This design comes from an exercise in tuning for small area, a short achievable clock period and few clock cycles on the open sky130 flow, not from production work. In this exercise RTL edits were held to simulation tests only and were not proved equivalent to the original. Power and IR drop assume default switching activity.

m3.png
Drawn at 1 px/µm. Cells faint in the background.
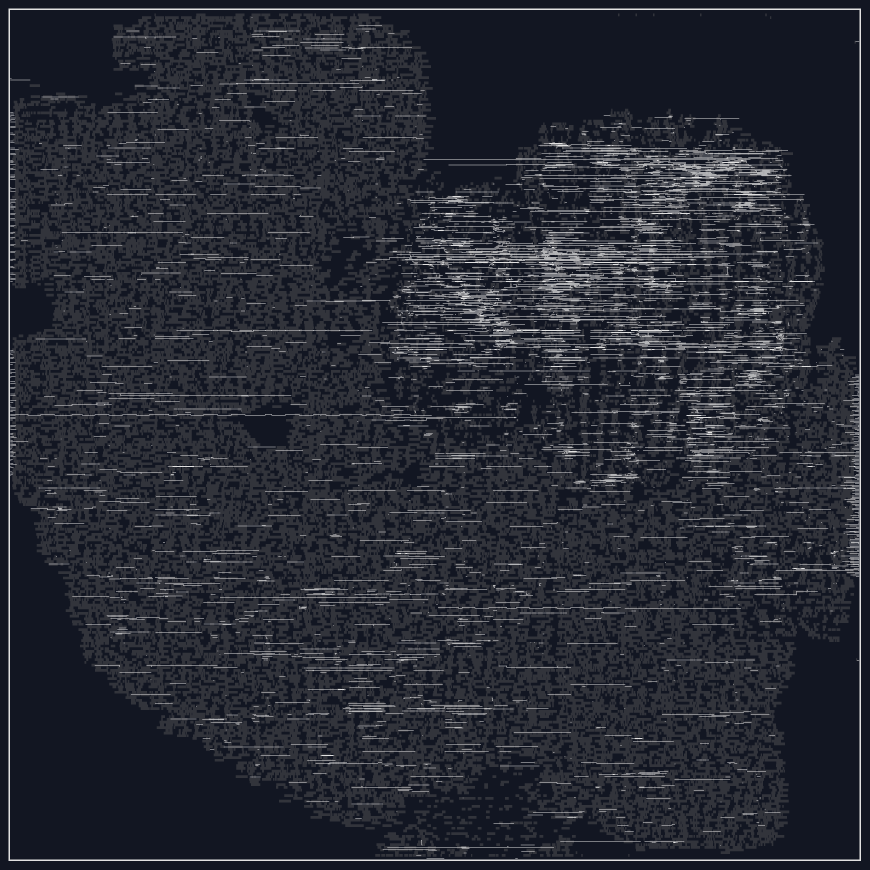
m4.png
Drawn at 1 px/µm. Cells faint in the background.
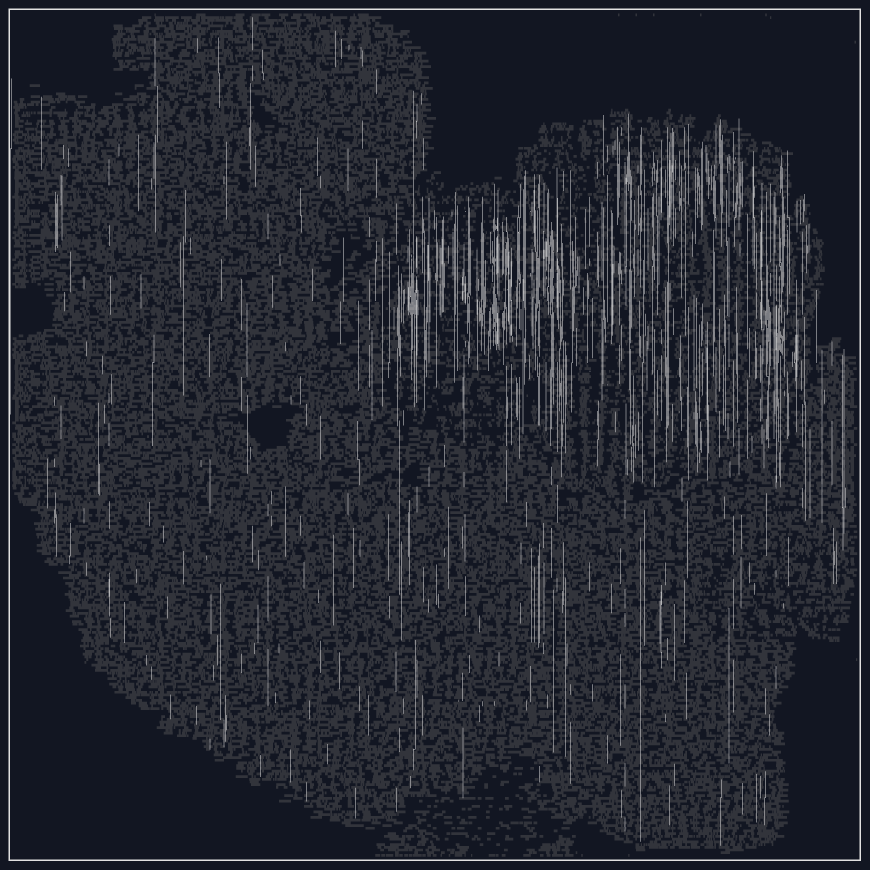
### design/flow/run.sh
#!/bin/bash
# synth_recipe.tcl (not shown) runs the flow's synth.tcl, then flattens the netlist and writes it again
# the make line also repeats each setting of config.mk as NAME=value (left out here)
make -C /OpenROAD-flow-scripts/flow DESIGN_CONFIG=/design/flow/config.mk WORK_HOME=/design/flow/orfs CLKGATE_MAP_FILE= SYNTH_SCRIPT=/design/flow/synth_recipe.tcl finish
### design/flow/config.mk
export PLATFORM = sky130hd
export DESIGN_NAME = svm_forest
export DESIGN_NICKNAME = svm_forest
export VERILOG_FILES = /design/flow/design.v
export SDC_FILE = /design/flow/constraint.sdc
export NUM_CORES = 8
export LEC_CHECK = 0
export CAP_MARGIN = 20
export CORE_MARGIN = 2
export CORE_UTILIZATION = 40
export PLACE_DENSITY = 0.6
export SLEW_MARGIN = 20
### design/flow/constraint.sdc
create_clock -name core_clock -period 8.0 [get_ports {clk_svm}]
set_input_delay 1.6000 -clock core_clock [delete_from_list [all_inputs] [get_ports {clk_svm}]]
set_output_delay 1.6000 -clock core_clock [all_outputs]
set_load 0.01 [all_outputs]
### design/flow/design.v
`timescale 1ns / 1ps
module mul_one(
		 clk,
		 rst_n,
		 mul_a,
		 mul_b,
		 start,
	    svm_enable,
		 busy_one,
		 data_one
    );
       input clk;
		 input rst_n;
		 input start;
		 input svm_enable;
		 output reg busy_one;
		 output reg [31:0] data_one;
		parameter   MUL_WIDTH  = 32;
      parameter   MUL_RESULT = 64; 
		input [MUL_WIDTH-1:0]   mul_a;   
      input [MUL_WIDTH-1:0]   mul_b; 
      reg busy; 
		reg [MUL_WIDTH-1:0]   mul_32_out; 
      reg [MUL_RESULT-1:0]   mul_out; 
		reg [MUL_RESULT-1:0]   mul_out_reg;  
		reg                    msb; 
		reg                    msb_reg_0; 
		reg                     msb_reg_1; 
		reg                    msb_reg_2; 
		reg                    msb_reg_3; 
		reg [MUL_WIDTH-1:0]   mul_a_reg;
		reg [MUL_WIDTH-1:0]   mul_b_reg;
      reg [MUL_RESULT-2:0]   stored0;
		reg [MUL_RESULT-2:0]   stored1; 
		 reg [MUL_RESULT-2:0]   stored2; 
		 reg [MUL_RESULT-2:0]   stored3; 
		 reg [MUL_RESULT-2:0]   stored4; 
		 reg [MUL_RESULT-2:0]   stored5; 
		 reg [MUL_RESULT-2:0]   stored6; 
		 reg [MUL_RESULT-2:0]   stored7;
		 reg [MUL_RESULT-2:0]   stored8; 
		 reg [MUL_RESULT-2:0]   stored9;
		 reg [MUL_RESULT-2:0]   stored10; 
		 reg [MUL_RESULT-2:0]   stored11; 
		 reg [MUL_RESULT-2:0]   stored12; 
		 reg [MUL_RESULT-2:0]   stored13; 
		 reg [MUL_RESULT-2:0]   stored14; 
		 reg [MUL_RESULT-2:0]   stored15;
       reg [MUL_RESULT-2:0]   stored16;
		 reg [MUL_RESULT-2:0]   stored17;
		 reg [MUL_RESULT-2:0]   stored18;
		 reg [MUL_RESULT-2:0]   stored19;
		 reg [MUL_RESULT-2:0]   stored20;
		 reg [MUL_RESULT-2:0]   stored21;
		 reg [MUL_RESULT-2:0]   stored22;
		 reg [MUL_RESULT-2:0]   stored23;
		 reg [MUL_RESULT-2:0]   stored24;
		 reg [MUL_RESULT-2:0]   stored25;
		 reg [MUL_RESULT-2:0]   stored26;
		 reg [MUL_RESULT-2:0]   stored27;
		 reg [MUL_RESULT-2:0]   stored28;
		 reg [MUL_RESULT-2:0]   stored29;
       reg [MUL_RESULT-2:0]   stored30;
		 reg [MUL_RESULT-2:0]   stored31;
       reg [MUL_RESULT-2:0]   add0_0; 
		 reg [MUL_RESULT-2:0]   add0_1; 
		reg [MUL_RESULT-2:0]   add0_2; 
		 reg [MUL_RESULT-2:0]   add0_3; 
		 reg [MUL_RESULT-2:0]   add0_4; 
		 reg [MUL_RESULT-2:0]   add0_5; 
		 reg [MUL_RESULT-2:0]   add0_6; 
		reg [MUL_RESULT-2:0]   add0_7;
       reg [MUL_RESULT-2:0]   add0_8;
       reg [MUL_RESULT-2:0]   add0_9;
       reg [MUL_RESULT-2:0]   add0_10;
       reg [MUL_RESULT-2:0]   add0_11;
       reg [MUL_RESULT-2:0]   add0_12;
		 reg [MUL_RESULT-2:0]   add0_13;
		 reg [MUL_RESULT-2:0]   add0_14;
		 reg [MUL_RESULT-2:0]   add0_15;
		 reg [MUL_RESULT-2:0]   add1_0; 
		 reg [MUL_RESULT-2:0]   add1_1; 
		reg [MUL_RESULT-2:0]   add1_2; 
		reg [MUL_RESULT-2:0]   add1_3;
      reg [MUL_RESULT-2:0]   add1_4;
      reg [MUL_RESULT-2:0]   add1_5;
      reg [MUL_RESULT-2:0]   add1_6;
      reg [MUL_RESULT-2:0]   add1_7;
		 reg [MUL_RESULT-2:0]   add2_0; 
		 reg [MUL_RESULT-2:0]   add2_1;
		 reg [MUL_RESULT-2:0]   add2_2;	 
		 reg [MUL_RESULT-2:0]   add2_3;
		 reg [MUL_RESULT-1:0]   add3_0;
		 reg [MUL_RESULT-1:0]   add3_1;
		reg [MUL_RESULT-1:0]   add4_0;
		reg [MUL_WIDTH-1:0] mul_sub; 
	always @ ( posedge clk or negedge rst_n ) 
      begin 
      if ( !rst_n ) 
       begin 
         mul_a_reg <= 32'b0;
         mul_b_reg <= 32'b0;
		   stored0 <= 63'b0; 
			stored1 <= 63'b0; 
			stored2 <= 63'b0;    
			stored3 <= 63'b0; 
			stored4 <= 63'b0; 
			stored5 <= 63'b0;
			stored6 <= 63'b0; 
			stored7 <= 63'b0;
			stored8 <= 63'b0; 
			stored9 <= 63'b0; 
			stored10 <= 63'b0; 
			stored11 <= 63'b0; 
			stored12 <= 63'b0;  
			stored13 <= 63'b0;     
			stored14 <= 63'b0;  
			stored15 <= 63'b0;
		   stored16 <= 63'b0;
			stored17 <= 63'b0;
			stored18 <= 63'b0;
			stored19 <= 63'b0;
			stored20 <= 63'b0;
			stored21 <= 63'b0;
			stored22 <= 63'b0;
			stored23 <= 63'b0;
			stored24 <= 63'b0;
			stored25 <= 63'b0;
			stored26 <= 63'b0;
			stored27 <= 63'b0;
			stored28 <= 63'b0;
			stored29 <= 63'b0;
			stored30 <= 63'b0;
			stored31 <= 63'b0;
		add0_0 <= 63'b0;  
		add0_1 <= 63'b0;    
		add0_2 <= 63'b0;    
		add0_3 <= 63'b0;
		add0_4 <= 63'b0; 
		add0_5 <= 63'b0;     
		add0_6 <= 63'b0;     
		add0_7 <= 63'b0;
      add0_8 <= 63'b0;
		add0_9 <= 63'b0;
		add0_10 <= 63'b0;
		add0_11 <= 63'b0;
		add0_12 <= 63'b0;
		add0_13 <= 63'b0;
      add0_14 <= 63'b0;
		add0_15 <= 63'b0;
		add1_0 <= 63'b0; 
		add1_1 <= 63'b0;
		add1_2 <= 63'b0;
		add1_3 <= 63'b0; 
		add1_4 <= 63'b0;
		add1_5 <= 63'b0;
		add1_6<= 63'b0;
		add1_7 <= 63'b0;
		add2_0 <= 63'b0; 
		add2_1 <= 63'b0;
      add2_2 <= 63'b0;
		add2_3 <= 63'b0;
		add3_0 <= 63'b0;
		add3_1 <= 63'b0;
		add4_0 <= 63'b0;
		msb <= 1'b0; 
		msb_reg_0 <= 1'b0;
		msb_reg_1 <= 1'b0;
		msb_reg_2 <= 1'b0; 
		msb_reg_3 <= 1'b0; 
		mul_out_reg <= 64'b0;
		mul_out <= 64'b0;
      mul_32_out <= 32'b0;	
      data_one <= 32'b0; 
		mul_sub <= 32'b0;
		busy_one <= 1'b1;
      busy <= 1'b1;		
    end
	 else  
	 begin
		if(start == 1'b1)
		begin   
		busy_one <= 1'b1;
      busy <= 1'b1;	
      mul_sub <= mul_sub + 1; 
		mul_a_reg <= (mul_a[31]==0)?  mul_a : {1'b0,~mul_a[30:0]+1'b1};          
		mul_b_reg <= (mul_b[31]==0)?  mul_b : {1'b0,~mul_b[30:0]+1'b1};
		msb_reg_0 <= mul_a[31] ^ mul_b[31];
		msb_reg_1 <= msb_reg_0;         
		msb_reg_2 <= msb_reg_1;          
		msb_reg_3 <= msb_reg_2;         
		msb <= msb_reg_3;          
		stored0 <= mul_b_reg[0] ? {32'b0,mul_a_reg[30:0]}       : 63'b0;         
		stored1 <= mul_b_reg[1] ? {31'b0,mul_a_reg[30:0],1'b0}  : 63'b0;          
		stored2 <= mul_b_reg[2] ? {30'b0,mul_a_reg[30:0],2'b0}  : 63'b0;          
		stored3 <= mul_b_reg[3] ? {29'b0,mul_a_reg[30:0],3'b0}  : 63'b0;          
		stored4 <= mul_b_reg[4] ? {28'b0,mul_a_reg[30:0],4'b0}  : 63'b0;          
		stored5 <= mul_b_reg[5] ? {27'b0,mul_a_reg[30:0],5'b0}  : 63'b0;         
		stored6 <= mul_b_reg[6] ? {26'b0,mul_a_reg[30:0],6'b0}  : 63'b0;         
		stored7 <= mul_b_reg[7] ? {25'b0,mul_a_reg[30:0],7'b0}  : 63'b0;          
		stored8 <= mul_b_reg[8] ? {24'b0,mul_a_reg[30:0],8'b0}  : 63'b0;          
		stored9 <= mul_b_reg[9] ? {23'b0,mul_a_reg[30:0],9'b0}  : 63'b0;          
		stored10 <= mul_b_reg[10] ? {22'b0,mul_a_reg[30:0],10'b0}  : 63'b0;          
		stored11 <= mul_b_reg[11] ? {21'b0,mul_a_reg[30:0],11'b0}  : 63'b0;          
		stored12 <= mul_b_reg[12] ? {20'b0,mul_a_reg[30:0],12'b0}  : 63'b0;          
		stored13 <= mul_b_reg[13] ? {19'b0,mul_a_reg[30:0],13'b0}  : 63'b0;          
		stored14 <= mul_b_reg[14] ? {18'b0,mul_a_reg[30:0],14'b0}  : 63'b0;         
		stored15 <= mul_b_reg[15] ? {17'b0,mul_a_reg[30:0],15'b0}  : 63'b0; 
		stored16 <= mul_b_reg[16] ? {16'b0,mul_a_reg[30:0],16'b0}  : 63'b0; 
		stored17 <= mul_b_reg[17] ? {15'b0,mul_a_reg[30:0],17'b0}  : 63'b0;
		stored18 <= mul_b_reg[18] ? {14'b0,mul_a_reg[30:0],18'b0}  : 63'b0;
		stored19 <= mul_b_reg[19] ? {13'b0,mul_a_reg[30:0],19'b0}  : 63'b0;
		stored20 <= mul_b_reg[20] ? {12'b0,mul_a_reg[30:0],20'b0}  : 63'b0;
		stored21 <= mul_b_reg[21] ? {11'b0,mul_a_reg[30:0],21'b0}  : 63'b0;
		stored22 <= mul_b_reg[22] ? {10'b0,mul_a_reg[30:0],22'b0}  : 63'b0;
		stored23 <= mul_b_reg[23] ? {9'b0,mul_a_reg[30:0],23'b0}  : 63'b0;
		stored24 <= mul_b_reg[24] ? {8'b0,mul_a_reg[30:0],24'b0}  : 63'b0;
		stored25 <= mul_b_reg[25] ? {7'b0,mul_a_reg[30:0],25'b0}  : 63'b0;
		stored26 <= mul_b_reg[26] ? {6'b0,mul_a_reg[30:0],26'b0}  : 63'b0;
		stored27 <= mul_b_reg[27] ? {5'b0,mul_a_reg[30:0],27'b0}  : 63'b0;
		stored28 <= mul_b_reg[28] ? {4'b0,mul_a_reg[30:0],28'b0}  : 63'b0;
		stored29 <= mul_b_reg[29] ? {3'b0,mul_a_reg[30:0],29'b0}  : 63'b0;
		stored30 <= mul_b_reg[30] ? {2'b0,mul_a_reg[30:0],30'b0}  : 63'b0;
		stored31 <= mul_b_reg[31] ? {1'b0,mul_a_reg[30:0],31'b0}  : 63'b0;
		add0_0 <= stored0 + stored1;        
		add0_1 <= stored2 + stored3;         
		add0_2 <= stored4 + stored5;        
		add0_3 <= stored6 + stored7;         
		add0_4 <= stored8 + stored9;          
		add0_5 <= stored10 + stored11;         
		add0_6 <= stored12 + stored13;      
		add0_7 <= stored14 + stored15;
		add0_8 <= stored16 + stored17;
		add0_9 <= stored18 + stored19;
		add0_10 <= stored20 + stored21;
		add0_11 <= stored22 + stored23;
		add0_12 <= stored24 + stored25;
		add0_13 <= stored26 + stored27;
		add0_14 <= stored28 + stored29;
		add0_15 <= stored30 + stored31;
		add1_0 <= add0_0 + add0_1;         
		add1_1 <= add0_2 + add0_3;         
		add1_2 <= add0_4 + add0_5;      
		add1_3 <= add0_6 + add0_7;
      add1_4 <= add0_8 + add0_9;
      add1_5 <= add0_10 + add0_11;
      add1_6 <= add0_12 + add0_13;
      add1_7 <= add0_14 + add0_15;
		add2_0 <= add1_0 + add1_1;         
		add2_1 <= add1_2 + add1_3;
      add2_2 <= add1_4 + add1_5;
		add2_3 <= add1_6 + add1_7;
		add3_0 <= add2_0 + add2_1; 
      add3_1 <= add2_2 + add2_3;
	   add4_0 <= add3_0 + add3_1;
      mul_out_reg <= (add4_0==0)? 64'b0 : {msb,add4_0[62:0]};		
		mul_out <= (mul_out_reg==0)? 64'b0 : (mul_out_reg[63]==0)? mul_out_reg : {mul_out_reg[63],mul_out_reg[62:0]};  
      data_one <= (mul_out[63] == 0)?{mul_out[63],mul_out[46:16]}:(((~mul_out[46:16]+1'b1)== 0)?(32'hffffffff):{mul_out[63],~mul_out[46:16]+1'b1});	
		if(mul_sub >= 10)
			begin
			busy <= 1'b0;
			busy_one <= busy;
			end
		end
		else if(start == 1'b0)
		begin
		   mul_sub <= 0;
		end
	end
end
endmodule
`timescale 1ns / 1ps
module mul_two(
       mul_a,
       mul_b,
       data_two,
	    svm_enable,
		 start,
		 busy_two,
		 clk,
		 rst_n
    );
      parameter   MUL_WIDTH  = 17;
      parameter   MUL_RESULT = 34; 
		input [MUL_WIDTH-1:0]   mul_a;   
      input [MUL_WIDTH-1:0]   mul_b; 
      input                   clk; 
      input                   rst_n;
      input start;
		input svm_enable;
      output reg busy_two; 
	   reg busy; 
      output reg [MUL_RESULT-3:0]  data_two;
		reg [MUL_RESULT-3:0]   mul_32_out;
      reg [MUL_RESULT-3:0]   mul_out; 
		reg [MUL_RESULT-1:0]   mul_out_reg;  
		reg                    msb; 
		reg                    msb_reg_0; 
		reg                     msb_reg_1; 
		reg                    msb_reg_2; 
		reg                    msb_reg_3; 
		reg [MUL_WIDTH-1:0]   mul_a_reg;
		reg [MUL_WIDTH-1:0]   mul_b_reg;
       reg [MUL_RESULT-2:0]   stored0;
		 reg [MUL_RESULT-2:0]   stored1; 
		 reg [MUL_RESULT-2:0]   stored2; 
		 reg [MUL_RESULT-2:0]   stored3; 
		 reg [MUL_RESULT-2:0]   stored4; 
		 reg [MUL_RESULT-2:0]   stored5; 
		 reg [MUL_RESULT-2:0]   stored6; 
		 reg [MUL_RESULT-2:0]   stored7;
		 reg [MUL_RESULT-2:0]   stored8; 
		 reg [MUL_RESULT-2:0]   stored9;
		 reg [MUL_RESULT-2:0]   stored10; 
		 reg [MUL_RESULT-2:0]   stored11; 
		 reg [MUL_RESULT-2:0]   stored12; 
		 reg [MUL_RESULT-2:0]   stored13; 
		 reg [MUL_RESULT-2:0]   stored14; 
		 reg [MUL_RESULT-2:0]   stored15;
       reg [MUL_RESULT-2:0]   stored16;
       reg [MUL_RESULT-2:0]   add0_0; 
		 reg [MUL_RESULT-2:0]   add0_1; 
		 reg [MUL_RESULT-2:0]   add0_2; 
		 reg [MUL_RESULT-2:0]   add0_3; 
		 reg [MUL_RESULT-2:0]   add0_4; 
		 reg [MUL_RESULT-2:0]   add0_5; 
		 reg [MUL_RESULT-2:0]   add0_6; 
		 reg [MUL_RESULT-2:0]   add0_7;
		 reg [MUL_RESULT-2:0]   add1_0; 
		 reg [MUL_RESULT-2:0]   add1_1; 
		 reg [MUL_RESULT-2:0]   add1_2; 
		 reg [MUL_RESULT-2:0]   add1_3;
		 reg [MUL_RESULT-2:0]   add2_0; 
		 reg [MUL_RESULT-2:0]   add2_1;
		 reg [MUL_RESULT-1:0]   add3_0;
		 reg [7:0] mul_sub; 
		always @ ( posedge clk or negedge rst_n ) 
      begin 
      if ( !rst_n ) 
       begin 
         mul_a_reg <= 17'b0;
         mul_b_reg <= 17'b0;
		   stored0 <= 33'b0; 
			stored1 <= 33'b0; 
			stored2 <= 33'b0;    
			stored3 <= 33'b0; 
			stored4 <= 33'b0; 
			stored5 <= 33'b0;
			stored6 <= 33'b0; 
			stored7 <= 33'b0;
			stored8 <= 33'b0; 
			stored9 <= 33'b0; 
			stored10 <= 33'b0; 
			stored11 <= 33'b0; 
			stored12 <= 33'b0;  
			stored13 <= 33'b0;     
			stored14 <= 33'b0;  
			stored15 <= 33'b0;
		   stored16 <= 33'b0;	
		add0_0 <= 33'b0;  
		add0_1 <= 33'b0;    
		add0_2 <= 33'b0;    
		add0_3 <= 33'b0;
		add0_4 <= 33'b0; 
		add0_5 <= 33'b0;     
		add0_6 <= 33'b0;     
		add0_7 <= 33'b0;
		add1_0 <= 33'b0; 
		add1_1 <= 33'b0;
		add1_2 <= 33'b0;
		add1_3 <= 33'b0; 
		add2_0 <= 33'b0; 
		add2_1 <= 33'b0;
		add3_0 <= 33'b0;
		msb <= 1'b0; 
		msb_reg_0 <= 1'b0;
		msb_reg_1 <= 1'b0;
		msb_reg_2 <= 1'b0; 
		msb_reg_3 <= 1'b0; 
		mul_out_reg <= 34'b0;
		mul_out <= 32'b0;
      mul_32_out <= 32'b0;	
      data_two <= 32'b0; 
		mul_sub <= 8'b0;
		busy_two <= 1'b1;
      busy <= 1'b1;	
    end
		else  
		begin 
		if(start == 1'b1)
		begin  
			busy_two <= 1'b1;
			busy <= 1'b1;
			mul_sub <= mul_sub + 1; 
			mul_a_reg <= (mul_a[16]==0)?  mul_a : {1'b0,~mul_a[15:0]+1'b1};          
			mul_b_reg <= (mul_b[16]==0)?  mul_b : {1'b0,~mul_b[15:0]+1'b1};
			msb_reg_0 <= mul_a[16] ^ mul_b[16]; 
			msb_reg_1 <= msb_reg_0;         
			msb_reg_2 <= msb_reg_1;          
			msb_reg_3 <= msb_reg_2;         
			msb <= msb_reg_3;          
			stored0 <= mul_b_reg[0] ? {17'b0,mul_a_reg[15:0]}       : 33'b0;         
			stored1 <= mul_b_reg[1] ? {16'b0,mul_a_reg[15:0],1'b0}  : 33'b0;          
			stored2 <= mul_b_reg[2] ? {15'b0,mul_a_reg[15:0],2'b0}  : 33'b0;          
			stored3 <= mul_b_reg[3] ? {14'b0,mul_a_reg[15:0],3'b0}  : 33'b0;          
			stored4 <= mul_b_reg[4] ? {13'b0,mul_a_reg[15:0],4'b0}  : 33'b0;          
			stored5 <= mul_b_reg[5] ? {12'b0,mul_a_reg[15:0],5'b0}  : 33'b0;         
			stored6 <= mul_b_reg[6] ? {11'b0,mul_a_reg[15:0],6'b0}  : 33'b0;         
			stored7 <= mul_b_reg[7] ? {10'b0,mul_a_reg[15:0],7'b0}  : 33'b0;          
			stored8 <= mul_b_reg[8] ? {9'b0,mul_a_reg[15:0],8'b0}  : 33'b0;          
			stored9 <= mul_b_reg[9] ? {8'b0,mul_a_reg[15:0],9'b0}  : 33'b0;          
			stored10 <= mul_b_reg[10] ? {7'b0,mul_a_reg[15:0],10'b0}  : 33'b0;          
			stored11 <= mul_b_reg[11] ? {6'b0,mul_a_reg[15:0],11'b0}  : 33'b0;          
			stored12 <= mul_b_reg[12] ? {5'b0,mul_a_reg[15:0],12'b0}  : 33'b0;          
			stored13 <= mul_b_reg[13] ? {4'b0,mul_a_reg[15:0],13'b0}  : 33'b0;          
			stored14 <= mul_b_reg[14] ? {3'b0,mul_a_reg[15:0],14'b0}  : 33'b0;         
			stored15 <= mul_b_reg[15] ? {2'b0,mul_a_reg[15:0],15'b0}  : 33'b0; 
			stored16 <= mul_b_reg[16] ? {1'b0,mul_a_reg[15:0],16'b0}  : 33'b0; 
			add0_0 <= stored0 + stored1;        
			add0_1 <= stored2 + stored3;         
			add0_2 <= stored4 + stored5;        
			add0_3 <= stored6 + stored7;         
			add0_4 <= stored8 + stored9;          
			add0_5 <= stored10 + stored11;         
			add0_6 <= stored12 + stored13;      
			add0_7 <= stored14 + stored15;         
			add1_0 <= add0_0 + add0_1;         
			add1_1 <= add0_2 + add0_3;         
			add1_2 <= add0_4 + add0_5;      
			add1_3 <= add0_6 + add0_7;         
			add2_0 <= add1_0 + add1_1;         
			add2_1 <= add1_2 + add1_3;          
			add3_0 <= (add2_0 + add2_1) + stored16;
			mul_out_reg <= (add3_0==0)? 34'b0 : {msb,add3_0[32:0]};
			mul_32_out <= (mul_out_reg[33]==0)? ({16'b0,mul_out_reg[31:16]}) : (0-{16'b0,mul_out_reg[31:16]});	
			mul_out <= (mul_32_out[31:0] == 0)? 32'b0 : mul_32_out;	
			data_two <= mul_out;
			if(mul_sub >= 10)
				begin
					  busy <= 1'b0;
			        busy_two <= busy;
				end
			end
			else if(start == 1'b0)
			begin
				mul_sub <= 0;
			end
   end
end
endmodule
`timescale 1ns / 1ps
module mul_three(
       mul_a,
       mul_b,
       data_three,
	    svm_enable,
		 start,
		 busy_three,
		 clk,
		 rst_n
    );
      parameter   MUL_WIDTH  = 17;
      parameter   MUL_RESULT = 34; 
		input [MUL_WIDTH-1:0]   mul_a;   
      input [MUL_WIDTH-1:0]   mul_b; 
      input                   clk; 
      input                   rst_n;
      input start;
		input svm_enable;
      output reg busy_three; 
	   reg busy; 
      output reg [MUL_RESULT-3:0]  data_three;
		reg [MUL_RESULT-3:0]   mul_32_out;
      reg [MUL_RESULT-3:0]   mul_out; 
		reg [MUL_RESULT-1:0]   mul_out_reg;  
		reg                    msb; 
		reg                    msb_reg_0; 
		reg                     msb_reg_1; 
		reg                    msb_reg_2; 
		reg                    msb_reg_3; 
		reg [MUL_WIDTH-1:0]   mul_a_reg;
		reg [MUL_WIDTH-1:0]   mul_b_reg;
       reg [MUL_RESULT-2:0]   stored0;
		 reg [MUL_RESULT-2:0]   stored1; 
		 reg [MUL_RESULT-2:0]   stored2; 
		 reg [MUL_RESULT-2:0]   stored3; 
		 reg [MUL_RESULT-2:0]   stored4; 
		 reg [MUL_RESULT-2:0]   stored5; 
		 reg [MUL_RESULT-2:0]   stored6; 
		 reg [MUL_RESULT-2:0]   stored7;
		 reg [MUL_RESULT-2:0]   stored8; 
		 reg [MUL_RESULT-2:0]   stored9;
		 reg [MUL_RESULT-2:0]   stored10; 
		 reg [MUL_RESULT-2:0]   stored11; 
		 reg [MUL_RESULT-2:0]   stored12; 
		 reg [MUL_RESULT-2:0]   stored13; 
		 reg [MUL_RESULT-2:0]   stored14; 
		 reg [MUL_RESULT-2:0]   stored15;
       reg [MUL_RESULT-2:0]   stored16;
       reg [MUL_RESULT-2:0]   add0_0; 
		 reg [MUL_RESULT-2:0]   add0_1; 
		 reg [MUL_RESULT-2:0]   add0_2; 
		 reg [MUL_RESULT-2:0]   add0_3; 
		 reg [MUL_RESULT-2:0]   add0_4; 
		 reg [MUL_RESULT-2:0]   add0_5; 
		 reg [MUL_RESULT-2:0]   add0_6; 
		 reg [MUL_RESULT-2:0]   add0_7;
		 reg [MUL_RESULT-2:0]   add1_0; 
		 reg [MUL_RESULT-2:0]   add1_1; 
		 reg [MUL_RESULT-2:0]   add1_2; 
		 reg [MUL_RESULT-2:0]   add1_3;
		 reg [MUL_RESULT-2:0]   add2_0; 
		 reg [MUL_RESULT-2:0]   add2_1;
		 reg [MUL_RESULT-1:0]   add3_0;
		 reg [7:0] mul_sub; 
		always @ ( posedge clk or negedge rst_n ) 
      begin 
      if ( !rst_n ) 
       begin 
         mul_a_reg <= 17'b0;
         mul_b_reg <= 17'b0;
		   stored0 <= 33'b0; 
			stored1 <= 33'b0; 
			stored2 <= 33'b0;    
			stored3 <= 33'b0; 
			stored4 <= 33'b0; 
			stored5 <= 33'b0;
			stored6 <= 33'b0; 
			stored7 <= 33'b0;
			stored8 <= 33'b0; 
			stored9 <= 33'b0; 
			stored10 <= 33'b0; 
			stored11 <= 33'b0; 
			stored12 <= 33'b0;  
			stored13 <= 33'b0;     
			stored14 <= 33'b0;  
			stored15 <= 33'b0;
		   stored16 <= 33'b0;	
		add0_0 <= 33'b0;  
		add0_1 <= 33'b0;    
		add0_2 <= 33'b0;    
		add0_3 <= 33'b0;
		add0_4 <= 33'b0; 
		add0_5 <= 33'b0;     
		add0_6 <= 33'b0;     
		add0_7 <= 33'b0;
		add1_0 <= 33'b0; 
		add1_1 <= 33'b0;
		add1_2 <= 33'b0;
		add1_3 <= 33'b0; 
		add2_0 <= 33'b0; 
		add2_1 <= 33'b0;
		add3_0 <= 33'b0;
		msb <= 1'b0; 
		msb_reg_0 <= 1'b0;
		msb_reg_1 <= 1'b0;
		msb_reg_2 <= 1'b0; 
		msb_reg_3 <= 1'b0; 
		mul_out_reg <= 34'b0;
		mul_out <= 32'b0;
      mul_32_out <= 32'b0;	
      data_three <= 32'b0; 
		mul_sub <= 8'b0;
		busy_three <= 1'b1;
      busy <= 1'b1;	
    end
		else  
		begin 
		if(start == 1'b1)
		begin  
			busy_three <= 1'b1;
			busy <= 1'b1;
			mul_sub <= mul_sub + 1; 
			mul_a_reg <= (mul_a[16]==0)?  mul_a : {1'b0,~mul_a[15:0]+1'b1};          
			mul_b_reg <= (mul_b[16]==0)?  mul_b : {1'b0,~mul_b[15:0]+1'b1};
			msb_reg_0 <= mul_a[16] ^ mul_b[16]; 
			msb_reg_1 <= msb_reg_0;         
			msb_reg_2 <= msb_reg_1;          
			msb_reg_3 <= msb_reg_2;         
			msb <= msb_reg_3;          
			stored0 <= mul_b_reg[0] ? {17'b0,mul_a_reg[15:0]}       : 33'b0;         
			stored1 <= mul_b_reg[1] ? {16'b0,mul_a_reg[15:0],1'b0}  : 33'b0;          
			stored2 <= mul_b_reg[2] ? {15'b0,mul_a_reg[15:0],2'b0}  : 33'b0;          
			stored3 <= mul_b_reg[3] ? {14'b0,mul_a_reg[15:0],3'b0}  : 33'b0;          
			stored4 <= mul_b_reg[4] ? {13'b0,mul_a_reg[15:0],4'b0}  : 33'b0;          
			stored5 <= mul_b_reg[5] ? {12'b0,mul_a_reg[15:0],5'b0}  : 33'b0;         
			stored6 <= mul_b_reg[6] ? {11'b0,mul_a_reg[15:0],6'b0}  : 33'b0;         
			stored7 <= mul_b_reg[7] ? {10'b0,mul_a_reg[15:0],7'b0}  : 33'b0;          
			stored8 <= mul_b_reg[8] ? {9'b0,mul_a_reg[15:0],8'b0}  : 33'b0;          
			stored9 <= mul_b_reg[9] ? {8'b0,mul_a_reg[15:0],9'b0}  : 33'b0;          
			stored10 <= mul_b_reg[10] ? {7'b0,mul_a_reg[15:0],10'b0}  : 33'b0;          
			stored11 <= mul_b_reg[11] ? {6'b0,mul_a_reg[15:0],11'b0}  : 33'b0;          
			stored12 <= mul_b_reg[12] ? {5'b0,mul_a_reg[15:0],12'b0}  : 33'b0;          
			stored13 <= mul_b_reg[13] ? {4'b0,mul_a_reg[15:0],13'b0}  : 33'b0;          
			stored14 <= mul_b_reg[14] ? {3'b0,mul_a_reg[15:0],14'b0}  : 33'b0;         
			stored15 <= mul_b_reg[15] ? {2'b0,mul_a_reg[15:0],15'b0}  : 33'b0; 
			stored16 <= mul_b_reg[16] ? {1'b0,mul_a_reg[15:0],16'b0}  : 33'b0; 
			add0_0 <= stored0 + stored1;        
			add0_1 <= stored2 + stored3;         
			add0_2 <= stored4 + stored5;        
			add0_3 <= stored6 + stored7;         
			add0_4 <= stored8 + stored9;          
			add0_5 <= stored10 + stored11;         
			add0_6 <= stored12 + stored13;      
			add0_7 <= stored14 + stored15;         
			add1_0 <= add0_0 + add0_1;         
			add1_1 <= add0_2 + add0_3;         
			add1_2 <= add0_4 + add0_5;      
			add1_3 <= add0_6 + add0_7;         
			add2_0 <= add1_0 + add1_1;         
			add2_1 <= add1_2 + add1_3;          
			add3_0 <= (add2_0 + add2_1) + stored16;
			mul_out_reg <= (add3_0==0)? 34'b0 : {msb,add3_0[32:0]};
			mul_32_out <= (mul_out_reg[33]==0)? ({16'b0,mul_out_reg[31:16]}) : (0-{16'b0,mul_out_reg[31:16]});	
			mul_out <= (mul_32_out[31:0] == 0)? 32'b0 : mul_32_out;	
			data_three <= mul_out;
			if(mul_sub >= 10)
				begin
					  busy <= 1'b0;
			        busy_three <= busy;
				end
			end
			else if(start == 1'b0)
			begin
				mul_sub <= 0;
			end
   end
end
endmodule
`timescale 1ns / 1ps
module mul_four(
       mul_a,
       mul_b,
       data_four,
	    svm_enable,
		 start,
		 busy_four,
		 clk,
		 rst_n
    );
      parameter   MUL_WIDTH  = 17;
      parameter   MUL_RESULT = 34; 
		input [MUL_WIDTH-1:0]   mul_a;   
      input [MUL_WIDTH-1:0]   mul_b; 
      input                   clk; 
      input                   rst_n;
      input start;
		input svm_enable;
      output reg busy_four; 
	   reg busy; 
      output reg [MUL_RESULT-3:0]  data_four;
		reg [MUL_RESULT-3:0]   mul_32_out;
      reg [MUL_RESULT-3:0]   mul_out; 
		reg [MUL_RESULT-1:0]   mul_out_reg;  
		reg                    msb; 
		reg                    msb_reg_0; 
		reg                     msb_reg_1; 
		reg                    msb_reg_2; 
		reg                    msb_reg_3; 
		reg [MUL_WIDTH-1:0]   mul_a_reg;
		reg [MUL_WIDTH-1:0]   mul_b_reg;
       reg [MUL_RESULT-2:0]   stored0;
		 reg [MUL_RESULT-2:0]   stored1; 
		 reg [MUL_RESULT-2:0]   stored2; 
		 reg [MUL_RESULT-2:0]   stored3; 
		 reg [MUL_RESULT-2:0]   stored4; 
		 reg [MUL_RESULT-2:0]   stored5; 
		 reg [MUL_RESULT-2:0]   stored6; 
		 reg [MUL_RESULT-2:0]   stored7;
		 reg [MUL_RESULT-2:0]   stored8; 
		 reg [MUL_RESULT-2:0]   stored9;
		 reg [MUL_RESULT-2:0]   stored10; 
		 reg [MUL_RESULT-2:0]   stored11; 
		 reg [MUL_RESULT-2:0]   stored12; 
		 reg [MUL_RESULT-2:0]   stored13; 
		 reg [MUL_RESULT-2:0]   stored14; 
		 reg [MUL_RESULT-2:0]   stored15;
       reg [MUL_RESULT-2:0]   stored16;
       reg [MUL_RESULT-2:0]   add0_0; 
		 reg [MUL_RESULT-2:0]   add0_1; 
		 reg [MUL_RESULT-2:0]   add0_2; 
		 reg [MUL_RESULT-2:0]   add0_3; 
		 reg [MUL_RESULT-2:0]   add0_4; 
		 reg [MUL_RESULT-2:0]   add0_5; 
		 reg [MUL_RESULT-2:0]   add0_6; 
		 reg [MUL_RESULT-2:0]   add0_7;
		 reg [MUL_RESULT-2:0]   add1_0; 
		 reg [MUL_RESULT-2:0]   add1_1; 
		 reg [MUL_RESULT-2:0]   add1_2; 
		 reg [MUL_RESULT-2:0]   add1_3;
		 reg [MUL_RESULT-2:0]   add2_0; 
		 reg [MUL_RESULT-2:0]   add2_1;
		 reg [MUL_RESULT-1:0]   add3_0;
		 reg [7:0] mul_sub; 
		always @ ( posedge clk or negedge rst_n ) 
      begin 
      if ( !rst_n ) 
       begin 
         mul_a_reg <= 17'b0;
         mul_b_reg <= 17'b0;
		   stored0 <= 33'b0; 
			stored1 <= 33'b0; 
			stored2 <= 33'b0;    
			stored3 <= 33'b0; 
			stored4 <= 33'b0; 
			stored5 <= 33'b0;
			stored6 <= 33'b0; 
			stored7 <= 33'b0;
			stored8 <= 33'b0; 
			stored9 <= 33'b0; 
			stored10 <= 33'b0; 
			stored11 <= 33'b0; 
			stored12 <= 33'b0;  
			stored13 <= 33'b0;     
			stored14 <= 33'b0;  
			stored15 <= 33'b0;
		   stored16 <= 33'b0;	
		add0_0 <= 33'b0;  
		add0_1 <= 33'b0;    
		add0_2 <= 33'b0;    
		add0_3 <= 33'b0;
		add0_4 <= 33'b0; 
		add0_5 <= 33'b0;     
		add0_6 <= 33'b0;     
		add0_7 <= 33'b0;
		add1_0 <= 33'b0; 
		add1_1 <= 33'b0;
		add1_2 <= 33'b0;
		add1_3 <= 33'b0; 
		add2_0 <= 33'b0; 
		add2_1 <= 33'b0;
		add3_0 <= 33'b0;
		msb <= 1'b0; 
		msb_reg_0 <= 1'b0;
		msb_reg_1 <= 1'b0;
		msb_reg_2 <= 1'b0; 
		msb_reg_3 <= 1'b0; 
		mul_out_reg <= 34'b0;
		mul_out <= 32'b0;
      mul_32_out <= 32'b0;	
      data_four <= 32'b0; 
		mul_sub <= 8'b0;
		busy_four <= 1'b1;
      busy <= 1'b1;	
    end
		else  
		begin 
		if(start == 1'b1)
		begin  
			busy_four <= 1'b1;
			busy <= 1'b1;
			mul_sub <= mul_sub + 1; 
			mul_a_reg <= (mul_a[16]==0)?  mul_a : {1'b0,~mul_a[15:0]+1'b1};          
			mul_b_reg <= (mul_b[16]==0)?  mul_b : {1'b0,~mul_b[15:0]+1'b1};
			msb_reg_0 <= mul_a[16] ^ mul_b[16]; 
			msb_reg_1 <= msb_reg_0;         
			msb_reg_2 <= msb_reg_1;          
			msb_reg_3 <= msb_reg_2;         
			msb <= msb_reg_3;          
			stored0 <= mul_b_reg[0] ? {17'b0,mul_a_reg[15:0]}       : 33'b0;         
			stored1 <= mul_b_reg[1] ? {16'b0,mul_a_reg[15:0],1'b0}  : 33'b0;          
			stored2 <= mul_b_reg[2] ? {15'b0,mul_a_reg[15:0],2'b0}  : 33'b0;          
			stored3 <= mul_b_reg[3] ? {14'b0,mul_a_reg[15:0],3'b0}  : 33'b0;          
			stored4 <= mul_b_reg[4] ? {13'b0,mul_a_reg[15:0],4'b0}  : 33'b0;          
			stored5 <= mul_b_reg[5] ? {12'b0,mul_a_reg[15:0],5'b0}  : 33'b0;         
			stored6 <= mul_b_reg[6] ? {11'b0,mul_a_reg[15:0],6'b0}  : 33'b0;         
			stored7 <= mul_b_reg[7] ? {10'b0,mul_a_reg[15:0],7'b0}  : 33'b0;          
			stored8 <= mul_b_reg[8] ? {9'b0,mul_a_reg[15:0],8'b0}  : 33'b0;          
			stored9 <= mul_b_reg[9] ? {8'b0,mul_a_reg[15:0],9'b0}  : 33'b0;          
			stored10 <= mul_b_reg[10] ? {7'b0,mul_a_reg[15:0],10'b0}  : 33'b0;          
			stored11 <= mul_b_reg[11] ? {6'b0,mul_a_reg[15:0],11'b0}  : 33'b0;          
			stored12 <= mul_b_reg[12] ? {5'b0,mul_a_reg[15:0],12'b0}  : 33'b0;          
			stored13 <= mul_b_reg[13] ? {4'b0,mul_a_reg[15:0],13'b0}  : 33'b0;          
			stored14 <= mul_b_reg[14] ? {3'b0,mul_a_reg[15:0],14'b0}  : 33'b0;         
			stored15 <= mul_b_reg[15] ? {2'b0,mul_a_reg[15:0],15'b0}  : 33'b0; 
			stored16 <= mul_b_reg[16] ? {1'b0,mul_a_reg[15:0],16'b0}  : 33'b0; 
			add0_0 <= stored0 + stored1;        
			add0_1 <= stored2 + stored3;         
			add0_2 <= stored4 + stored5;        
			add0_3 <= stored6 + stored7;         
			add0_4 <= stored8 + stored9;          
			add0_5 <= stored10 + stored11;         
			add0_6 <= stored12 + stored13;      
			add0_7 <= stored14 + stored15;         
			add1_0 <= add0_0 + add0_1;         
			add1_1 <= add0_2 + add0_3;         
			add1_2 <= add0_4 + add0_5;      
			add1_3 <= add0_6 + add0_7;         
			add2_0 <= add1_0 + add1_1;         
			add2_1 <= add1_2 + add1_3;          
			add3_0 <= (add2_0 + add2_1) + stored16;
			mul_out_reg <= (add3_0==0)? 34'b0 : {msb,add3_0[32:0]};
			mul_32_out <= (mul_out_reg[33]==0)? ({16'b0,mul_out_reg[31:16]}) : (0-{16'b0,mul_out_reg[31:16]});	
			mul_out <= (mul_32_out[31:0] == 0)? 32'b0 : mul_32_out;	
			data_four <= mul_out;
			if(mul_sub >= 10)
				begin
					  busy <= 1'b0;
			        busy_four <= busy;
				end
			end
			else if(start == 1'b0)
			begin
				mul_sub <= 0;
			end
   end
end
endmodule
`timescale 1ns / 1ps
module mul_five(
    mul_a,
       mul_b,
       data_five,
	    svm_enable,
		 start,
		 busy_five,
		 clk,
		 rst_n
    );
      parameter   MUL_WIDTH  = 17;
      parameter   MUL_RESULT = 34; 
		input [MUL_WIDTH-1:0]   mul_a;   
      input [MUL_WIDTH-1:0]   mul_b; 
      input                   clk; 
      input                   rst_n;
      input start;
		input svm_enable;
      output reg busy_five; 
	   reg busy; 
      output reg [MUL_RESULT-3:0]  data_five;
		reg [MUL_RESULT-3:0]   mul_32_out;
      reg [MUL_RESULT-3:0]   mul_out; 
		reg [MUL_RESULT-1:0]   mul_out_reg;  
		reg                    msb; 
		reg                    msb_reg_0; 
		reg                     msb_reg_1; 
		reg                    msb_reg_2; 
		reg                    msb_reg_3; 
		reg [MUL_WIDTH-1:0]   mul_a_reg;
		reg [MUL_WIDTH-1:0]   mul_b_reg;
       reg [MUL_RESULT-2:0]   stored0;
		 reg [MUL_RESULT-2:0]   stored1; 
		 reg [MUL_RESULT-2:0]   stored2; 
		 reg [MUL_RESULT-2:0]   stored3; 
		 reg [MUL_RESULT-2:0]   stored4; 
		 reg [MUL_RESULT-2:0]   stored5; 
		 reg [MUL_RESULT-2:0]   stored6; 
		 reg [MUL_RESULT-2:0]   stored7;
		 reg [MUL_RESULT-2:0]   stored8; 
		 reg [MUL_RESULT-2:0]   stored9;
		 reg [MUL_RESULT-2:0]   stored10; 
		 reg [MUL_RESULT-2:0]   stored11; 
		 reg [MUL_RESULT-2:0]   stored12; 
		 reg [MUL_RESULT-2:0]   stored13; 
		 reg [MUL_RESULT-2:0]   stored14; 
		 reg [MUL_RESULT-2:0]   stored15;
       reg [MUL_RESULT-2:0]   stored16;
       reg [MUL_RESULT-2:0]   add0_0; 
		 reg [MUL_RESULT-2:0]   add0_1; 
		 reg [MUL_RESULT-2:0]   add0_2; 
		 reg [MUL_RESULT-2:0]   add0_3; 
		 reg [MUL_RESULT-2:0]   add0_4; 
		 reg [MUL_RESULT-2:0]   add0_5; 
		 reg [MUL_RESULT-2:0]   add0_6; 
		 reg [MUL_RESULT-2:0]   add0_7;
		 reg [MUL_RESULT-2:0]   add1_0; 
		 reg [MUL_RESULT-2:0]   add1_1; 
		 reg [MUL_RESULT-2:0]   add1_2; 
		 reg [MUL_RESULT-2:0]   add1_3;
		 reg [MUL_RESULT-2:0]   add2_0; 
		 reg [MUL_RESULT-2:0]   add2_1;
		 reg [MUL_RESULT-1:0]   add3_0;
		 reg [7:0] mul_sub; 
		always @ ( posedge clk or negedge rst_n ) 
      begin 
      if ( !rst_n ) 
       begin 
         mul_a_reg <= 17'b0;
         mul_b_reg <= 17'b0;
		   stored0 <= 33'b0; 
			stored1 <= 33'b0; 
			stored2 <= 33'b0;    
			stored3 <= 33'b0; 
			stored4 <= 33'b0; 
			stored5 <= 33'b0;
			stored6 <= 33'b0; 
			stored7 <= 33'b0;
			stored8 <= 33'b0; 
			stored9 <= 33'b0; 
			stored10 <= 33'b0; 
			stored11 <= 33'b0; 
			stored12 <= 33'b0;  
			stored13 <= 33'b0;     
			stored14 <= 33'b0;  
			stored15 <= 33'b0;
		   stored16 <= 33'b0;	
		add0_0 <= 33'b0;  
		add0_1 <= 33'b0;    
		add0_2 <= 33'b0;    
		add0_3 <= 33'b0;
		add0_4 <= 33'b0; 
		add0_5 <= 33'b0;     
		add0_6 <= 33'b0;     
		add0_7 <= 33'b0;
		add1_0 <= 33'b0; 
		add1_1 <= 33'b0;
		add1_2 <= 33'b0;
		add1_3 <= 33'b0; 
		add2_0 <= 33'b0; 
		add2_1 <= 33'b0;
		add3_0 <= 33'b0;
		msb <= 1'b0; 
		msb_reg_0 <= 1'b0;
		msb_reg_1 <= 1'b0;
		msb_reg_2 <= 1'b0; 
		msb_reg_3 <= 1'b0; 
		mul_out_reg <= 34'b0;
		mul_out <= 32'b0;
      mul_32_out <= 32'b0;	
      data_five <= 32'b0; 
		mul_sub <= 8'b0;
		busy_five <= 1'b1;
      busy <= 1'b1;	
    end
		else  
		begin 
		if(start == 1'b1)
		begin  
			busy_five <= 1'b1;
			busy <= 1'b1;
			mul_sub <= mul_sub + 1; 
			mul_a_reg <= (mul_a[16]==0)?  mul_a : {1'b0,~mul_a[15:0]+1'b1};          
			mul_b_reg <= (mul_b[16]==0)?  mul_b : {1'b0,~mul_b[15:0]+1'b1};
			msb_reg_0 <= mul_a[16] ^ mul_b[16]; 
			msb_reg_1 <= msb_reg_0;         
			msb_reg_2 <= msb_reg_1;          
			msb_reg_3 <= msb_reg_2;         
			msb <= msb_reg_3;          
			stored0 <= mul_b_reg[0] ? {17'b0,mul_a_reg[15:0]}       : 33'b0;         
			stored1 <= mul_b_reg[1] ? {16'b0,mul_a_reg[15:0],1'b0}  : 33'b0;          
			stored2 <= mul_b_reg[2] ? {15'b0,mul_a_reg[15:0],2'b0}  : 33'b0;          
			stored3 <= mul_b_reg[3] ? {14'b0,mul_a_reg[15:0],3'b0}  : 33'b0;          
			stored4 <= mul_b_reg[4] ? {13'b0,mul_a_reg[15:0],4'b0}  : 33'b0;          
			stored5 <= mul_b_reg[5] ? {12'b0,mul_a_reg[15:0],5'b0}  : 33'b0;         
			stored6 <= mul_b_reg[6] ? {11'b0,mul_a_reg[15:0],6'b0}  : 33'b0;         
			stored7 <= mul_b_reg[7] ? {10'b0,mul_a_reg[15:0],7'b0}  : 33'b0;          
			stored8 <= mul_b_reg[8] ? {9'b0,mul_a_reg[15:0],8'b0}  : 33'b0;          
			stored9 <= mul_b_reg[9] ? {8'b0,mul_a_reg[15:0],9'b0}  : 33'b0;          
			stored10 <= mul_b_reg[10] ? {7'b0,mul_a_reg[15:0],10'b0}  : 33'b0;          
			stored11 <= mul_b_reg[11] ? {6'b0,mul_a_reg[15:0],11'b0}  : 33'b0;          
			stored12 <= mul_b_reg[12] ? {5'b0,mul_a_reg[15:0],12'b0}  : 33'b0;          
			stored13 <= mul_b_reg[13] ? {4'b0,mul_a_reg[15:0],13'b0}  : 33'b0;          
			stored14 <= mul_b_reg[14] ? {3'b0,mul_a_reg[15:0],14'b0}  : 33'b0;         
			stored15 <= mul_b_reg[15] ? {2'b0,mul_a_reg[15:0],15'b0}  : 33'b0; 
			stored16 <= mul_b_reg[16] ? {1'b0,mul_a_reg[15:0],16'b0}  : 33'b0; 
			add0_0 <= stored0 + stored1;        
			add0_1 <= stored2 + stored3;         
			add0_2 <= stored4 + stored5;        
			add0_3 <= stored6 + stored7;         
			add0_4 <= stored8 + stored9;          
			add0_5 <= stored10 + stored11;         
			add0_6 <= stored12 + stored13;      
			add0_7 <= stored14 + stored15;         
			add1_0 <= add0_0 + add0_1;         
			add1_1 <= add0_2 + add0_3;         
			add1_2 <= add0_4 + add0_5;      
			add1_3 <= add0_6 + add0_7;         
			add2_0 <= add1_0 + add1_1;         
			add2_1 <= add1_2 + add1_3;          
			add3_0 <= (add2_0 + add2_1) + stored16;
			mul_out_reg <= (add3_0==0)? 34'b0 : {msb,add3_0[32:0]};
			mul_32_out <= (mul_out_reg[33]==0)? ({16'b0,mul_out_reg[31:16]}) : (0-{16'b0,mul_out_reg[31:16]});	
			mul_out <= (mul_32_out[31:0] == 0)? 32'b0 : mul_32_out;	
			data_five <= mul_out;
			if(mul_sub >= 10)
				begin
					  busy <= 1'b0;
			        busy_five <= busy;
				end
			end
			else if(start == 1'b0)
			begin
				mul_sub <= 0;
			end
   end
end
endmodule
`timescale 1ns / 1ps
module exp_top(
     clk,
	  rst_n,
     sum_a, 
	  enable,
	  svm_enable,
	  out_b, 
	  busy_e
    );
	  parameter IN_WIDTH = 32;
	  parameter OUT_WIDTH = 32;
	  input clk;
	  input rst_n;
	  input [IN_WIDTH-1:0] sum_a;
	  input enable;
	  input svm_enable;
	  output reg [OUT_WIDTH-1:0] out_b; 
	  output  busy_e;
	  assign busy_e = busy_reg_e;
	  function [31:0] ln_G_t;
	     input [4:0] k;
	     begin
	        case (k)
	        5'd0: ln_G_t = 32'b00000000000000001011000101101111; 
	        5'd1: ln_G_t = 32'b00000000000000010110001011100100; 
	        5'd2: ln_G_t = 32'b00000000000000100001010001010011; 
	        5'd3: ln_G_t = 32'b00000000000000101100010111001001; 
	        5'd4: ln_G_t = 32'b00000000000000110111011100111000; 
	        5'd5: ln_G_t = 32'b00000000000001000010100010101101; 
	        5'd6: ln_G_t = 32'b00000000000001001101101000011100; 
	        5'd7: ln_G_t = 32'b00000000000001011000101110010010; 
	        5'd8: ln_G_t = 32'b00000000000001100011110100000001; 
	        5'd9: ln_G_t = 32'b00000000000001101110111001110110; 
	        5'd10: ln_G_t = 32'b00000000000001111001111111100101; 
	        5'd11: ln_G_t = 32'b00000000000010000101000101010100; 
	        5'd12: ln_G_t = 32'b00000000000010010000001011001010; 
	        5'd13: ln_G_t = 32'b00000000000010011011010000111101; 
	        5'd14: ln_G_t = 32'b00000000000010100110010110101111; 
	        5'd15: ln_G_t = 32'b00000000000010110001011100100100; 
	        default: ln_G_t = 32'd0;
	        endcase
	     end
	  endfunction
	  function [31:0] ln_g_t;
	     input [4:0] k;
	     begin
	        case (k)
	        5'd0: ln_g_t = 32'b00000000000000000100100110100110; 
	        5'd1: ln_g_t = 32'b00000000000000000010001000101101; 
	        5'd2: ln_g_t = 32'b00000000000000000001000010000101; 
	        5'd3: ln_g_t = 32'b00000000000000000000100000100000; 
	        5'd4: ln_g_t = 32'b00000000000000000000010000001000; 
	        5'd5: ln_g_t = 32'b00000000000000000000001000000010; 
	        5'd6: ln_g_t = 32'b00000000000000000000000100000000; 
	        5'd7: ln_g_t = 32'b00000000000000000000000010000000; 
	        5'd8: ln_g_t = 32'b00000000000000000000000001000000; 
	        5'd9: ln_g_t = 32'b00000000000000000000000000100000; 
	        5'd10: ln_g_t = 32'b00000000000000000000000000010000; 
	        5'd11: ln_g_t = 32'b00000000000000000000000000001000; 
	        5'd12: ln_g_t = 32'b00000000000000000000000000000100; 
	        5'd13: ln_g_t = 32'b00000000000000000000000000000010; 
	        5'd14: ln_g_t = 32'b00000000000000000000000000000001; 
	        default: ln_g_t = 32'd0;
	        endcase
	     end
	  endfunction
	  reg [4:0] i;
	  reg [31:0] a;
	  reg [47:0] b;
	  reg [4:0] kk;
	  reg busy_reg_e;
	  always @(posedge clk or negedge rst_n)
	  begin
	       if(!rst_n)
          begin
					 i <= 5'b0;
					 b <= 48'b000000000000000100000000000000000000000000000000;
					 a <= 32'd0;   
					 kk <= 0;
					 out_b <= 32'h00010000;
					 busy_reg_e <= 1;
			 end
			 else if(svm_enable == 1'b1) 
			 begin
			 if((enable == 1'b1))
			 begin 
			    busy_reg_e <= 1'b1; 
				 if(kk == 0)
				 begin
				     a <= sum_a;
				     kk <= kk+1;
				 end
				 else if(sum_a > 32'b00000000000010110000000000000000)
				 begin
				      out_b <= 0;
						busy_reg_e <= 1'b0;
				 end
			    else if((sum_a > 0) && (sum_a <= 32'b00000000000010110000000000000000))
			    begin 
					 if(a >= 32'b00000000000000001011000101101111) 
					 begin
						 if(i <= 14)
						 begin 
								if((a >= ln_G_t(i)) && (a < ln_G_t(i+1)))
								begin
								a <= a - ln_G_t(i);
								b <= b>>(i+1); 
								i <= 0; 
								end
								else begin
								i <= i+1;
								end
						 end
					 end
					 if((a >= 32'b00000000000000000100100110100110)&&(a < 32'b00000000000000001011000101101111))
					 begin
							a <= a - 32'b00000000000000000100100110100110; 
							b <= b - (b>>2);
					 end
					  if((a >= ln_g_t(1))&&(a < ln_g_t(0)))
					  begin
							  a <= a - ln_g_t(1);
							  b <= b - (b>>3);		  
                 end	
                 if((a >= ln_g_t(2))&&(a < ln_g_t(1)))
					  begin
							  a <= a - ln_g_t(2);
							  b <= b - (b>>4);		  
                 end					  
					  if((a >= ln_g_t(3))&&(a < ln_g_t(2)))
					  begin
							  a <= a - ln_g_t(3);
							  b <= b - (b>>5);		  
                 end	
					  if((a >= ln_g_t(4))&&(a < ln_g_t(3)))
					  begin
							  a <= a - ln_g_t(4);
							  b <= b - (b>>6);		  
                 end	
					  if((a >= ln_g_t(5))&&(a < ln_g_t(4)))
					  begin
							  a <= a - ln_g_t(5);
							  b <= b - (b>>7);		  
                 end	
					  if((a >= ln_g_t(6))&&(a < ln_g_t(5)))
					  begin
							  a <= a - ln_g_t(6);
							  b <= b - (b>>8);		  
                 end	
					  if((a >= ln_g_t(7))&&(a < ln_g_t(6)))
					  begin
							  a <= a - ln_g_t(7);
							  b <= b - (b>>9);		  
                 end	
					  if((a >= ln_g_t(8))&&(a < ln_g_t(7)))
					  begin
							  a <= a - ln_g_t(8);
							  b <= b - (b>>10);		  
                 end	
					  if((a >= ln_g_t(9))&&(a < ln_g_t(8)))
					  begin
							  a <= a - ln_g_t(9);
							  b <= b - (b>>11);		  
                 end	
					  if((a >= ln_g_t(10))&&(a < ln_g_t(9)))
					  begin
							  a <= a - ln_g_t(10);
							  b <= b - (b>>12);		  
                 end	
					  if((a >= ln_g_t(11))&&(a < ln_g_t(10)))
					  begin
							  a <= a - ln_g_t(11);
							  b <= b - (b>>13);		  
                 end	
					  if((a >= ln_g_t(12))&&(a < ln_g_t(11)))
					  begin
							  a <= a - ln_g_t(12);
							  b <= b - (b>>14);		  
                 end	
					  if((a >= ln_g_t(13))&&(a < ln_g_t(12)))
					  begin
							  a <= a - ln_g_t(13);
							  b <= b - (b>>15);		  
                 end	
					  if((a >= ln_g_t(14))&&(a < ln_g_t(13)))
					  begin
							  a <= a - ln_g_t(14);
							  b <= b - (b>>16);		  
                 end
					 if((a < 32'b00000000000000000000000000000001)) 
					 begin
							busy_reg_e <= 1'b0;
	                  out_b <= b[47:16];
					 end
				 end 
				 else if(sum_a == 0) 
				 begin
				    out_b <= 32'b00000000000000010000000000000000;
				    busy_reg_e <= 1'b0;
				 end
		end 
		if(enable == 0)
		begin 		
			  i <= 0;
			  kk <= 0;
			  b <= 48'b000000000000000100000000000000000000000000000000;
			  busy_reg_e <= 1;
		end
	end
 end
endmodule
`timescale 1ns / 1ps
module svm_forest(
       input clk_svm,                   
       input rst_n,                     
		 input [31:0] svm_b,              
		 input [79:0] s_out,              
		 input [79:0] sv_out,             
       output reg tst_rd_sign,
		 output reg [15:0] ddr_tst_num,
		 output reg [15:0] ddr_ker_num,
		 output reg [15:0] ddr_alpha_num,
		 input ker_rd_end,
		 output reg [79:0] sam_flag,
		 output reg svm_tst_finish,
		 input        ddr_end,
		 input [15:0] num_sample,
		 input train_end_sign,
		 input [31:0] data_rd_x,          
		 input [31:0] data_rd_y,          
		 input [31:0] data_rd_z,          
		 input [31:0] data_rd_w,          
		 input [31:0] data_rd_a           
    );
	 reg [7:0] tst_cnt;
	 reg [7:0] ker_num;
	 reg [7:0] a_cnt;
	 reg tst_add_sign;
	 reg ker_cal_sign;
	 reg ker_rd_flag;
	 reg [31:0] A_one;
	 reg [31:0] A_two;
	 reg [31:0] B_one;
	 reg [31:0] B_two;
	 reg [31:0] C_one;
	 reg [31:0] C_two;
	 reg [31:0] D_one;
	 reg [31:0] D_two;
	 reg [31:0] E_one;
	 reg [31:0] E_two;
	 reg start_A;
	 reg start_B;
	 reg start_C;
	 reg start_D;
	 reg start_E;
	 reg svm_five_enable;
	 reg svm_tst_enable;
	 reg exp_enable;
	 reg exp_on_enable;
    wire [31:0] data_one;
	 wire busy_one;
	 wire [31:0] data_two;
	 wire busy_two;
	 wire [31:0] data_three;
	 wire busy_three;
	 wire [31:0] data_four;
	 wire busy_four;
	 wire [31:0] data_five;
	 wire busy_five;
    reg [31:0] x_reg;	 
	 wire busy_e;
	 wire [31:0] out_k;
	 reg [31:0] sum_exp_one;
    reg [31:0] sum_exp_two;	 
	 reg [31:0] sumtest;
	 reg sum_Y_N;
	 reg busy_mul_flag;
	 reg busy_five_flag;
	 reg busy_exp_flag;
	 reg tst_add_on;
	 reg cool_sign;
	 reg [15:0] sp_num;
	 always @(posedge clk_svm or negedge rst_n)
	 begin
	    if(!rst_n)
		 begin
		    tst_cnt <= 8'd0;
			 ker_num <= 8'd0;
			 a_cnt <= 8'd0;
			 tst_rd_sign <= 1'b0;
			 ddr_tst_num <= 16'd0;
			 ddr_ker_num <= 16'd0;
			 ddr_alpha_num <= 16'd0;
			 tst_add_sign <= 1'b0;
			 ker_cal_sign <= 1'b0;
          ker_rd_flag <= 1'b0;
			 svm_tst_enable <= 1'b0;
			 svm_five_enable <= 1'b0;
          sum_Y_N <= 1'b0;
			 sam_flag <= 80'd0;
			 busy_mul_flag <= 1'b0;
			 busy_five_flag <= 1'b0;
			 busy_exp_flag <= 1'b0;
			 exp_on_enable <= 1'b0;
			 exp_enable <= 1'b0;
			 sumtest <= 32'd0;
			 svm_tst_finish <= 1'b0;
			 start_A <= 1'b0;
			 start_B <= 1'b0;
          start_C <= 1'b0;
          start_D <= 1'b0;
			 start_E <= 1'b0;
			 A_one <= 32'b0;
			 A_two <= 32'b0;
			 B_one <= 32'b0;
			 B_two <= 32'b0;
			 C_one <= 32'b0;
			 C_two <= 32'b0;
			 D_one <= 32'b0;
			 D_two <= 32'b0;
			 E_one <= 32'b0;
			 E_two <= 32'b0;
			 sum_exp_one <= 32'd0;
			 sum_exp_two <= 32'd0;
			 tst_add_on <= 1'b1;
			 cool_sign <= 1'b0;
			 sp_num <= 16'd0;
		 end
		 else begin
		  if(ddr_end == 1'b1)
		  begin
		  sp_num <= num_sample; 
		  if(train_end_sign == 1'b1)
		  begin
			 if(tst_add_sign == 1'b1)
			 begin
			    tst_add_sign <= 1'b0;
				 a_cnt <= 0;
				 sumtest <= sumtest + svm_b;
				 sum_Y_N <= 1'b1;
			 end
		    if(sum_Y_N == 1'b1)
			 begin
				   if(sumtest[31] == 0)
					begin
						if(tst_cnt < sp_num) 
						begin
						   sam_flag[tst_cnt] <= 0;
							cool_sign <= 1'b1;
						end
						else begin
						   sam_flag[tst_cnt] <= 1;
							cool_sign <= 1'b1;
						end
					end
					else if(sumtest[31] == 1)
					begin
						if(tst_cnt < sp_num) 
						begin
						   sam_flag[tst_cnt] <= 1;
							cool_sign <= 1'b1;
						end
						else begin
						   sam_flag[tst_cnt] <= 0;
							cool_sign <= 1'b1;
						end
					end
			 end
			 if(cool_sign == 1'b1)
			 begin
			    sumtest <= 0;
				 sum_Y_N <= 1'b0;
				 tst_add_on <= 1'b1;
				 cool_sign <= 1'b0;
				 tst_cnt <= tst_cnt + 1;
			 end
		    if(tst_add_on == 1'b1)
			 begin		    	    
				 if(tst_cnt < (sp_num<<1)) 
				 begin
					 if(a_cnt < (sp_num<<1)) 
					 begin
						 if(s_out[a_cnt] == 1) 
						 begin
							 tst_rd_sign <= 1'b1;
							 tst_add_on <= 1'b0;
							 ddr_ker_num <= (a_cnt<<5);
							 ddr_tst_num <= (tst_cnt<<5);
							 ddr_alpha_num <= (a_cnt<<4);
						 end
						 else begin
							 a_cnt <= a_cnt + 1;
						 end 
					 end
					 else begin
						 tst_add_sign <= 1'b1;
						 tst_add_on <= 1'b0;
					 end 
				 end 
				 else begin
			    svm_tst_finish <= 1'b1;
				 sam_flag <= sam_flag;
			    end
			 end
				 ker_rd_flag <= ker_rd_end;
				 if(!ker_rd_flag && ker_rd_end)      
				 begin
				    tst_rd_sign <= 1'b0;
					 ker_cal_sign <= 1'b1;
					 svm_tst_enable <= 1'b1;
					 A_one <= {16'd0,data_rd_x[31:16]} - {16'd0,data_rd_z[31:16]}; 
					 A_two <= {16'd0,data_rd_x[31:16]} - {16'd0,data_rd_z[31:16]}; 
					 B_one <= {16'd0,data_rd_x[15:0]} - {16'd0,data_rd_z[15:0]}; 
					 B_two <= {16'd0,data_rd_x[15:0]} - {16'd0,data_rd_z[15:0]}; 
					 C_one <= {16'd0,data_rd_y[31:16]} - {16'd0,data_rd_w[31:16]};
					 C_two <= {16'd0,data_rd_y[31:16]} - {16'd0,data_rd_w[31:16]};
					 D_one <= {16'd0,data_rd_y[15:0]} - {16'd0,data_rd_w[15:0]};
					 D_two <= {16'd0,data_rd_y[15:0]} - {16'd0,data_rd_w[15:0]};
				 end
             if(svm_tst_enable == 1'b1)
             begin
                start_A <= 1'b1;
					 start_B <= 1'b1;
                start_C <= 1'b1;
                start_D <= 1'b1;
             end				 
				 busy_mul_flag <= busy_one;
				 if(busy_mul_flag && !busy_one) 
				 begin
				    start_A <= 1'b0;
					 start_B <= 1'b0;
					 start_C <= 1'b0;
                start_D <= 1'b0;
					 svm_tst_enable <= 1'b0;
					 sum_exp_one <= data_one + data_two;
					 sum_exp_two <= data_three + data_four;
					 exp_on_enable <= 1'b1;
				 end
				 if(exp_on_enable == 1'b1)
				 begin
				    exp_enable <= 1'b1;
					 exp_on_enable <= 1'b0;
					 x_reg <= ((sum_exp_one + sum_exp_two)>>1); 
				 end
				 busy_exp_flag <= busy_e;
				 if(busy_exp_flag && !busy_e)     
				 begin
				    exp_enable <= 1'b0;
					 svm_five_enable <= 1'b1;
					 a_cnt <= a_cnt + 1;
				 end
				 if(svm_five_enable == 1'b1)
				 begin
					 if(sv_out[a_cnt-1] == 1)
					 begin
					 sumtest <= (a_cnt <= sp_num)?(sumtest + (out_k<<1) + (out_k>>1)):(sumtest - (out_k<<1) - (out_k>>1));
				    svm_five_enable <= 1'b0;
					 ker_cal_sign <= 1'b0;
					 tst_add_on <= 1'b1;
					 end
					 else begin
					 start_E <= 1'b1;
					 E_one <= out_k;
					 E_two <= data_rd_a;
					 end
				 end
				 busy_five_flag <= busy_five;
				 if(busy_five_flag && !busy_five) 
				 begin
				    svm_five_enable <= 1'b0;
					 start_E <= 1'b0;
					 ker_cal_sign <= 1'b0;
					 sumtest <= (a_cnt <= sp_num)?(sumtest + data_five):(sumtest - data_five);
					 tst_add_on <= 1'b1;
				 end
		 end
		 end
	   end
    end
   exp_top exp_K(
		  .clk(clk_svm),
		  .rst_n(rst_n),
		  .sum_a(x_reg), 
		  .enable(exp_enable), 
		  .svm_enable(1'b1), 
		  .out_b(out_k), 
		  .busy_e(busy_e) 
		);
	mul_one mul_one_data(
		  .clk(clk_svm),
		  .rst_n(rst_n),
	     .mul_a(A_one),
		  .mul_b(A_two),
		  .start(start_A), 
		  .svm_enable(svm_tst_enable),
		  .busy_one(busy_one), 
	     .data_one(data_one) 
	    );
   mul_two mul_two_data(
		  .clk(clk_svm),
		  .rst_n(rst_n),
	     .mul_a(B_one),
		  .mul_b(B_two), 
		  .start(start_B), 
		  .svm_enable(svm_tst_enable),
		  .busy_two(busy_two), 
	     .data_two(data_two) 
	   );
   mul_three mul_three_data(
		  .clk(clk_svm),
		  .rst_n(rst_n),
	     .mul_a(C_one),
		  .mul_b(C_two),
		  .start(start_C), 
		  .svm_enable(svm_tst_enable),
		  .busy_three(busy_three), 
	     .data_three(data_three) 
	   );
   mul_four mul_four_data(
		  .clk(clk_svm),
		  .rst_n(rst_n),
	     .mul_a(D_one),
		  .mul_b(D_two),
		  .start(start_D), 
		  .svm_enable(svm_tst_enable),
		  .busy_four(busy_four), 
	     .data_four(data_four) 
	   );	 
	mul_five mul_five_data(
		  .clk(clk_svm),
		  .rst_n(rst_n),
	     .mul_a(E_one),
		  .mul_b(E_two),
		  .start(start_E), 
		  .svm_enable(svm_five_enable),
		  .busy_five(busy_five), 
	     .data_five(data_five) 
	   );
endmodule
==> results.yml <==
die:
  start_util: 0.401
  boundaryPins: 503
  rows: 310
  core_area_um2: 713000
  die_w_um: 850
clocking:
  ctsResizeCount: 0
  cts_hold_buf: 0
  clkSlewWorstSetupHoldPaths_ps: 60
  postCtsSetupBuffers: 0
  clk-insertion-delay-late_ps: 1080
  cts.path.max_buffers: 4
  cts.htree.levels: 5
  cts_tree: "built"
  numCtsBuffers: 469
  clock-root-buffer: "clkbuf_16"
drt:
  drt-initial-drc-count: 19200
  first_pass_iters: 7
final_layout:
  synthToLayoutAreaGrowth_pct: 11.3
  layout_commonest_cell: "dfrtp_1"
  largest_reg_flops: 62
  final_cell_mix: "4085 x dfrtp_1, 3016 x o21ai_0, 2542 x ha_1, 2392 x inv_1, 2170 x nand2_1"
  drive_gt1_frac: 0.111
yosys:
  synth-seq-cells: 4156
  yosysWarnings: 15
  postSynth.asyncResetShare: 0.993
  synth_edf_count: 31
  synthCells: 31200
  synth_cell_types: 113
  synth_area_leaders: "dfrtp_1 36%, ha_1 11%, mux2_2 7.2%, o21ai_0 5.3%, xnor2_1 4.6%"
  yosysSeqAreaShare: 0.364
  ys.flop_type: "dfrtp_1"
  synth.top_cells.by_count: "4117 x dfrtp_1, 3018 x o21ai_0, 2542 x ha_1"
sta:
  holdWs_ps: 443
  worst_slew_pin_slew_ps: 1270
  setup_viol: 0
  period_share: 0.863
  final_max_slew_viol_count: 0
  min_period_ps: 6910
  grt_setup_unrepaired: "false"
  clock-skew-final_ps: 130
  hold_viol: 0
placement:
  place_area_um2: 302000
  hpwl_um: 666000
  io_buffers: 463
global_routing:
  grt_overflow: 0
  grt_antenna_before_repair: 42
pwr:
  power_density_nw_per_um2: 325
  p_total_mw: 103
run_status:
  outcome: "no timing/DRC/antenna violations"
setup_path:
  critPathMaxFanout: 17
Testbench counts, summed over its fixed seeds: cycles 282,783.
## Picture notes: m3.png
- wire length on this layer: 52.6 mm
- nets with wire on the layer: 2016
drt total wl: 897000 µm
met3 GRT Util: 0.0340
Vias: 232000

## Picture notes: m4.png
- nets with wire on the layer: 460
- share of all routed wire: 4.3%
- wire length on this layer: 38.6 mm

## power breakdown
group / switching, mW / total [mW] / internal, mW
clock: 9.45 / 22.7 / 13.3
combinational: 25.5 / 46.7 / 21.1
sequential: 6.36 / 34.0 / 27.6
total: 41.4 / 103 / 62.0
## cell type report
cell class	instances	area [µm²]
clock buffer	678	13700
sequential	4156	104000
inverter	2406	9050
timing repair buffer	991	9430
clock inverter	190	2530
tap	9516	11900
multi-input combinational	23200	167000
antenna	27	67.6
fill	68600	394000
## layer usage
metal | track usage | share of wire | vias up
met1 | 0.330 | 0.45 | 113000
met5 | 0 | 0.00018 | -
li1 | - | - | 111000
met4 | 0.0893 | 0.043 | 22
met2 | 0.384 | 0.45 | 6402
met3 | 0.0340 | 0.059 | 1789
## cells by family after synthesis
kind of cell             Yosys count  share of synthesized area
AO/OA/AOI/OAI                   8768                      0.188
XOR/XNOR                        2194                     0.0672
adder cells (fa/ha/maj)         2718                      0.124
buffers and inverters           3862                     0.0517
flip-flops                      4156                      0.364
multiplexers                    2009                     0.0824
other                              1                  0.0000131
AND/OR/NAND/NOR                 7497                      0.123
## path summary, 6_finish.rpt
check / start / end / slack, ps / depth (start not counted)
hold / removal: rst_n / mul_three_data.add0_2[7] / 440 / 1
min in group core_clock: ker_rd_flag / ker_rd_flag / 470 / 2
hold reg to reg: ker_rd_flag / ker_rd_flag / 470 / 2
max in group asynchronous: rst_n / exp_K.b[11] / 5240 / 3
setup reg to reg: exp_K.i[1] / exp_K.a[27] / 1090 / 21
setup / recovery: exp_K.i[1] / exp_K.a[27] / 1090 / 21
## critical path, cell delays in order, from the launching register on
cell	delay, ps
dfrtp_2	530
inv_1	500
ha_1	480
a21oi_1	240
a211oi_1	160
ha_1	250
fa_1	390
nand2b_1	160
a21oi_1	170
o21ai_0	150
a21oi_1	280
o311ai_0	260
a31o_2	280
a2111oi_0	390
buf_4	200
o21ai_0	250
o211ai_1	260
o21ai_0	100
a31oi_1	540
a21o_1	570
o21ai_0	350
a22o_1	310
## stage by stage
step,setup WS (ps),instances
final,1090,41200
after global placement,1110,40300
after floorplan,1790,31200
after global routing,576,41200
after CTS,1150,41100
after detailed placement,1130,40300

==> port drivers added, routing unchanged <==
The flow's constraints put no driver on any port. The routed layout listed below was extracted and timed again, unchanged, in two steps.
Step 1, drivers: a clkbuf_16 drives clk_svm and a buf_2 each remaining input, both assumed.
Step 2 also shifts input and output timing later by t, the mid clock arrival at the registers, as if the neighbouring blocks saw the same clock.
Three values: ideal ports, drivers, drivers and shift; two values: the first two.
t (ns): 1.159
slack for setup (ns): 1.093 / 1.093 / 1.093
worst setup path at the end: register to register
clock arrival spread, ns: 0.162 / 0.162
After both steps setup and hold are still met in this run. For this run, drivers alone change the setup slack by 0.000 ns; drivers and shift together by 0.000 ns.
